This is an optimization exercise on Yosys and OpenROAD, whose aim is small area, not a production implementation.
Only simulation tests tie the RTL to the original design; equivalence was not proved.
Some runs may be left out. An edit can pass the tests and still lose a function that they never use.
Power is estimated from default activity; no workload was simulated.

### design/flow/ascii.mem
000000000000000
008208200208000
00a294000000000
01453e53e514000
00021ea1c2bc200
034d08410b2c000
0188207a4918000
004108000000000
004208208204000
008104104108000
028428000000000
00000823e208000
000000000208400
00000001c000000
000000000208000
002084208410000
00001c9aac9c000
00003820823e000
00001c88c43e000
00001c88270289c
00000431493e104
00003e820f020bc
00c420f2289c000
00003e084210410
01c8a272289c000
00001c8a2782118
000008200208000
000008200208400
000004210204000
000000f80f80000
000008102108000
01c882300208000
01c8aedbe81e000
01c8a28be8a2000
03c8a2f228bc000
01c8a082089c000
03c8a28a28bc000
03e820f2083e000
03e820f20820000
01c8a082689e000
0228a2fa28a2000
03e20820823e000
03c104104918000
0228a4e248a2000
02082082083e000
022db6aaa8a2000
022caaaa68a2000
01c8a28a289c000
03c8a28bc820000
01c8a28a2a9c204
03c8a2f248a2000
01e8207020bc000
03e208208208000
0228a28a289c000
0228a2894508000
022aaaaaa514000
0228942148a2000
0228a2508208000
03e08421083e000
00c20820820c000
010408104082000
00c10410410c000
214000000000000
00000000003e000
818000000000000
00001c09e89e000
02082cca28bc000
00001c8a089c000
00209e8a299a000
00001c8be81e000
00621e20823e000
00001e8a299a09c
02083c8a28a2000
00803820823e000
00201e08208289c
020824938922000
03820820823e000
00002afaaaaa000
00002cca28a2000
00001c8a289c000
00002cca28bc820
00001e8a299a082
00003661043c000
00001e81c0bc000
00023e208206000
0000228a299a000
000022894508000
000022aaa514000
00002289c8a2000
000022894508230
00003e10843e000
004208408204000
008208208208000
008104084108000
000010a84000000
### design/flow/run.sh
#!/bin/bash
# synth_recipe.tcl (not shown) runs the flow's synth.tcl, then flattens the netlist and writes it again
# the make line also repeats each setting of config.mk as NAME=value (left out here)
make -C /OpenROAD-flow-scripts/flow DESIGN_CONFIG=/design/flow/config.mk WORK_HOME=/design/flow/orfs CLKGATE_MAP_FILE= SYNTH_SCRIPT=/design/flow/synth_recipe.tcl finish
### design/flow/config.mk
export PLATFORM = sky130hd
export DESIGN_NAME = text_driver_80x60
export DESIGN_NICKNAME = text_driver_80x60
export VERILOG_FILES = /design/flow/design.v
export SDC_FILE = /design/flow/constraint.sdc
export NUM_CORES = 4
export LEC_CHECK = 0
export CAP_MARGIN = 20
export CORE_MARGIN = 2
export CORE_UTILIZATION = 40
export SLEW_MARGIN = 20
export SYNTH_MEMORY_MAX_BITS = 16384
### design/flow/constraint.sdc
create_clock -name core_clock -period 10.0 [get_ports {CLK_50MHz}]
set_input_delay 2.0000 -clock core_clock [delete_from_list [all_inputs] [get_ports {CLK_50MHz}]]
set_output_delay 2.0000 -clock core_clock [all_outputs]
set_load 0.01 [all_outputs]
### design/flow/design.v
`timescale 1ns / 1ps
module ascii_rom(
  input [7:0] CHAR,    
  input [5:0] POS,     
  output PIXEL        
  );
  logic [59:0] rom [0:94];  
  initial begin
    $readmemh("ascii.mem", rom, 0, 94);
  end
  logic out;
  assign PIXEL = out;
  always_comb begin
    if (CHAR < 32 || CHAR > 126) begin
      out = 0;
    end
    else begin
      if (POS > 59) begin
        out = 0;
      end
      else begin
        out = rom[CHAR-32][POS];
      end
    end
  end
endmodule
`timescale 1ns / 1ps
module ram256_8_13x6(
    input CLK_50MHz,
    input RESET,
    input WE,            
    input [6:0] WA,     
    input [6:0] RA,     
    input [7:0] WD,      
    output [7:0] RD    
    );
    logic [7:0] r_memory [92:0];   
    integer i;
    always_ff @(posedge CLK_50MHz) begin
        if (RESET) begin
            for (i = 0; i < 93; i++) begin
                r_memory[i] <= 32;
            end
        end
        else if (WE) begin
            r_memory[WA] <= WD;
        end
    end
    assign RD = (RA < 93) ? r_memory[RA] : 8'd0;
endmodule
`timescale 1ns / 1ps
module text_driver_80x60 (
  input CLK_50MHz,
  input RESET,
  input [7:0] CHAR,
  input WE,
  output [12:0] DISP_ADDR,  
  output [7:0] DISP_DATA,
  output DISP_WE
  );
  logic [12:0] addr;
  logic [7:0] data;
  logic send;
  logic s_reset;
  logic [6:0] write_cursor;
  logic [3:0] write_col;  
  logic [2:0] write_row;  
  logic [7:0] write_char;
  logic write_en;
  logic [6:0] read_cursor;
  logic [3:0] read_col;  
  logic [2:0] read_row;  
  logic [7:0] read_char;
  logic [5:0] pos;
  logic pixel_status;
  logic [6:0] out_col;  
  logic [5:0] out_row;  
  logic [2:0] px_col;  
  logic [3:0] px_row;  
  assign write_cursor = {write_row, write_col};
  assign read_cursor = {read_row, read_col};
  assign DISP_ADDR = addr;
  assign DISP_DATA = data;
  assign DISP_WE = send;
  ram256_8_13x6 char_buffer(.CLK_50MHz(CLK_50MHz), .RESET(s_reset), .WE(write_en), .WA(write_cursor), 
                            .RA(read_cursor), .WD(write_char), .RD(read_char));
  ascii_rom bitmap(.CHAR(read_char), .POS(pos), .PIXEL(pixel_status));
  always_ff @(posedge CLK_50MHz) begin
    if (RESET || CHAR == 127) begin
      s_reset <= 1;
      write_col <= 0;
      write_row <= 0;
      read_col <= 0;
      read_row <= 0;
      out_col <= 0;
      out_row <= 0;
      px_col <= 0;
      px_row <= 0;
      write_char <= 0;
      pos <= 59;
      send <= 0;
    end
    else begin
      s_reset <= 0;
      write_en <= 0;
      if (WE) begin
        write_char <= CHAR;
        write_en <= 1;
        if (write_char == 10) begin
          if (write_row < 5) begin
            write_row <= write_row + 1;
          end
          else begin
            write_row <= 0;
          end
          write_col <= 0;
        end
        else if (write_char == 13) begin
          write_col <= 0;
        end
        else if (write_char == 9) begin
          if (write_col < 11) begin
            write_col <= write_col + 2;
          end
        end
        else if (write_char == 32) begin
          if (write_col < 12) begin
            write_col <= write_col + 1;
          end
        end
        else if (write_char == 8) begin
          if (write_col > 0) begin
            write_col <= write_col - 1;
          end
        end
        else if (write_char >= 32 && write_char <= 126 && write_col < 13 && write_row < 6) begin
          write_col <= write_col + 1;
        end
      end
      if (pixel_status) begin
        data <= 8'h00;
      end
      else begin
        data <= 8'hFF;
      end
      addr <= {out_row+px_row, out_col+px_col};
      send <= 1;
      if (pos > 0) begin
        pos <= pos - 1;
        px_col <= px_col + 1;
        if (px_col >= 5) begin  
          px_row <= px_row + 1;
          px_col <= 0;
          if (px_row >= 9) begin  
            px_row <= 0;
          end
        end
      end
      else begin
        pos <= 59;
        px_col <= 0;
        px_row <= 0;
        read_col <= read_col + 1;
        out_col <= out_col + 6;  
        if (read_col > 12) begin  
          read_row <= read_row + 1;
          out_row <= out_row + 10;  
          read_col <= 0;
          out_col <= 0;
          if (read_row > 5) begin  
            read_row <= 0;
            out_row <= 0;
          end
        end
      end
    end
  end
endmodule
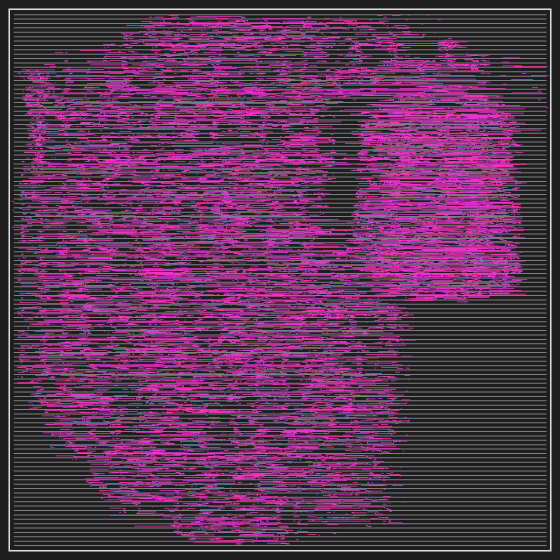
**Above:** run 1 (the metal 1 layer).
Supply wires on this layer in gray.
share of all routed wire: 42%
main direction: horizontal
nets with wire on the layer: 3372
wire length on this layer: 60.5 mm

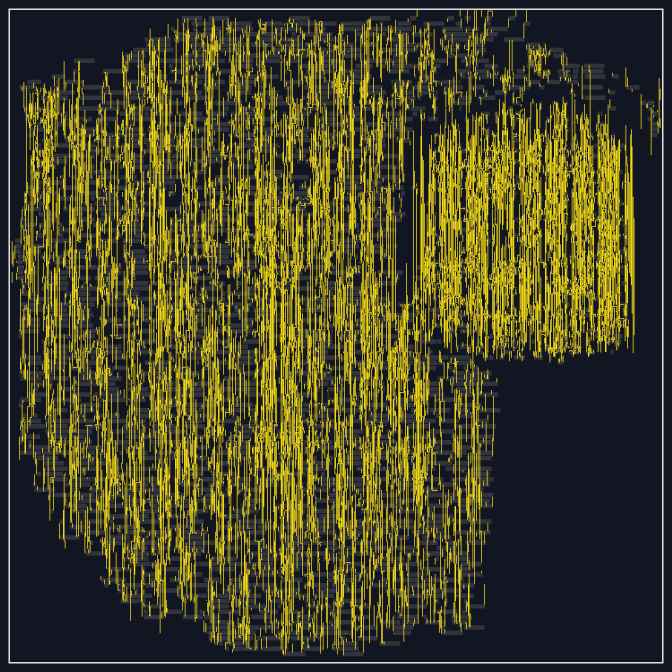
**Above:** run 1 (metal 2).
Cells faint in the background.
share of all routed wire: 45%
nets with wire on the layer: 2779

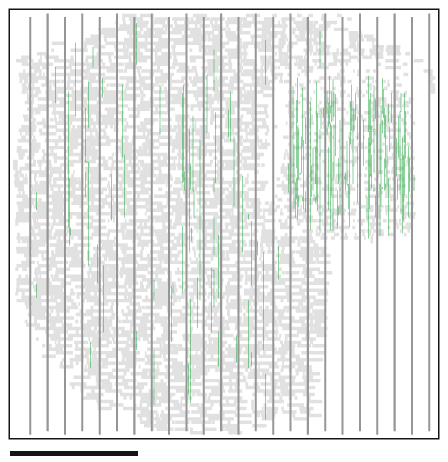
**Above:** run 1 (M4 wires).
The bar under the picture is 100 um long. Supply wires on this layer in gray. Cells faint in the background.
share of all routed wire: 4.1%
nets with wire on the layer: 115

==> results.yml, run 1 <==
synth:
  synth_area_leaders: "edfxtp_1, and2_1, mux4_2"
  synth-simple-area-share_pct: 19.2
  synth_nets: 3587
  synth_fa_ha_area_share_pct: 1.14
  yosysTopAreaCell: "edfxtp_1"
  synth_most_common_cell: "edfxtp_1"
  synth_flop_cell: "edfxtp_1"
worst_hold_path:
  holdPathEnd: "px_col[0]"
detailed_routing:
  drt_pass1_iterations: 6
  wl_met2_mm: 65.0
  highest_layer: "met4"
  drcViolationCount: 0
power:
  p_switching_w: 0.00203
  comb_power_w: 0.000764
  pwr-share-seq_pct: 49.3
  clock_net_power_w: 0.00330
critical_path:
  cp.required_ns: 10.45
  end_kind: "flip-flop"
  cp.arrival_ns: 8.17
  worst-setup-path-type: "flip-flop to flip-flop"
  r2r_cells: 18
  crit_top_cell: "o32ai_1"
  critPathMaxStageDelay_ns: 0.90
floorplanning:
  die_w_um: 335
  core_area_mm2: 0.109
  die_y_um: 335
  taps: 1414
  rows: 121
grt:
  grt_max_degree: 87
  met1_usage_pct: 35.4
placement:
  pre_cts_ws_ns: 2.46
  dpl.hpwl_mm: 94.0
  io_buffer_count: 32
finish:
  multi_input_area_share_pct: 36.7
  n_clock_buffer: 111
  buffers: 105
  buffer_area_share_pct: 1.96
  multi_input_area_mm2: 0.0176
clocking:
  clockRootBuffer: "clkbuf_16"
  insertion_delay_ns: 0.69
sta:
  relSlewSlack_pct: 26.9
  hold_violations: 0
  post-route-period-util_pct: 77.2
  tightest_slew_ns: 1.09
status:
  outcome: "no timing/DRC/antenna violations"
## Run 2: large edit since run 1, in outline
design/flow/design.v: 178 -> 2194 lines; modules unchanged: 0
  ascii_rom: edited, 25 -> 2056 lines
  ram256_8_13x6: edited, 23 -> 31 lines
  text_driver_80x60: edited, 127 -> 107 lines
==> module ram256_8_13x6 as of run 2 <==
module ram256_8_13x6(
    input CLK_50MHz,
    input FILL,
    input WE,
    input [2:0] WROW,
    input [3:0] WCOL,
    input [6:0] WD,
    input [2:0] RROW,
    input [3:0] RCOL,
    output [6:0] RD
    );
    wire [6:0] mem [0:5][0:13];
    genvar r, c;
    generate
      for (r = 0; r < 6; r++) begin : g_row
        for (c = 0; c < 14; c++) begin : g_col
          if (r < 5 || c < 13) begin : g_cell
            logic [6:0] q;
            always_ff @(posedge CLK_50MHz)
              if (FILL || (WE && WROW == r && WCOL == c))
                q <= WD;
            assign mem[r][c] = q;
          end
          else begin : g_none
            assign mem[r][c] = 7'd32;
          end
        end
      end
    endgenerate
    assign RD = (RROW < 6 && RCOL < 14) ? mem[RROW][RCOL] : 7'd32;
endmodule
==> module text_driver_80x60 as of run 2 <==
module text_driver_80x60 (
  input CLK_50MHz,
  input RESET,
  input [7:0] CHAR,
  input WE,
  output [12:0] DISP_ADDR,  
  output [7:0] DISP_DATA,
  output DISP_WE
  );
  wire clear = RESET || CHAR == 8'd127;
  logic send;
  logic data;
  logic [6:0] last;
  logic wen;
  logic [2:0] wrow;  
  logic [3:0] wcol;  
  logic [2:0] px_col;  
  logic [3:0] px_row;  
  logic [3:0] rcol;    
  logic [2:0] rrow;    
  wire printable = CHAR[7] == 1'b0 && CHAR[6:5] != 2'b00;
  wire ctl = CHAR == 8'd8 || CHAR == 8'd9 || CHAR == 8'd10 || CHAR == 8'd13;
  wire [6:0] code = printable ? CHAR[6:0] : (ctl ? {3'b000, CHAR[3:0]} : 7'd0);
  wire l_lf  = last == 7'd10;
  wire l_cr  = last == 7'd13;
  wire l_tab = last == 7'd9;
  wire l_sp  = last == 7'd32;
  wire l_bs  = last == 7'd8;
  wire l_chr = last[6:5] != 2'b00 && !l_sp;
  always_ff @(posedge CLK_50MHz) begin
    wen <= WE;
    if (clear) begin
      wrow <= 0;
      wcol <= 0;
      last <= 0;
    end
    else if (WE) begin
      last <= code;
      if (l_lf) begin
        wrow <= (wrow == 5) ? 3'd0 : wrow + 3'd1;
        wcol <= 0;
      end
      else if (l_cr)
        wcol <= 0;
      else if (l_tab) begin
        if (wcol < 11) wcol <= wcol + 4'd2;
      end
      else if (l_sp) begin
        if (wcol < 12) wcol <= wcol + 4'd1;
      end
      else if (l_bs) begin
        if (wcol > 0) wcol <= wcol - 4'd1;
      end
      else if (l_chr) begin
        if (wcol < 13) wcol <= wcol + 4'd1;
      end
    end
  end
  wire [6:0] wd = (!send || last[6:5] == 2'b00) ? 7'd32 : last;
  logic [3:0] n_rcol;
  logic [2:0] n_rrow;
  wire [6:0] rd;
  ram256_8_13x6 char_buffer(.CLK_50MHz(CLK_50MHz), .FILL(!send), .WE(wen),
                            .WROW(wrow), .WCOL(wcol), .WD(wd),
                            .RROW(n_rrow), .RCOL(n_rcol), .RD(rd));
  logic [2:0] n_px_col;
  logic [3:0] n_px_row;
  always_comb begin
    n_px_col = px_col + 3'd1;
    n_px_row = px_row;
    n_rcol = rcol;
    n_rrow = rrow;
    if (px_col == 5) begin
      n_px_col = 0;
      n_px_row = px_row + 4'd1;
      if (px_row == 9) begin
        n_px_row = 0;
        n_rcol = rcol + 4'd1;
        if (rcol == 13) begin
          n_rcol = 0;
          n_rrow = (rrow == 6) ? 3'd0 : rrow + 3'd1;
        end
      end
    end
    if (!send) begin
      n_px_col = 0;
      n_px_row = 0;
      n_rcol = 0;
      n_rrow = 0;
    end
  end
  wire pixel;
  ascii_rom bitmap(.CODE(rd), .ROW(n_px_row), .COL(n_px_col), .PIXEL(pixel));
  always_ff @(posedge CLK_50MHz) begin
    send <= !clear;
    data <= pixel;
    px_col <= n_px_col;
    px_row <= n_px_row;
    rcol <= n_rcol;
    rrow <= n_rrow;
  end
  wire [6:0] out_col = {rcol, 1'b0} + {rcol, 2'b00} + {4'b0000, px_col};
  wire [5:0] out_row = {rrow, 1'b0} + {rrow, 3'b000} + {2'b00, px_row};
  assign DISP_ADDR = {out_row, out_col};
  assign DISP_DATA = {8{~data}};
  assign DISP_WE = send;
endmodule
--- a/design/flow/config.mk
+++ b/design/flow/config.mk
@@ -6,4 +6,5 @@
 export NUM_CORES = 4
 export LEC_CHECK = 0
+export ABC_AREA = 1
 export CAP_MARGIN = 20
 export CORE_MARGIN = 2
removed: design/flow/ascii.mem
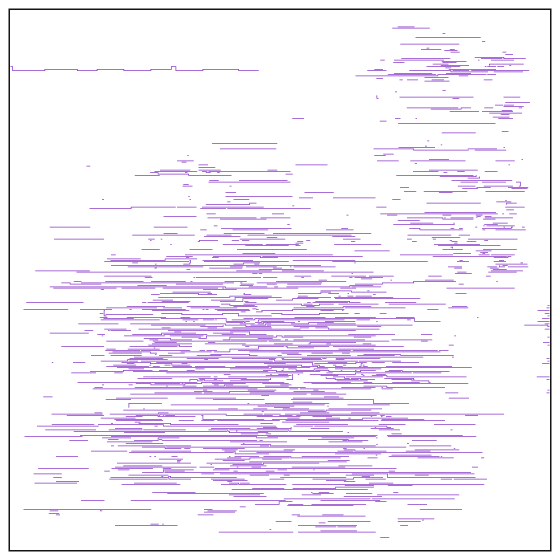
**Above:** run 2 (metal 3).
main direction: horizontal
wire length on this layer: 17900 um
share of all routed wire: 14%
longest straight run: 157 um

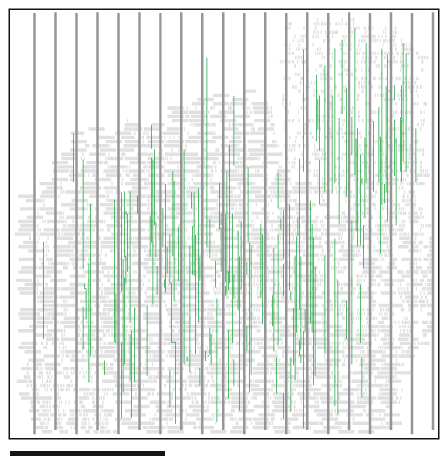
**Above:** run 2 (M4 wires).
The bar under the picture is 100 um long. Supply wires on this layer in gray. Cells faint in the background.
main direction: vertical
share of all routed wire: 5.8%
longest straight run: 139 um
nets with wire on the layer: 123

==> results.yml, run 2 <==
critical_path:
  end_kind: "flip-flop"
  worst-setup-path-type: "flip-flop to flip-flop"
  critPathMaxStageDelay_ns: 0.87
  cp.arrival_ns: 9.05
  cp.required_ns: 10.58
clocking:
  insertion_delay_ns: 0.64
sta:
  hold_violations: 0
  tightest_slew_ns: 1.26
  post-route-period-util_pct: 84.8
grt:
  antenna_found_initial: 4
  grt_max_degree: 84
  met1_usage_pct: 42.5
synth:
  synth_most_common_cell: "nand2_1"
  synth_nets: 3142
  synth_flop_cell: "edfxtp_1"
  synth_area_leaders: "edfxtp_1, nand2_1, nand3_1"
  synth_fa_ha_area_share_pct: 2.51
finish:
  n_clock_buffer: 75
  multi_input_area_mm2: 0.0105
  buffers: 146
  top_register: "char_buffer.g_row.g_col.g_cell.q"
  buffer_area_share_pct: 3.51
  multi_input_area_share_pct: 31.2
detailed_routing:
  drt_pass1_iterations: 6
  highest_layer: "met5"
  wl_met2_mm: 52.1
  drcViolationCount: 0
worst_hold_path:
  holdPathEnd: "last[6]"
floorplanning:
  die_y_um: 277
  core_area_mm2: 0.0741
  die_w_um: 277
status:
  outcome: "no timing/DRC/antenna violations"
placement:
  pre_cts_ws_ns: 1.74
  io_buffer_count: 32
  dpl.hpwl_mm: 87.2
power:
  clock_net_power_w: 0.00222
  p_switching_w: 0.00135
  ir_worst_vdd_mv: 0.180
  p_total_w: 0.00560
==> run 3, diff against run 2 <==
==> design/flow/flow/run.sh (new file) <==
#!/bin/bash
# The standard layout, with one change: synthesis maps the logic with an
# area-only ABC script (flow/abc_area.script) in place of ORFS's.
set -euo pipefail
rm -rf scripts_area
cp -r "$FLOW_HOME/scripts" scripts_area
cp flow/abc_area.script scripts_area/abc_area.script
bash standard.sh SCRIPTS_DIR="$PWD/scripts_area" synth > synth.log 2>&1
bash standard.sh > layout.log 2>&1
==> design/flow/flow/abc_area.script (new file) <==
&get -n
&st
&dch -f
&nf -a -F 20 -A 20 -E 100
&put
topo
==> design/flow/standard.sh (new file) <==
#!/bin/bash
# synth_recipe.tcl (not shown) runs the flow's synth.tcl, then flattens the netlist and writes it again
# the make line also repeats each setting of config.mk as NAME=value (left out here)
make -C /OpenROAD-flow-scripts/flow DESIGN_CONFIG=/design/flow/config.mk WORK_HOME=/design/flow/orfs CLKGATE_MAP_FILE= SYNTH_SCRIPT=/design/flow/synth_recipe.tcl "${@:-finish}"
removed: design/flow/run.sh
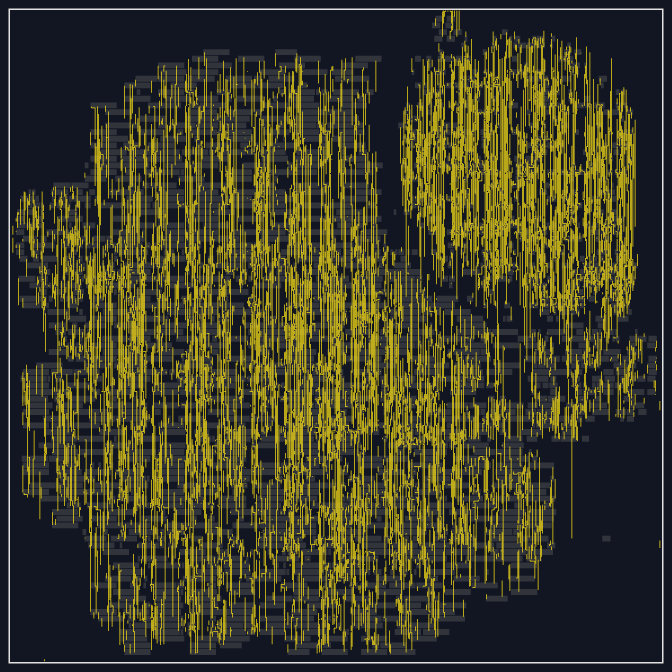
**Above:** run 3 (metal 2).
Cells faint in the background.
main direction: vertical
longest straight run: 85.7 um
share of all routed wire: 45%

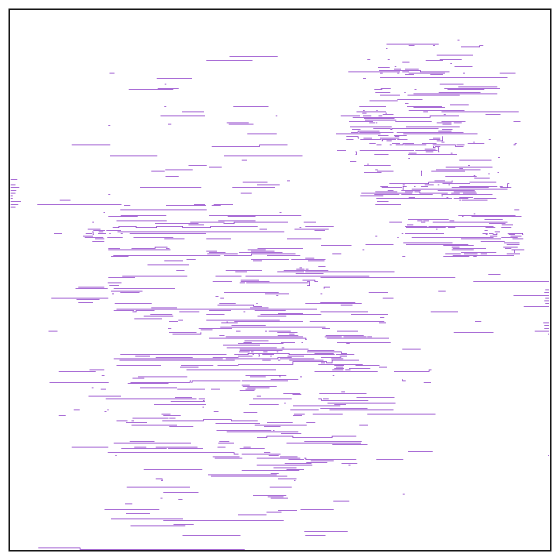
**Above:** run 3 (metal 3).
nets with wire on the layer: 363
wire length on this layer: 8640 um

==> results.yml, run 3 <==
detailed_routing:
  highest_layer: "met5"
  wl_met3_mm: 8.64
  wl_met2_mm: 41.8
critical_path:
  rr_startpoint: "px_col[1]"
  end_kind: "flip-flop"
  critPathMaxStageDelay_ns: 1.01
  worst-setup-path-type: "flip-flop to flip-flop"
  cp.required_ns: 10.57
  cp.arrival_ns: 10.19
power:
  power_top_consumer: "sequential cells"
  clock_net_power_w: 0.00236
  p_switching_w: 0.00130
  ir_worst_vdd_mv: 0.127
  p_total_w: 0.00569
status:
  outcome: "no timing/DRC/antenna violations"
grt:
  met1_usage_pct: 36.4
  antenna_found_initial: 4
  grt_max_degree: 84
  gr-total-overflow: 0
floorplanning:
  die_y_um: 266
  die_w_um: 266
  core_area_mm2: 0.0683
synth:
  synth_compound_area_share_pct: 17.1
  synth_nets: 2163
  synth_most_common_cell: "edfxtp_1"
  synth_fa_ha_area_share_pct: 2.72
  synthesis.area_mm2: 0.0275
  synth_flop_cell: "edfxtp_1"
finish:
  buffers: 132
  multi_input_area_mm2: 0.00924
  multi_input_area_share_pct: 28.9
  n_clock_buffer: 70
  top_register: "char_buffer.g_row.g_col.g_cell.q"
placement:
  dpl.hpwl_mm: 62.2
  pre_cts_ws_ns: 0.666
  place_congestion: 0.993
  io_buffer_count: 32
clocking:
  cts_max_level: 2
  insertion_delay_ns: 0.64
sta:
  slew_viol_final: 0
  post-route-period-util_pct: 96.1
  hold_violations: 0
  tightest_slew_ns: 1.14
worst_hold_path:
  holdPathEnd: "last[4]"
--- run 4: outline of the changes from run 3 ---
design/flow/design.v: 2194 -> 2198 lines; modules unchanged: 0
  ascii_rom: edited, 2056 -> 2056 lines
  ram256_8_13x6: edited, 31 -> 35 lines
  text_driver_80x60: edited, 107 -> 107 lines
==> module ram256_8_13x6 as of run 4 <==
module ram256_8_13x6(
    input CLK_50MHz,
    input FILL,
    input WE,
    input [2:0] WROW,
    input [3:0] WCOL,
    input [6:0] WD,
    input [2:0] RROW,
    input [3:0] RCOL,
    output [6:0] RD
    );
    wire [6:0] rowv [0:7];
    genvar r, c;
    generate
      for (r = 0; r < 6; r++) begin : g_row
        wire [6:0] mem [0:15];
        for (c = 0; c < 16; c++) begin : g_col
          if (c < 14 && (r < 5 || c < 13)) begin : g_cell
            logic [6:0] q;
            wire sel = WE && WROW == r && WCOL == c;
            always_ff @(posedge CLK_50MHz)
              q <= (q & {7{~sel}}) | (WD & {7{sel | FILL}});
            assign mem[c] = q;
          end
          else begin : g_none
            assign mem[c] = 7'h7f;
          end
        end
        assign rowv[r] = mem[RCOL];
      end
    endgenerate
    assign rowv[6] = 7'h7f;
    assign rowv[7] = 7'h7f;
    assign RD = rowv[RROW];
endmodule
==> module text_driver_80x60 as of run 4 <==
module text_driver_80x60 (
  input CLK_50MHz,
  input RESET,
  input [7:0] CHAR,
  input WE,
  output [12:0] DISP_ADDR,  
  output [7:0] DISP_DATA,
  output DISP_WE
  );
  wire clear = RESET || CHAR == 8'd127;
  logic send;
  logic data;
  logic [6:0] last;
  logic wen;
  logic [2:0] wrow;  
  logic [3:0] wcol;  
  logic [2:0] px_col;  
  logic [3:0] px_row;  
  logic [3:0] rcol;    
  logic [2:0] rrow;    
  wire printable = CHAR[7] == 1'b0 && CHAR[6:5] != 2'b00;
  wire ctl = CHAR == 8'd8 || CHAR == 8'd9 || CHAR == 8'd10 || CHAR == 8'd13;
  wire [6:0] code = printable ? CHAR[6:0] : (ctl ? {3'b000, CHAR[3:0]} : 7'd0);
  wire l_lf  = last == 7'd10;
  wire l_cr  = last == 7'd13;
  wire l_tab = last == 7'd9;
  wire l_sp  = last == 7'd32;
  wire l_bs  = last == 7'd8;
  wire l_chr = last[6:5] != 2'b00 && !l_sp;
  always_ff @(posedge CLK_50MHz) begin
    wen <= WE;
    if (clear) begin
      wrow <= 0;
      wcol <= 0;
      last <= 0;
    end
    else if (WE) begin
      last <= code;
      if (l_lf) begin
        wrow <= (wrow == 5) ? 3'd0 : wrow + 3'd1;
        wcol <= 0;
      end
      else if (l_cr)
        wcol <= 0;
      else if (l_tab) begin
        if (wcol < 11) wcol <= wcol + 4'd2;
      end
      else if (l_sp) begin
        if (wcol < 12) wcol <= wcol + 4'd1;
      end
      else if (l_bs) begin
        if (wcol > 0) wcol <= wcol - 4'd1;
      end
      else if (l_chr) begin
        if (wcol < 13) wcol <= wcol + 4'd1;
      end
    end
  end
  wire [6:0] wd = (!send || !l_chr) ? 7'h7f : last;
  logic [3:0] n_rcol;
  logic [2:0] n_rrow;
  wire [6:0] rd;
  ram256_8_13x6 char_buffer(.CLK_50MHz(CLK_50MHz), .FILL(!send), .WE(wen),
                            .WROW(wrow), .WCOL(wcol), .WD(wd),
                            .RROW(n_rrow), .RCOL(n_rcol), .RD(rd));
  logic [2:0] n_px_col;
  logic [3:0] n_px_row;
  always_comb begin
    n_px_col = px_col + 3'd1;
    n_px_row = px_row;
    n_rcol = rcol;
    n_rrow = rrow;
    if (px_col == 5) begin
      n_px_col = 0;
      n_px_row = px_row + 4'd1;
      if (px_row == 9) begin
        n_px_row = 0;
        n_rcol = rcol + 4'd1;
        if (rcol == 13) begin
          n_rcol = 0;
          n_rrow = (rrow == 6) ? 3'd0 : rrow + 3'd1;
        end
      end
    end
    if (!send) begin
      n_px_col = 0;
      n_px_row = 0;
      n_rcol = 0;
      n_rrow = 0;
    end
  end
  wire pixel;
  ascii_rom bitmap(.CODE(rd), .ROW(n_px_row), .COL(n_px_col), .PIXEL(pixel));
  always_ff @(posedge CLK_50MHz) begin
    send <= !clear;
    data <= pixel;
    px_col <= n_px_col;
    px_row <= n_px_row;
    rcol <= n_rcol;
    rrow <= n_rrow;
  end
  wire [6:0] out_col = {rcol, 1'b0} + {rcol, 2'b00} + {4'b0000, px_col};
  wire [5:0] out_row = {rrow, 1'b0} + {rrow, 3'b000} + {2'b00, px_row};
  assign DISP_ADDR = {out_row, out_col};
  assign DISP_DATA = {8{~data}};
  assign DISP_WE = send;
endmodule
==> design/flow/flow/run.sh (replaced) <==
#!/bin/bash
# The standard layout with these changes:
#  - synthesis maps the logic with an area-oriented ABC script
#    (flow/abc_area.script) in place of ORFS's, and leaves adders to ABC
#    (no ADDER_MAP_FILE) instead of mapping them to full/half-adder cells;
#  - clock tree synthesis uses clkbuf_8 for the leaf clusters, clkbuf_16
#    above them, and inserts no dummy loads.
set -euo pipefail
rm -rf scripts_area
cp -r "$FLOW_HOME/scripts" scripts_area
cp flow/abc_area.script scripts_area/abc_area.script
bash standard.sh SCRIPTS_DIR="$PWD/scripts_area" ADDER_MAP_FILE= synth > synth.log 2>&1
CTS="-sink_clustering_enable -repair_clock_nets -sink_clustering_size 15 -sink_clustering_max_diameter 50"
CTS="$CTS -buf_list {sky130_fd_sc_hd__clkbuf_16 sky130_fd_sc_hd__clkbuf_8} -root_buf sky130_fd_sc_hd__clkbuf_16"
CTS="$CTS -sink_clustering_buffer sky130_fd_sc_hd__clkbuf_8 -dont_use_dummy_load"
bash standard.sh CTS_ARGS="$CTS" > layout.log 2>&1
==> design/flow/flow/abc_area.script (replaced) <==
&get -n
&st
&deepsyn -T 30
&dch -f
&nf -a
&st
&deepsyn -T 30
&dch -f
&nf -a
&put
topo
--- a/design/flow/config.mk
+++ b/design/flow/config.mk
@@ -7,7 +7,10 @@
 export LEC_CHECK = 0
 export ABC_AREA = 1
-export CAP_MARGIN = 20
+export CAP_MARGIN = 10
 export CORE_MARGIN = 2
-export CORE_UTILIZATION = 40
-export SLEW_MARGIN = 20
+export CORE_UTILIZATION = 45
+export CTS_BUF_LIST = sky130_fd_sc_hd__clkbuf_8 sky130_fd_sc_hd__clkbuf_4
+export CTS_CLUSTER_DIAMETER = 60
+export CTS_CLUSTER_SIZE = 30
+export SLEW_MARGIN = 10
 export SYNTH_MEMORY_MAX_BITS = 16384
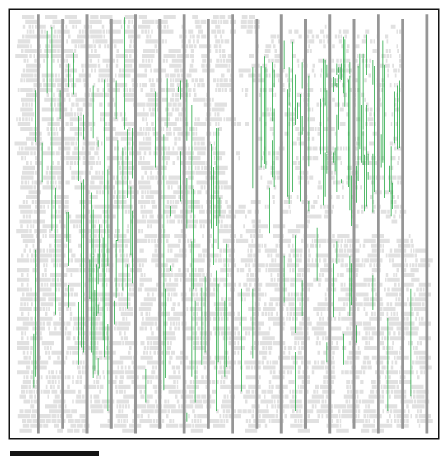
**Above:** run 4 (M4 wires).
The bar under the picture is 50 um long. Supply wires on this layer in gray. Cells faint in the background.
wire length on this layer: 5740 um
longest straight run: 155 um
main direction: vertical
nets with wire on the layer: 117

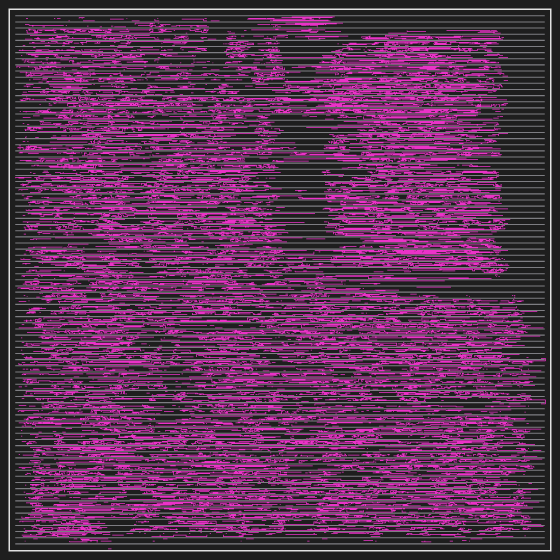
**Above:** run 4 (the metal 1 layer).
Supply wires on this layer in gray.
wire length on this layer: 43.2 mm
main direction: horizontal

==> results.yml, run 4 <==
sta:
  hold_slack_ns: 0.491
  slew_viol_final: 0
  post-route-period-util_pct: 77.5
  relSlewSlack_pct: 13.5
  tns_ns: 0
  hold_violations: 0
  tightest_slew_ns: 1.30
  rsz0062_at_grt: "false"
grt:
  grt_max_degree: 84
  gr-total-overflow: 0
  antenna_found_initial: 2
  met1_usage_pct: 49.7
critical_path:
  crit_top_cell: "a211oi_1"
  cp.arrival_ns: 8.12
  worst-setup-path-type: "flip-flop to flip-flop"
  critPathMaxStageDelay_ns: 0.86
  rr_startpoint: "px_col[0]"
  end_kind: "flip-flop"
  critPathTopFamily: "compound AO/OA/AOI/OAI gates"
  setup.worst_path.start_class: "flip-flop"
  cp.required_ns: 10.37
  worstReg2RegEnd: "data"
floorplanning:
  die_w_um: 239
  die_y_um: 239
  core_area_mm2: 0.0549
detailed_routing:
  wl_met3_mm: 11.9
  drt-met1-wl_mm: 43.2
  highest_layer: "met5"
  wl_met2_mm: 47.3
synth:
  synth_area_leaders: "dfxtp_1, a21oi_1, nor2_1"
  synth_nets: 3022
  synth_most_common_cell: "nor2_1"
  synth_compound_area_share_pct: 31.4
  synth_fa_ha_area_share_pct: 0
  synthesis.area_mm2: 0.0249
  synth_flop_cell: "dfxtp_1"
  synthArstFlopShare_pct: 0
  synth.avg_cell_area_um2: 8.27
power:
  clock_net_power_w: 0.00137
  p_total_w: 0.00417
  clockPowerShare_pct: 32.7
  p_switching_w: 0.00107
  power_top_consumer: "sequential cells"
  ir_worst_vdd_mv: 0.112
finish:
  multi_input_area_share_pct: 45.6
  multi_input_area_mm2: 0.0126
  diodes: 0
  n_clock_buffer: 56
  buffers: 124
  top_register: "char_buffer.g_row.g_col.g_cell.q"
placement:
  place_congestion: 1.03
  dpl.hpwl_mm: 72.8
  pre_cts_ws_ns: 2.53
  io_buffer_count: 32
clocking:
  cts_max_level: 2
  clkSinkCount: 612
  insertion_delay_ns: 0.61
status:
  outcome: "no timing/DRC/antenna violations"
worst_hold_path:
  holdPathEnd: "char_buffer.g_row[1].g_col[4].g_cell.q[6]"
==> run 5, diff against run 4 <==
--- a/design/flow/flow/run.sh
+++ b/design/flow/flow/run.sh
@@ -4,7 +4,9 @@
 #    (flow/abc_area.script) in place of ORFS's, and leaves adders to ABC
 #    (no ADDER_MAP_FILE) instead of mapping them to full/half-adder cells;
 #  - clock tree synthesis uses clkbuf_8 for the leaf clusters, clkbuf_16
-#    above them, and inserts no dummy loads.
+#    above them, and inserts no dummy loads;
+#  - every input and output port is buffered with buf_1 (the standard flow
+#    picks a larger buffer).
 set -euo pipefail
 rm -rf scripts_area
 cp -r "$FLOW_HOME/scripts" scripts_area
@@ -13,4 +15,5 @@
 CTS="-sink_clustering_enable -repair_clock_nets -sink_clustering_size 15 -sink_clustering_max_diameter 50"
 CTS="$CTS -buf_list {sky130_fd_sc_hd__clkbuf_16 sky130_fd_sc_hd__clkbuf_8} -root_buf sky130_fd_sc_hd__clkbuf_16"
 CTS="$CTS -sink_clustering_buffer sky130_fd_sc_hd__clkbuf_8 -dont_use_dummy_load"
-bash standard.sh CTS_ARGS="$CTS" > layout.log 2>&1
+bash standard.sh CTS_ARGS="$CTS" \
+  BUFFER_PORTS_ARGS="-inputs -outputs -buffer_cell sky130_fd_sc_hd__buf_1" > layout.log 2>&1
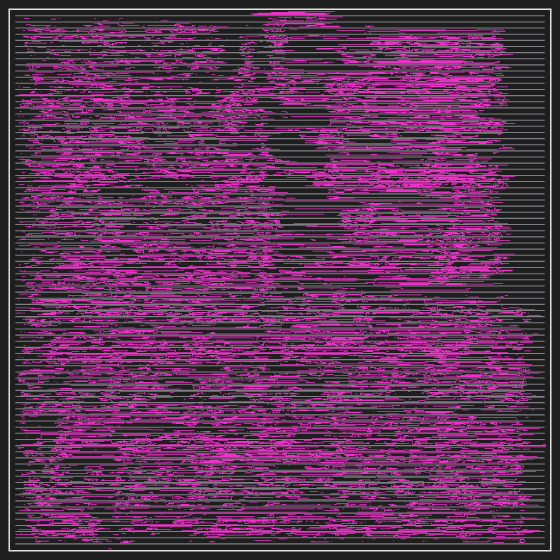
**Above:** run 5 (the metal 1 layer).
Supply wires on this layer in gray.
wire length on this layer: 43.7 mm
share of all routed wire: 40%

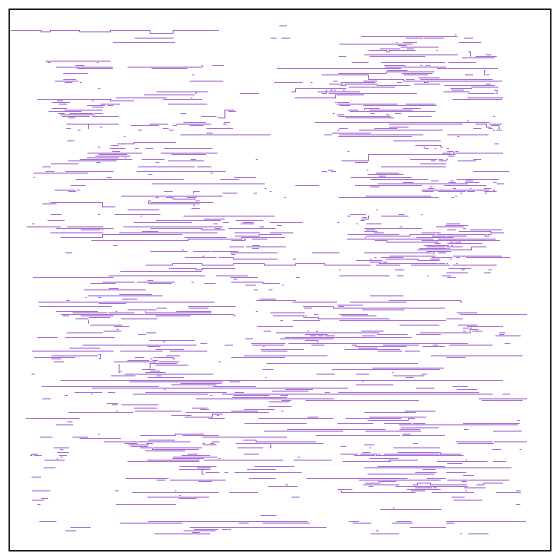
**Above:** run 5 (metal 3).
nets with wire on the layer: 418
longest straight run: 196 um
main direction: horizontal
share of all routed wire: 11%

==> results.yml, run 5 <==
floorplanning:
  die_y_um: 239
  die_w_um: 239
  core_area_mm2: 0.0549
finish:
  diodes: 0
  multi_input_area_share_pct: 45.9
  buffers: 132
  top_register: "char_buffer.g_row.g_col.g_cell.q"
  multi_input_area_mm2: 0.0126
power:
  ir_worst_vdd_mv: 0.114
  clock_net_power_w: 0.00136
  power_top_consumer: "sequential cells"
grt:
  antenna_found_initial: 1
  gr-total-overflow: 0
  grt_max_degree: 84
  met1_usage_pct: 49.7
sta:
  hold_slack_ns: 0.489
  hold_violations: 0
  rsz0062_at_grt: "false"
  relSlewSlack_pct: 18.0
  tightest_slew_ns: 1.23
  slew_viol_final: 0
status:
  outcome: "no timing/DRC/antenna violations"
critical_path:
  worstReg2RegEnd: "data"
  critPathMaxStageDelay_ns: 0.78
  worst-setup-path-type: "flip-flop to flip-flop"
  crit_top_cell: "a211oi_1"
  setup.worst_path.start_class: "flip-flop"
  critPathTopFamily: "compound AO/OA/AOI/OAI gates"
detailed_routing:
  wl_met2_mm: 47.8
  wl_met3_mm: 11.5
  highest_layer: "met5"
clocking:
  clkSinkCount: 612
  cts_max_level: 2
synth:
  synthesis.area_mm2: 0.0249
  synth_most_common_cell: "nor2_1"
  synthArstFlopShare_pct: 0
  synth.avg_cell_area_um2: 8.27
  synth_area_leaders: "dfxtp_1, a21oi_1, nor2_1"
placement:
  dpl.hpwl_mm: 74.1
  pre_cts_ws_ns: 2.54
==> run 6, diff against run 5 <==
--- a/design/flow/config.mk
+++ b/design/flow/config.mk
@@ -9,8 +9,6 @@
 export CAP_MARGIN = 10
 export CORE_MARGIN = 2
 export CORE_UTILIZATION = 45
-export CTS_BUF_LIST = sky130_fd_sc_hd__clkbuf_8 sky130_fd_sc_hd__clkbuf_4
-export CTS_CLUSTER_DIAMETER = 60
-export CTS_CLUSTER_SIZE = 30
+export GPL_TIMING_DRIVEN = 0
 export SLEW_MARGIN = 10
 export SYNTH_MEMORY_MAX_BITS = 16384
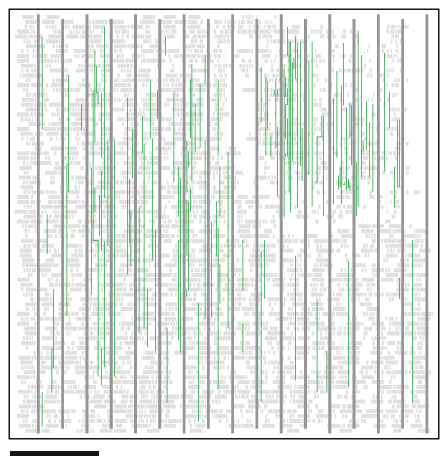
**Above:** run 6 (M4 wires).
The bar under the picture is 50 um long. Supply wires on this layer in gray. Cells faint in the background.
wire length on this layer: 5200 um
nets with wire on the layer: 86
main direction: vertical

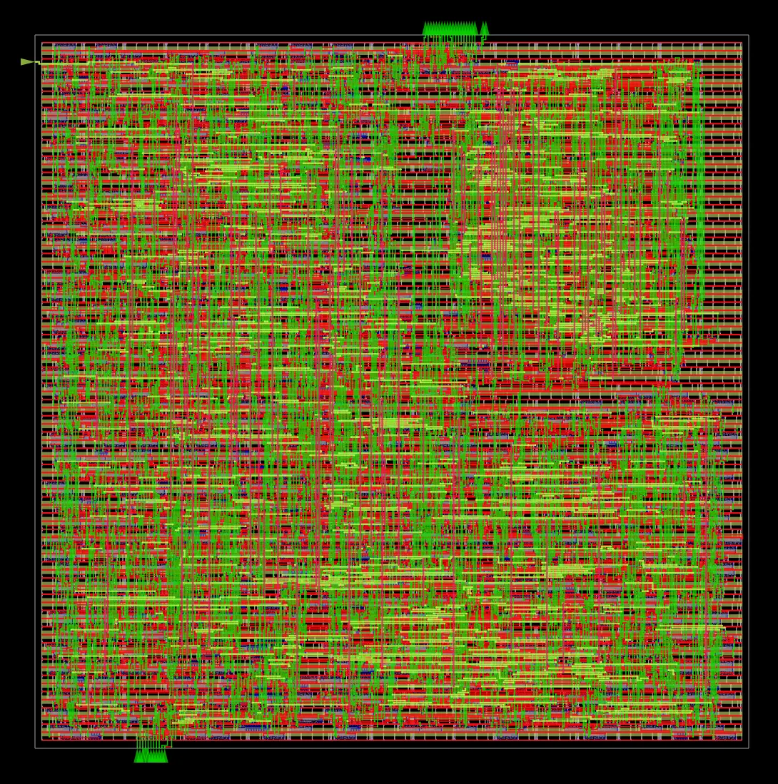
**Above:** run 6 (the routed nets).
Top Metal Used: met4
WL met2: 46.3 mm
GRT Resource Usage Total: 35.4%
Avg WL per Cell: 26.6 um
Metal-1 WL: 42.4 mm

==> results.yml, run 6 <==
synth:
  synthArstFlopShare_pct: 0
  synth_most_common_cell: "nor2_1"
  synthesis.area_mm2: 0.0249
  synth_xor_area_share_pct: 0.422
  synth.avg_cell_area_um2: 8.27
  synth_area_leaders: "dfxtp_1, a21oi_1, nor2_1"
status:
  outcome: "no timing/DRC/antenna violations"
detailed_routing:
  wl_met3_mm: 9.81
  num_vias: 25700
clocking:
  insertion_delay_ns: 0.62
  cts_max_level: 2
  clkSinkCount: 612
sta:
  hold_violations: 0
  hold_slack_ns: 0.486
  rsz0062_at_grt: "false"
  slew_viol_final: 0
placement:
  dpl.hpwl_mm: 71.4
  pre_cts_ws_ns: 1.37
grt:
  grt_max_degree: 48
  gr-max-usage-layer: "met2"
  antenna_found_initial: 1
  met1_usage_pct: 48.1
floorplanning:
  die_w_um: 239
  core_area_mm2: 0.0549
  die_y_um: 239
power:
  ir_worst_vdd_mv: 0.118
  clock_net_power_w: 0.00137
critical_path:
  critPathMaxStageDelay_ns: 1.10
  cp_max_fo: 29
  worst-setup-path-type: "flip-flop to flip-flop"
  worstReg2RegEnd: "data"
  critPathTopFamily: "compound AO/OA/AOI/OAI gates"
  crit_top_cell: "nor4_1"
  setup.worst_path.start_class: "flip-flop"
finish:
  multi_input_cells: 2372
  seq_cell_count: 612
  multi_input_area_mm2: 0.0127
  diodes: 0
  buffers: 130
==> run 7, diff against run 6 <==
--- a/design/flow/flow/run.sh
+++ b/design/flow/flow/run.sh
@@ -12,7 +12,7 @@
 cp -r "$FLOW_HOME/scripts" scripts_area
 cp flow/abc_area.script scripts_area/abc_area.script
 bash standard.sh SCRIPTS_DIR="$PWD/scripts_area" ADDER_MAP_FILE= synth > synth.log 2>&1
-CTS="-sink_clustering_enable -repair_clock_nets -sink_clustering_size 15 -sink_clustering_max_diameter 50"
+CTS="-sink_clustering_enable -repair_clock_nets -sink_clustering_size 18 -sink_clustering_max_diameter 50"
 CTS="$CTS -buf_list {sky130_fd_sc_hd__clkbuf_16 sky130_fd_sc_hd__clkbuf_8} -root_buf sky130_fd_sc_hd__clkbuf_16"
 CTS="$CTS -sink_clustering_buffer sky130_fd_sc_hd__clkbuf_8 -dont_use_dummy_load"
 bash standard.sh CTS_ARGS="$CTS" \
--- a/design/flow/config.mk
+++ b/design/flow/config.mk
@@ -8,7 +8,6 @@
 export ABC_AREA = 1
 export CAP_MARGIN = 10
 export CORE_MARGIN = 2
-export CORE_UTILIZATION = 45
-export GPL_TIMING_DRIVEN = 0
+export CORE_UTILIZATION = 50
 export SLEW_MARGIN = 10
 export SYNTH_MEMORY_MAX_BITS = 16384
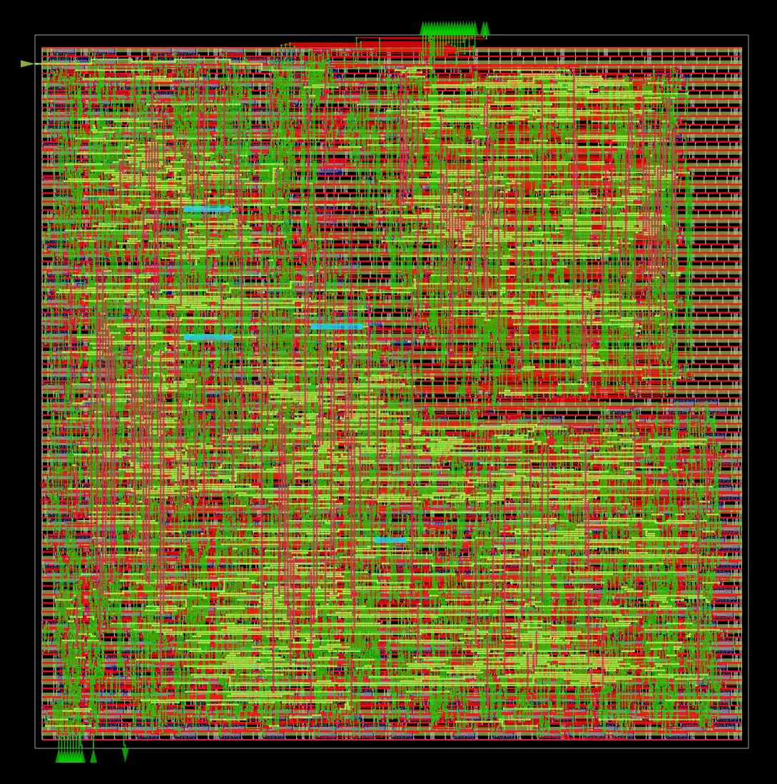
**Above:** run 7 (the routed nets).
GRT Resource Usage Total: 40.3%
total number of vias: 26.7k
total routed wirelength: 107 mm
Met3 Routed Length: 13.8 mm

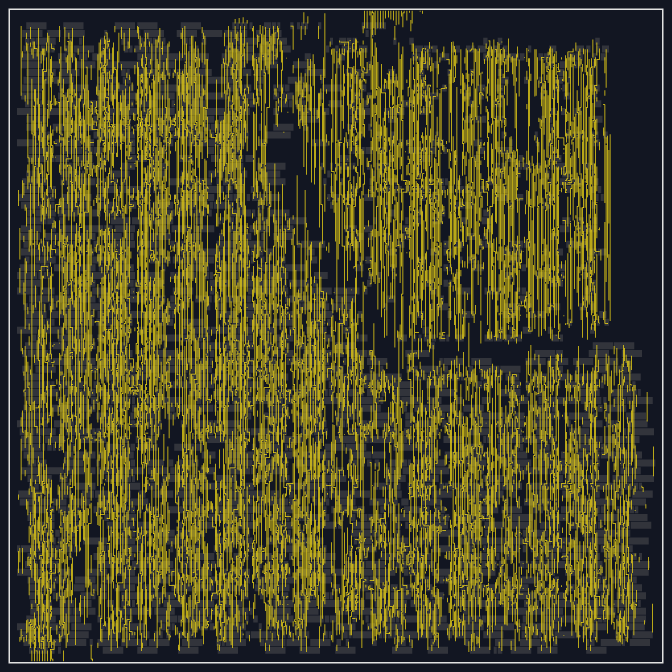
**Above:** run 7 (metal 2).
Cells faint in the background.
share of all routed wire: 43%
main direction: vertical
longest straight run: 91.5 um
wire length on this layer: 45.4 mm

==> results.yml, run 7 <==
clocking:
  cts_max_level: 2
  insertion_delay_ns: 0.60
  clkSinkCount: 612
sta:
  post-route-period-util_pct: 77.4
  hold_violations: 0
  rsz0062_at_grt: "false"
  fin_worst_skew_ns: 0.130
  slew_viol_final: 0
finish:
  multi_input_area_mm2: 0.0126
  seq_cell_count: 612
  multi_input_cells: 2372
  diodes: 0
  buffers: 118
placement:
  pre_cts_ws_ns: 2.56
  io_buffer_count: 32
  place_congestion: 1.03
  dpl.hpwl_mm: 71.9
synth:
  synth.avg_cell_area_um2: 8.27
  synthesis.area_mm2: 0.0249
  synthArstFlopShare_pct: 0
  synth_flop_cell: "dfxtp_1"
  synth_xor_area_share_pct: 0.422
  synth_area_leaders: "dfxtp_1, a21oi_1, nor2_1"
grt:
  antenna_found_initial: 6
  grt_max_degree: 84
  gr-max-usage-layer: "met2"
power:
  power.share.switching_pct: 25.5
  clock_net_power_w: 0.00126
  ir_worst_vdd_mv: 0.160
floorplanning:
  core_area_mm2: 0.0491
  die_y_um: 227
detailed_routing:
  highest_layer: "met5"
  drt-met1-wl_mm: 41.2
  wl_per_cell_um: 27.9
  vias_per_cell: 6.96
  wl_met2_mm: 45.4
status:
  outcome: "no timing/DRC/antenna violations"
critical_path:
  worstReg2RegEnd: "data"
  cp_max_fo: 29
  worst-setup-path-type: "flip-flop to flip-flop"
  critPathTopFamily: "simple AND/OR/NAND/NOR gates"
==> run 8, diff against run 7 <==
--- a/design/flow/config.mk
+++ b/design/flow/config.mk
@@ -9,5 +9,6 @@
 export CAP_MARGIN = 10
 export CORE_MARGIN = 2
 export CORE_UTILIZATION = 50
+export PLACE_DENSITY = 0.7
 export SLEW_MARGIN = 10
 export SYNTH_MEMORY_MAX_BITS = 16384
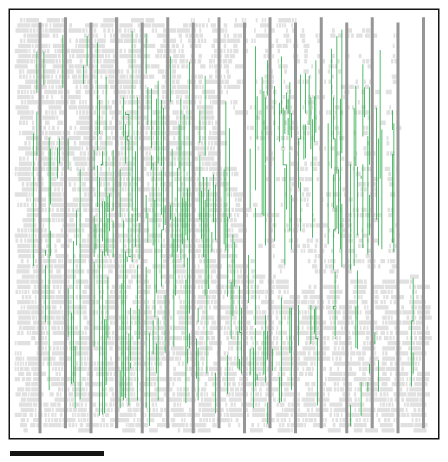
**Above:** run 8 (M4 wires).
The bar under the picture is 50 um long. Supply wires on this layer in gray. Cells faint in the background.
longest straight run: 134 um
share of all routed wire: 7.3%
nets with wire on the layer: 159
wire length on this layer: 7910 um

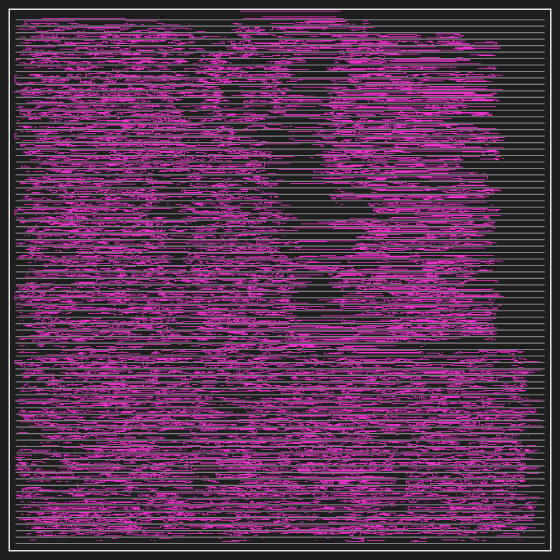
**Above:** run 8 (the metal 1 layer).
Supply wires on this layer in gray.
main direction: horizontal
share of all routed wire: 37%
wire length on this layer: 39.6 mm
longest straight run: 63.5 um

==> results.yml, run 8 <==
status:
  outcome: "no timing/DRC/antenna violations"
synth:
  synthesis.area_mm2: 0.0249
  synth.avg_cell_area_um2: 8.27
  synth_xor_area_share_pct: 0.422
  synthArstFlopShare_pct: 0
  synth_flop_cell: "dfxtp_1"
detailed_routing:
  wl_per_cell_um: 28.1
  highest_layer: "met5"
  routed_wl_mm: 108
  wl_met3_mm: 13.9
  vias_per_cell: 7.00
critical_path:
  cp_max_fo: 19
  critPathTopFamily: "compound AO/OA/AOI/OAI gates"
  worst-setup-path-type: "flip-flop to flip-flop"
floorplanning:
  die_y_um: 227
  core_area_mm2: 0.0491
sta:
  post-route-period-util_pct: 83.5
  hold_violations: 0
  rsz0062_at_grt: "false"
  fin_worst_skew_ns: 0.106
placement:
  pre_cts_ws_ns: 2.24
  dpl.hpwl_mm: 74.4
  io_buffer_count: 32
clocking:
  insertion_delay_ns: 0.61
  cts_max_level: 2
  clkSinkCount: 612
finish:
  buffers: 135
  multi_input_area_mm2: 0.0126
  multi_input_cells: 2372
  diodes: 1
  seq_cell_count: 612
grt:
  gr-max-usage-layer: "met2"
  grt_max_degree: 84
  grt_pass1_vias: 25000
  antenna_found_initial: 2
==> run 9, diff against run 8 <==
--- a/design/flow/config.mk
+++ b/design/flow/config.mk
@@ -6,9 +6,8 @@
 export NUM_CORES = 4
 export LEC_CHECK = 0
 export ABC_AREA = 1
-export CAP_MARGIN = 10
+export CAP_MARGIN = 5
 export CORE_MARGIN = 2
 export CORE_UTILIZATION = 50
-export PLACE_DENSITY = 0.7
-export SLEW_MARGIN = 10
+export SLEW_MARGIN = 5
 export SYNTH_MEMORY_MAX_BITS = 16384
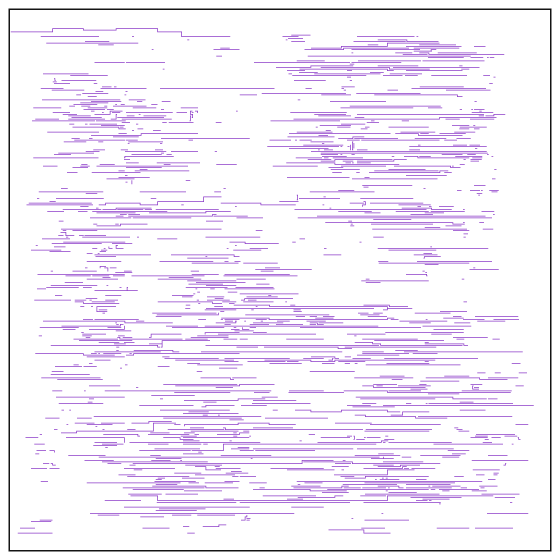
**Above:** run 9 (metal 3).
longest straight run: 118 um
main direction: horizontal

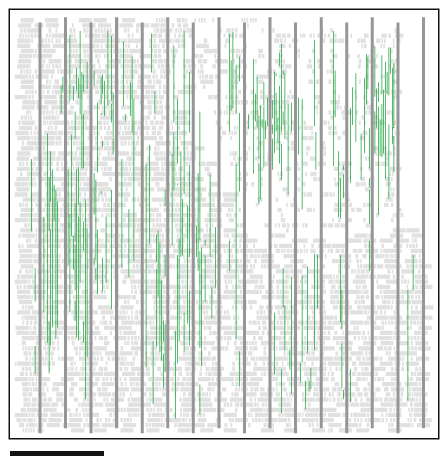
**Above:** run 9 (M4 wires).
The bar under the picture is 50 um long. Supply wires on this layer in gray. Cells faint in the background.
share of all routed wire: 5.9%
wire length on this layer: 6320 um

==> results.yml, run 9 <==
critical_path:
  critPathTopFamily: "simple AND/OR/NAND/NOR gates"
  worst-setup-path-type: "flip-flop to flip-flop"
  cp_max_fo: 29
  cp.arrival_ns: 8.10
  cp.depth: 19
finish:
  seq_cell_count: 612
  multi_input_area_mm2: 0.0126
  diodes: 0
  buffers: 118
  sh_seq_area_pct: 45.0
  layout_common_cells: "nor2_1, a21oi_1, dfxtp_1"
  multi_input_cells: 2372
placement:
  pre_cts_ws_ns: 2.56
  dpl.hpwl_mm: 71.9
  io_buffer_count: 32
grt:
  grt_max_degree: 84
  grt_pass1_vias: 24400
  met2_usage_pct: 60.6
power:
  power.share.switching_pct: 25.5
clocking:
  post-cts-setup-buffer-count: 0
  insertion_delay_ns: 0.60
  clkSinkCount: 612
  cts_max_level: 2
sta:
  fin_worst_skew_ns: 0.130
  hold_violations: 0
  rsz0062_at_grt: "false"
  post-route-period-util_pct: 77.4
detailed_routing:
  vias_per_cell: 6.96
  drcViolationCount: 0
  routed_wl_mm: 107
  wl_met3_mm: 13.8
  highest_layer: "met5"
synth:
  synthArstFlopShare_pct: 0
  synth_most_common_cell: "nor2_1"
  synthesis.area_mm2: 0.0249
  synth_flop_cell: "dfxtp_1"
  synth_seq_area_share_pct: 49.2
  synthMuxAreaShare_pct: 0.121
  synth.avg_cell_area_um2: 8.27
  synth_xor_area_share_pct: 0.422
floorplanning:
  core_area_mm2: 0.0491
  dieArea_mm2: 0.0516
status:
  outcome: "no timing/DRC/antenna violations"
==> run 10, diff against run 9 <==
--- a/design/flow/flow/run.sh
+++ b/design/flow/flow/run.sh
@@ -12,7 +12,7 @@
 cp -r "$FLOW_HOME/scripts" scripts_area
 cp flow/abc_area.script scripts_area/abc_area.script
 bash standard.sh SCRIPTS_DIR="$PWD/scripts_area" ADDER_MAP_FILE= synth > synth.log 2>&1
-CTS="-sink_clustering_enable -repair_clock_nets -sink_clustering_size 18 -sink_clustering_max_diameter 50"
+CTS="-sink_clustering_enable -repair_clock_nets -sink_clustering_size 16 -sink_clustering_max_diameter 45"
 CTS="$CTS -buf_list {sky130_fd_sc_hd__clkbuf_16 sky130_fd_sc_hd__clkbuf_8} -root_buf sky130_fd_sc_hd__clkbuf_16"
 CTS="$CTS -sink_clustering_buffer sky130_fd_sc_hd__clkbuf_8 -dont_use_dummy_load"
 bash standard.sh CTS_ARGS="$CTS" \
--- a/design/flow/config.mk
+++ b/design/flow/config.mk
@@ -6,8 +6,8 @@
 export NUM_CORES = 4
 export LEC_CHECK = 0
 export ABC_AREA = 1
-export CAP_MARGIN = 5
+export CAP_MARGIN = 10
 export CORE_MARGIN = 2
 export CORE_UTILIZATION = 50
-export SLEW_MARGIN = 5
+export SLEW_MARGIN = 10
 export SYNTH_MEMORY_MAX_BITS = 16384
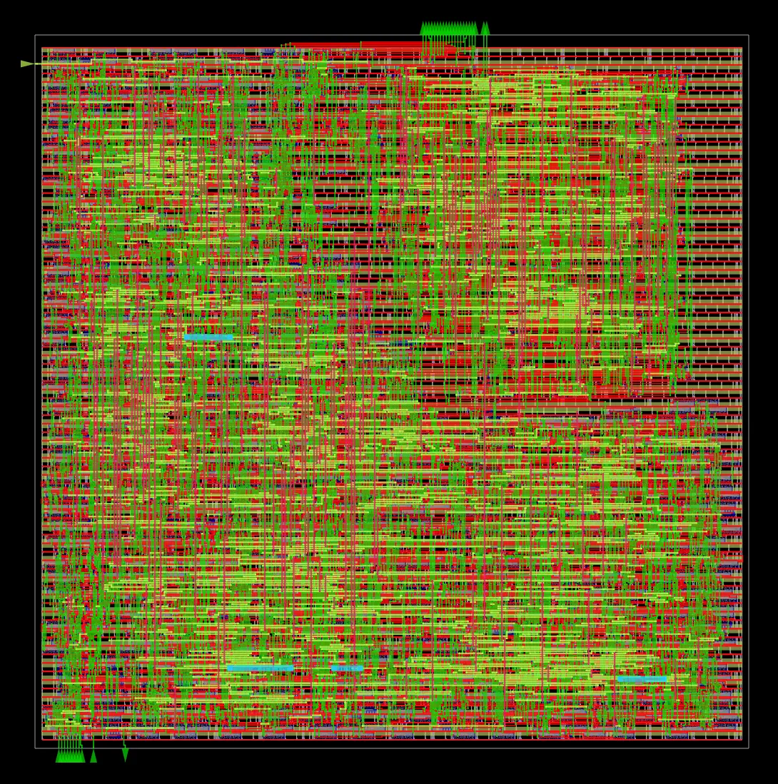
**Above:** run 10 (the routed nets).
Avg WL per Cell: 27.8 um
Metal-1 WL: 41.2 mm

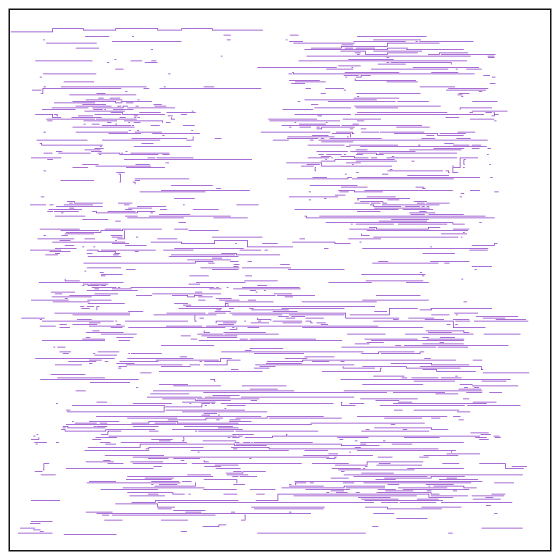
**Above:** run 10 (metal 3).
nets with wire on the layer: 488
longest straight run: 103 um
share of all routed wire: 13%

==> results.yml, run 10 <==
grt:
  met2_usage_pct: 60.2
  grt_max_degree: 84
  grt_pass1_vias: 24500
finish:
  multi_input_cells: 2372
  diodes: 5
  multi_input_area_mm2: 0.0126
  layout_common_cells: "nor2_1, a21oi_1, dfxtp_1"
  seq_cell_count: 612
detailed_routing:
  highest_layer: "met5"
  wl_met3_mm: 14.1
  routed_wl_mm: 107
sta:
  post-route-period-util_pct: 78.0
  rsz0062_at_grt: "false"
  fin_worst_skew_ns: 0.0969
status:
  outcome: "no timing/DRC/antenna violations"
placement:
  io_buffer_count: 32
  dpl.hpwl_mm: 71.9
  pre_cts_ws_ns: 2.56
clocking:
  insertion_delay_ns: 0.62
  cts_max_level: 2
  post-cts-setup-buffer-count: 0
synth:
  synthArstFlopShare_pct: 0
  synthMuxAreaShare_pct: 0.121
  synth_seq_area_share_pct: 49.2
  synthesis.area_mm2: 0.0249
  synth_most_common_cell: "nor2_1"
  synth_xor_area_share_pct: 0.422
  synth.avg_cell_area_um2: 8.27
critical_path:
  worst-setup-path-type: "flip-flop to flip-flop"
  critPathTopFamily: "compound AO/OA/AOI/OAI gates"
power:
  power.share.switching_pct: 25.4
floorplanning:
  core_area_mm2: 0.0491
  dieArea_mm2: 0.0516
==> run 11, diff against run 10 <==
--- a/design/flow/config.mk
+++ b/design/flow/config.mk
@@ -8,6 +8,6 @@
 export ABC_AREA = 1
 export CAP_MARGIN = 10
 export CORE_MARGIN = 2
-export CORE_UTILIZATION = 50
+export CORE_UTILIZATION = 55
 export SLEW_MARGIN = 10
 export SYNTH_MEMORY_MAX_BITS = 16384
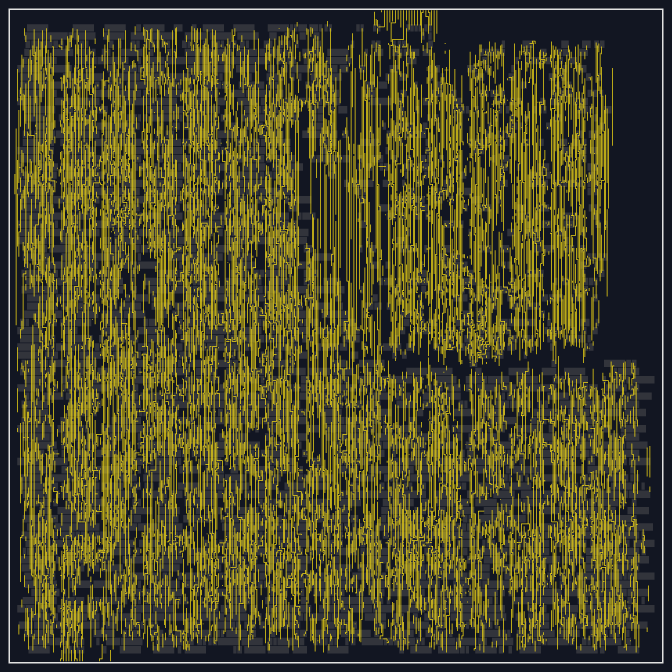
**Above:** run 11 (metal 2).
Cells faint in the background.
main direction: vertical
share of all routed wire: 42%
longest straight run: 74.8 um
nets with wire on the layer: 2666

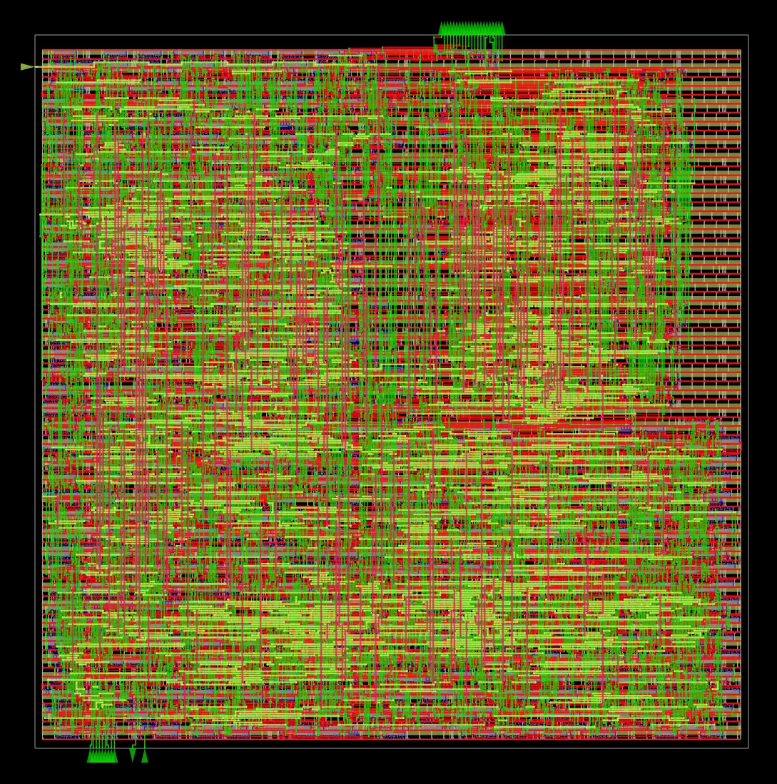
**Above:** run 11 (the routed nets).
Met3 Routed Length: 15.1 mm
GRT Resource Usage Total: 42.8%

==> results.yml, run 11 <==
status:
  outcome: "no timing/DRC/antenna violations"
finish:
  layout_common_cells: "nor2_1, a21oi_1, dfxtp_1"
  seq_cell_count: 612
  diodes: 0
  finalNetCount: 3199
  multi_input_area_mm2: 0.0126
  syn2layout_area_growth_pct: 9.88
power:
  comb_power_w: 0.000275
  pwr-share-seq_pct: 60.6
  power.share.switching_pct: 25.5
  seq-power_w: 0.00251
critical_path:
  r2r_cells: 19
  cp.depth: 19
  worst-setup-path-type: "flip-flop to flip-flop"
detailed_routing:
  highest_layer: "met4"
  drt-initial-drc-count: 4435
  wl_per_cell_um: 27.4
  drt-met1-wl_mm: 38.1
synth:
  synth.avg_cell_area_um2: 8.27
  synthesis.area_mm2: 0.0249
  synthMuxAreaShare_pct: 0.121
  synthArstFlopShare_pct: 0
  synth_xor_area_share_pct: 0.422
  synth_edf_count: 0
grt:
  grt_max_degree: 84
  met2_usage_pct: 63.1
  grt_pass1_vias: 25000
floorplanning:
  core_area_mm2: 0.0444
  dieArea_mm2: 0.0470
clocking:
  post-cts-setup-buffer-count: 0
  clkSinkCount: 612
  insertion_delay_ns: 0.63
  cts_max_level: 2
placement:
  dpl.hpwl_mm: 69.5
  pre_cts_ws_ns: 2.54
  io_buffer_count: 32
sta:
  tightest_slew_ns: 1.25
  rsz0062_at_grt: "false"
  fin_worst_skew_ns: 0.110
  post-route-period-util_pct: 81.3
==> run 12, diff against run 11 <==
--- a/design/flow/flow/run.sh
+++ b/design/flow/flow/run.sh
@@ -12,7 +12,7 @@
 cp -r "$FLOW_HOME/scripts" scripts_area
 cp flow/abc_area.script scripts_area/abc_area.script
 bash standard.sh SCRIPTS_DIR="$PWD/scripts_area" ADDER_MAP_FILE= synth > synth.log 2>&1
-CTS="-sink_clustering_enable -repair_clock_nets -sink_clustering_size 16 -sink_clustering_max_diameter 45"
+CTS="-sink_clustering_enable -repair_clock_nets -sink_clustering_size 17 -sink_clustering_max_diameter 50"
 CTS="$CTS -buf_list {sky130_fd_sc_hd__clkbuf_16 sky130_fd_sc_hd__clkbuf_8} -root_buf sky130_fd_sc_hd__clkbuf_16"
 CTS="$CTS -sink_clustering_buffer sky130_fd_sc_hd__clkbuf_8 -dont_use_dummy_load"
 bash standard.sh CTS_ARGS="$CTS" \
--- a/design/flow/config.mk
+++ b/design/flow/config.mk
@@ -8,6 +8,6 @@
 export ABC_AREA = 1
 export CAP_MARGIN = 10
 export CORE_MARGIN = 2
-export CORE_UTILIZATION = 55
+export CORE_UTILIZATION = 50
 export SLEW_MARGIN = 10
 export SYNTH_MEMORY_MAX_BITS = 16384
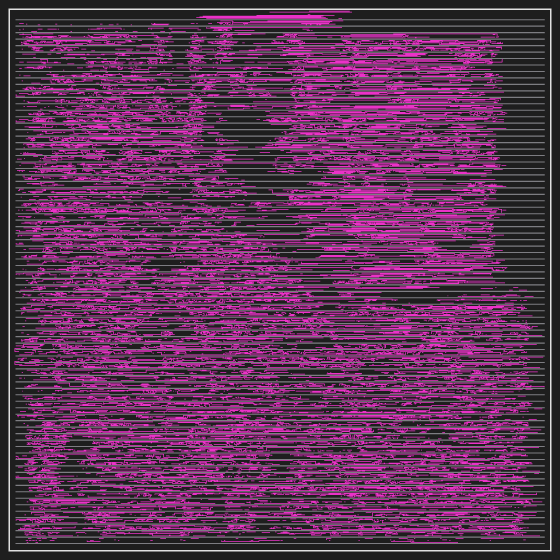
**Above:** run 12 (the metal 1 layer).
Supply wires on this layer in gray.
longest straight run: 99.8 um
share of all routed wire: 39%
nets with wire on the layer: 3094

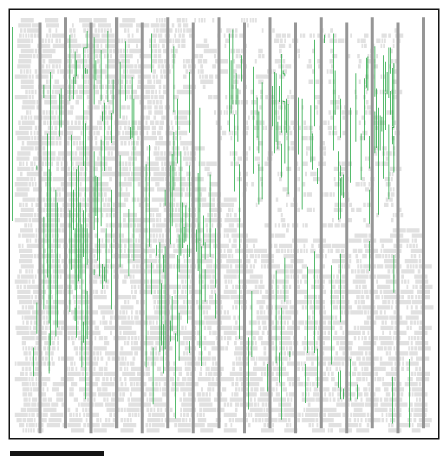
**Above:** run 12 (M4 wires).
The bar under the picture is 50 um long. Supply wires on this layer in gray. Cells faint in the background.
wire length on this layer: 6100 um
nets with wire on the layer: 137
main direction: vertical
longest straight run: 146 um

==> results.yml, run 12 <==
status:
  outcome: "no timing/DRC/antenna violations"
finish:
  syn2layout_area_growth_pct: 9.51
  top_area_cell_class: "multi-input combinational cells"
  seq_cell_count: 612
  top_regs: "char_buffer.g_row.g_col.g_cell.q (581), last (7)"
  diodes: 1
  finalNetCount: 3181
  multi_input_area_mm2: 0.0126
synth:
  synthesis.area_mm2: 0.0249
  synth_common_cells: "nor2_1, a21oi_1, dfxtp_1, o21ai_0, a22oi_1"
  yosys_warnings: 3
  synth.avg_cell_area_um2: 8.27
  synth_edf_count: 0
  synth_top_area_share_pct: 49.2
  synthMuxAreaShare_pct: 0.121
  synthArstFlopShare_pct: 0
  synth_xor_area_share_pct: 0.422
power:
  comb_power_w: 0.000276
  seq-power_w: 0.00252
  power.share.switching_pct: 25.4
  pwr-share-seq_pct: 62.2
sta:
  hold_violations: 0
  rsz0062_at_grt: "false"
  tightest_slew_ns: 1.27
  post-route-period-util_pct: 77.4
  fin_worst_skew_ns: 0.125
detailed_routing:
  drt-met1-wl_mm: 41.5
  wl_met3_mm: 13.8
  wl_per_cell_um: 27.9
  highest_layer: "met4"
  drt-initial-drc-count: 4791
clocking:
  post-cts-setup-buffer-count: 0
  insertion_delay_ns: 0.60
grt:
  met1_usage_pct: 54.4
  grt_use_total_pct: 40.4
  met2_usage_pct: 60.2
  grt_pass1_vias: 24400
  grt_max_degree: 84
floorplanning:
  core_area_mm2: 0.0491
  dieArea_mm2: 0.0516
placement:
  placed_area_mm2: 0.0265
  place_congestion: 1.03
  dpl.hpwl_mm: 71.9
critical_path:
  worst-setup-path-type: "flip-flop to flip-flop"
  r2r_cells: 18
  cp.depth: 18
==> run 13, diff against run 12 <==
==> design/flow/flow/run.sh (replaced) <==
#!/bin/bash
# The standard layout with these changes:
#  - synthesis maps the logic with an area-oriented ABC script
#    (flow/abc_area.script) in place of ORFS's, and leaves adders to ABC
#    (no ADDER_MAP_FILE) instead of mapping them to full/half-adder cells;
#  - clock tree synthesis clusters up to 20 flip-flops per clkbuf_16 and
#    inserts no dummy loads.
set -euo pipefail
rm -rf scripts_area
cp -r "$FLOW_HOME/scripts" scripts_area
cp flow/abc_area.script scripts_area/abc_area.script
bash standard.sh SCRIPTS_DIR="$PWD/scripts_area" ADDER_MAP_FILE= synth > synth.log 2>&1
CTS="-sink_clustering_enable -repair_clock_nets -sink_clustering_size 20 -sink_clustering_max_diameter 60"
CTS="$CTS -buf_list {sky130_fd_sc_hd__clkbuf_16} -dont_use_dummy_load"
bash standard.sh CTS_ARGS="$CTS" > layout.log 2>&1
--- a/design/flow/config.mk
+++ b/design/flow/config.mk
@@ -8,6 +8,9 @@
 export ABC_AREA = 1
 export CAP_MARGIN = 10
 export CORE_MARGIN = 2
-export CORE_UTILIZATION = 50
+export CORE_UTILIZATION = 45
+export CTS_BUF_LIST = sky130_fd_sc_hd__clkbuf_8 sky130_fd_sc_hd__clkbuf_4
+export CTS_CLUSTER_DIAMETER = 60
+export CTS_CLUSTER_SIZE = 30
 export SLEW_MARGIN = 10
 export SYNTH_MEMORY_MAX_BITS = 16384
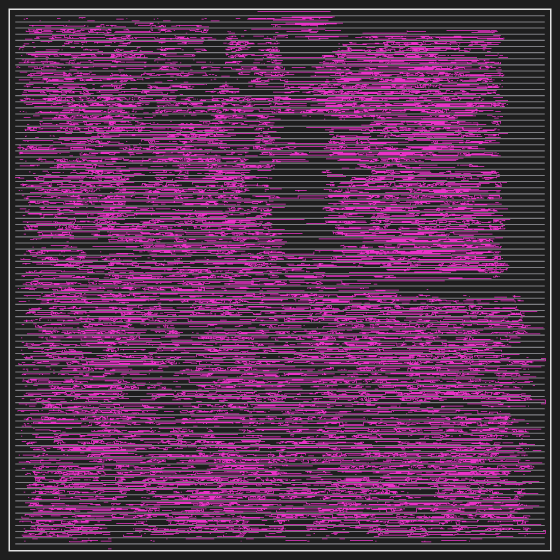
**Above:** run 13 (the metal 1 layer).
Supply wires on this layer in gray.
wire length on this layer: 43.4 mm
share of all routed wire: 40%
main direction: horizontal

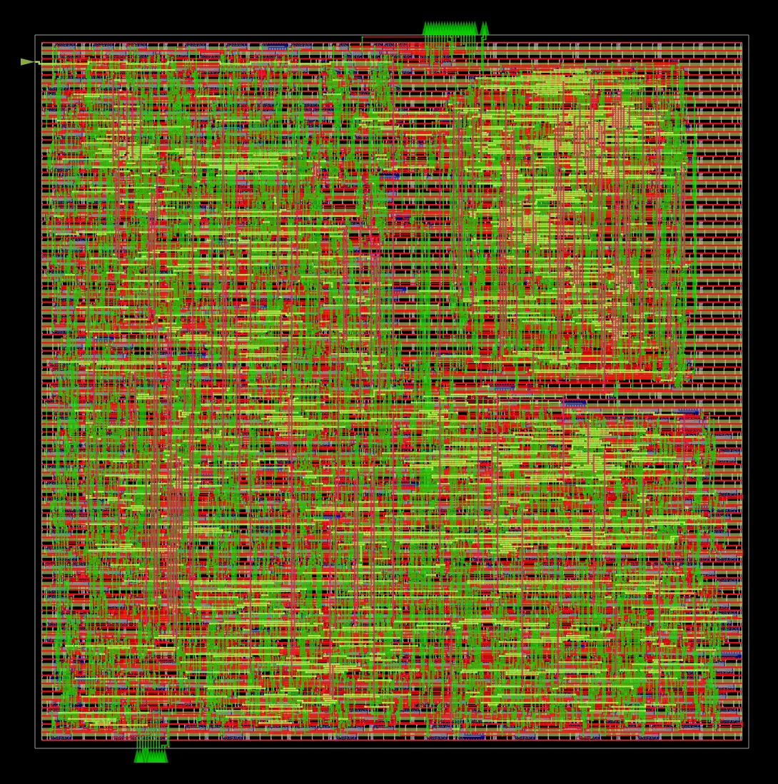
**Above:** run 13 (the routed nets).
Metal-1 WL: 43.4 mm
WL met2: 47.5 mm
Met3 Routed Length: 11.3 mm
Avg WL per Cell: 27.9 um

==> results.yml, run 13 <==
clocking:
  cts_tree: "done"
  insertion_delay_ns: 0.62
  post-cts-setup-buffer-count: 0
  cts.clk_slew.worst_paths_ns: 0.07
finish:
  syn2layout_area_growth_pct: 12.0
  top_area_cell_class: "multi-input combinational cells"
  diodes: 2
  finalNetCount: 3181
  multi_input_area_mm2: 0.0126
  seq_cell_count: 612
  sh_seq_area_pct: 43.9
  top_regs: "char_buffer.g_row.g_col.g_cell.q (581), last (7)"
sta:
  rsz0062_at_grt: "false"
  fin_worst_skew_ns: 0.105
  post-route-period-util_pct: 77.9
  tightest_slew_ns: 1.30
  hold_violations: 0
  tns_ns: 0
grt:
  grt_max_degree: 84
  grt_use_total_pct: 37.0
  met2_usage_pct: 56.9
power:
  pwr-share-seq_pct: 57.4
  power.share.switching_pct: 24.7
  seq-power_w: 0.00251
  comb_power_w: 0.000294
floorplanning:
  core_area_mm2: 0.0549
  dieArea_mm2: 0.0572
placement:
  dpl.hpwl_mm: 72.8
  placed_area_mm2: 0.0268
critical_path:
  critPathMaxStageDelay_ns: 0.87
  r2r_cells: 19
  worst-setup-path-type: "flip-flop to flip-flop"
  cp.depth: 19
detailed_routing:
  drt-initial-drc-count: 3791
  highest_layer: "met4"
  vias_per_cell: 6.78
synth:
  synth_edf_count: 0
  synthesis.area_mm2: 0.0249
  synth.avg_cell_area_um2: 8.27
  synth_xor_area_share_pct: 0.422
  synthArstFlopShare_pct: 0
  synth_top_area_share_pct: 49.2
  synth_common_cells: "nor2_1, a21oi_1, dfxtp_1, o21ai_0, a22oi_1"
status:
  outcome: "no timing/DRC/antenna violations"

==> gallery <==
M4 wires.
Plate I
The bar under the picture is 50 um long. Supply wires on this layer in gray. Cells faint in the background.
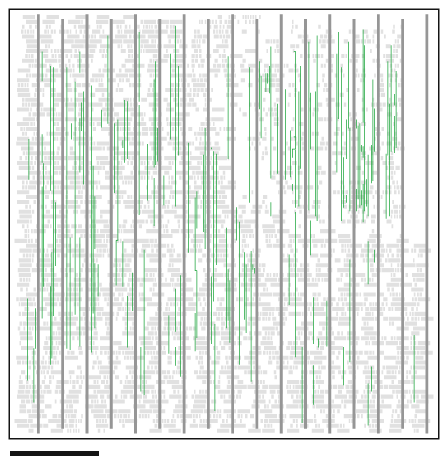
Plate II
The bar under the picture is 100 um long. Supply wires on this layer in gray. Cells faint in the background.
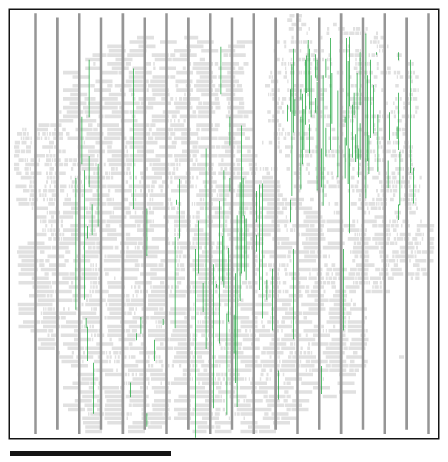
Plate II -> run 3
Plate I -> run 5
Of these, largest die: Plate II

Key to Plate I:
main direction: vertical
nets with wire on the layer: 105


## Gallery

Metal 2.
Cells faint in the background.
panel A
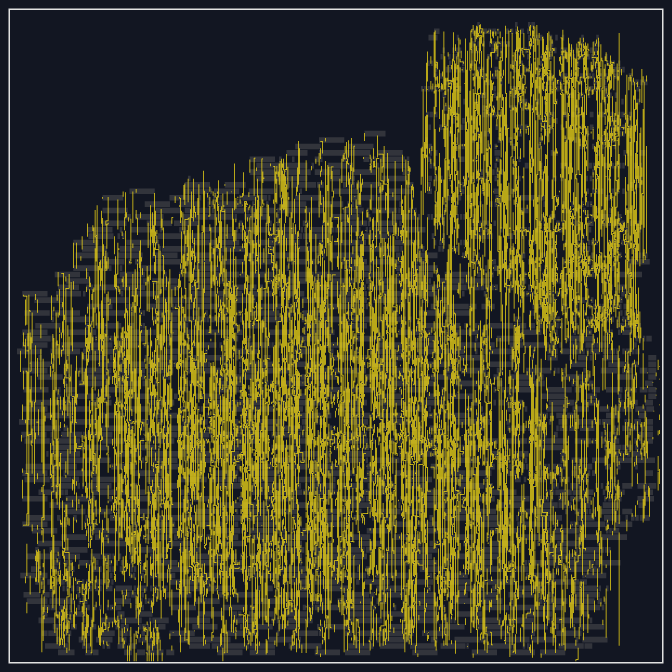
panel B
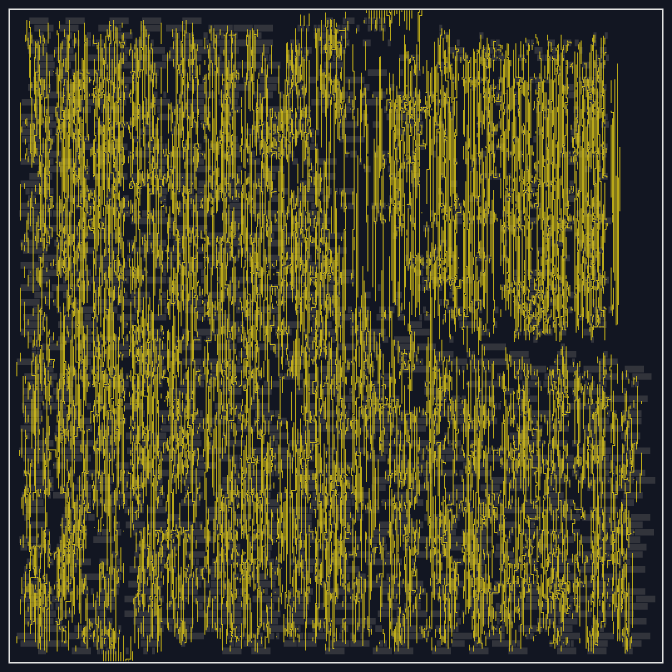
panel C
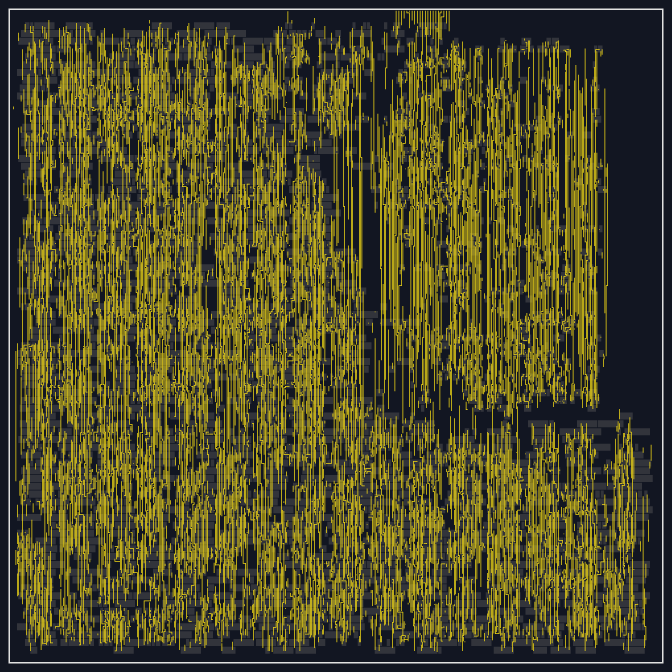
panel D
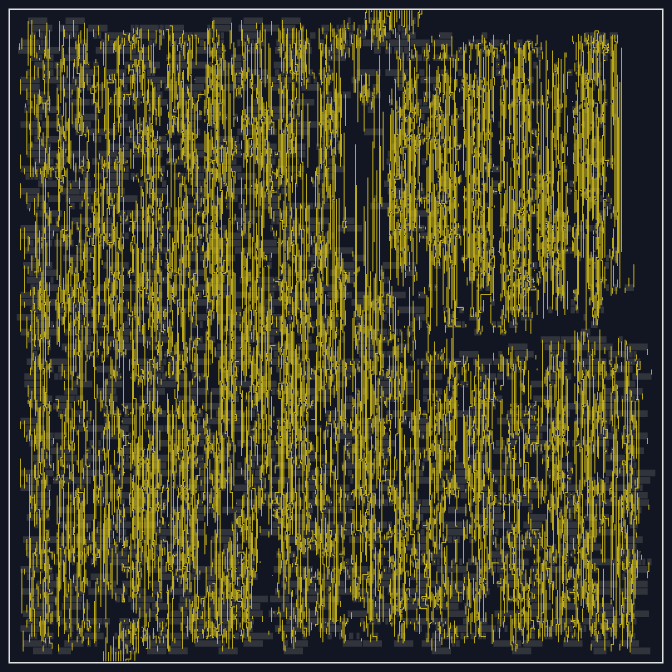
- panel B = run 5
- panel D = run 6
- panel C = run 8
- panel A = run 2

## static timing again, ports no longer ideal
The flow's constraints put no driver on any port. The routed layouts listed below were extracted and timed again, unchanged, in two steps.
Step 1 assumes that a clkbuf_16 drives the clock port and a buf_2 every other input.
Step 2 times the ports against the registers' clock, not the clock port: input delays grow and output delays shrink by t, the midpoint of the rising clock arrivals with the driver on.
a / b / c = no drivers / after step 1 / after step 2; a / b = the first two.
run | t, ns | setup WS [ns] | hold slack, ns | worst slew at a driven data input, ns
run 1 | 0.741 | 2.278 / 2.278 / 2.278 | 0.488 / 0.488 / 0.488 | 0.03
run 2 | 0.690 | 1.524 / 1.524 / 1.524 | 0.496 / 0.496 / 0.496 | 0.03
run 3 | 0.684 | 0.385 / 0.385 / 0.385 | 0.525 / 0.525 / 0.525 | 0.03
run 4 | 0.623 | 2.247 / 2.247 / 2.247 | 0.491 / 0.491 / 0.491 | 0.04
run 5 | 0.635 | 2.076 / 2.076 / 2.076 | 0.489 / 0.489 / 0.489 | 0.03
run 6 | 0.616 | 0.953 / 0.953 / 0.953 | 0.486 / 0.486 / 0.486 | 0.03
run 7 | 0.596 | 2.259 / 2.259 / 2.259 | 0.491 / 0.491 / 0.491 | 0.03
run 8 | 0.618 | 1.645 / 1.645 / 1.645 | 0.489 / 0.489 / 0.489 | 0.03
run 9 | 0.596 | 2.259 / 2.259 / 2.259 | 0.491 / 0.491 / 0.491 | 0.03
run 10 | 0.629 | 2.197 / 2.197 / 2.197 | 0.488 / 0.488 / 0.488 | 0.03
run 11 | 0.635 | 1.873 / 1.873 / 1.873 | 0.487 / 0.487 / 0.487 | 0.03
run 12 | 0.600 | 2.255 / 2.255 / 2.255 | 0.490 / 0.490 / 0.490 | 0.03
run 13 | 0.627 | 2.211 / 2.211 / 2.211 | 0.488 / 0.488 / 0.488 | 0.04
After both steps every run listed still meets setup and hold.
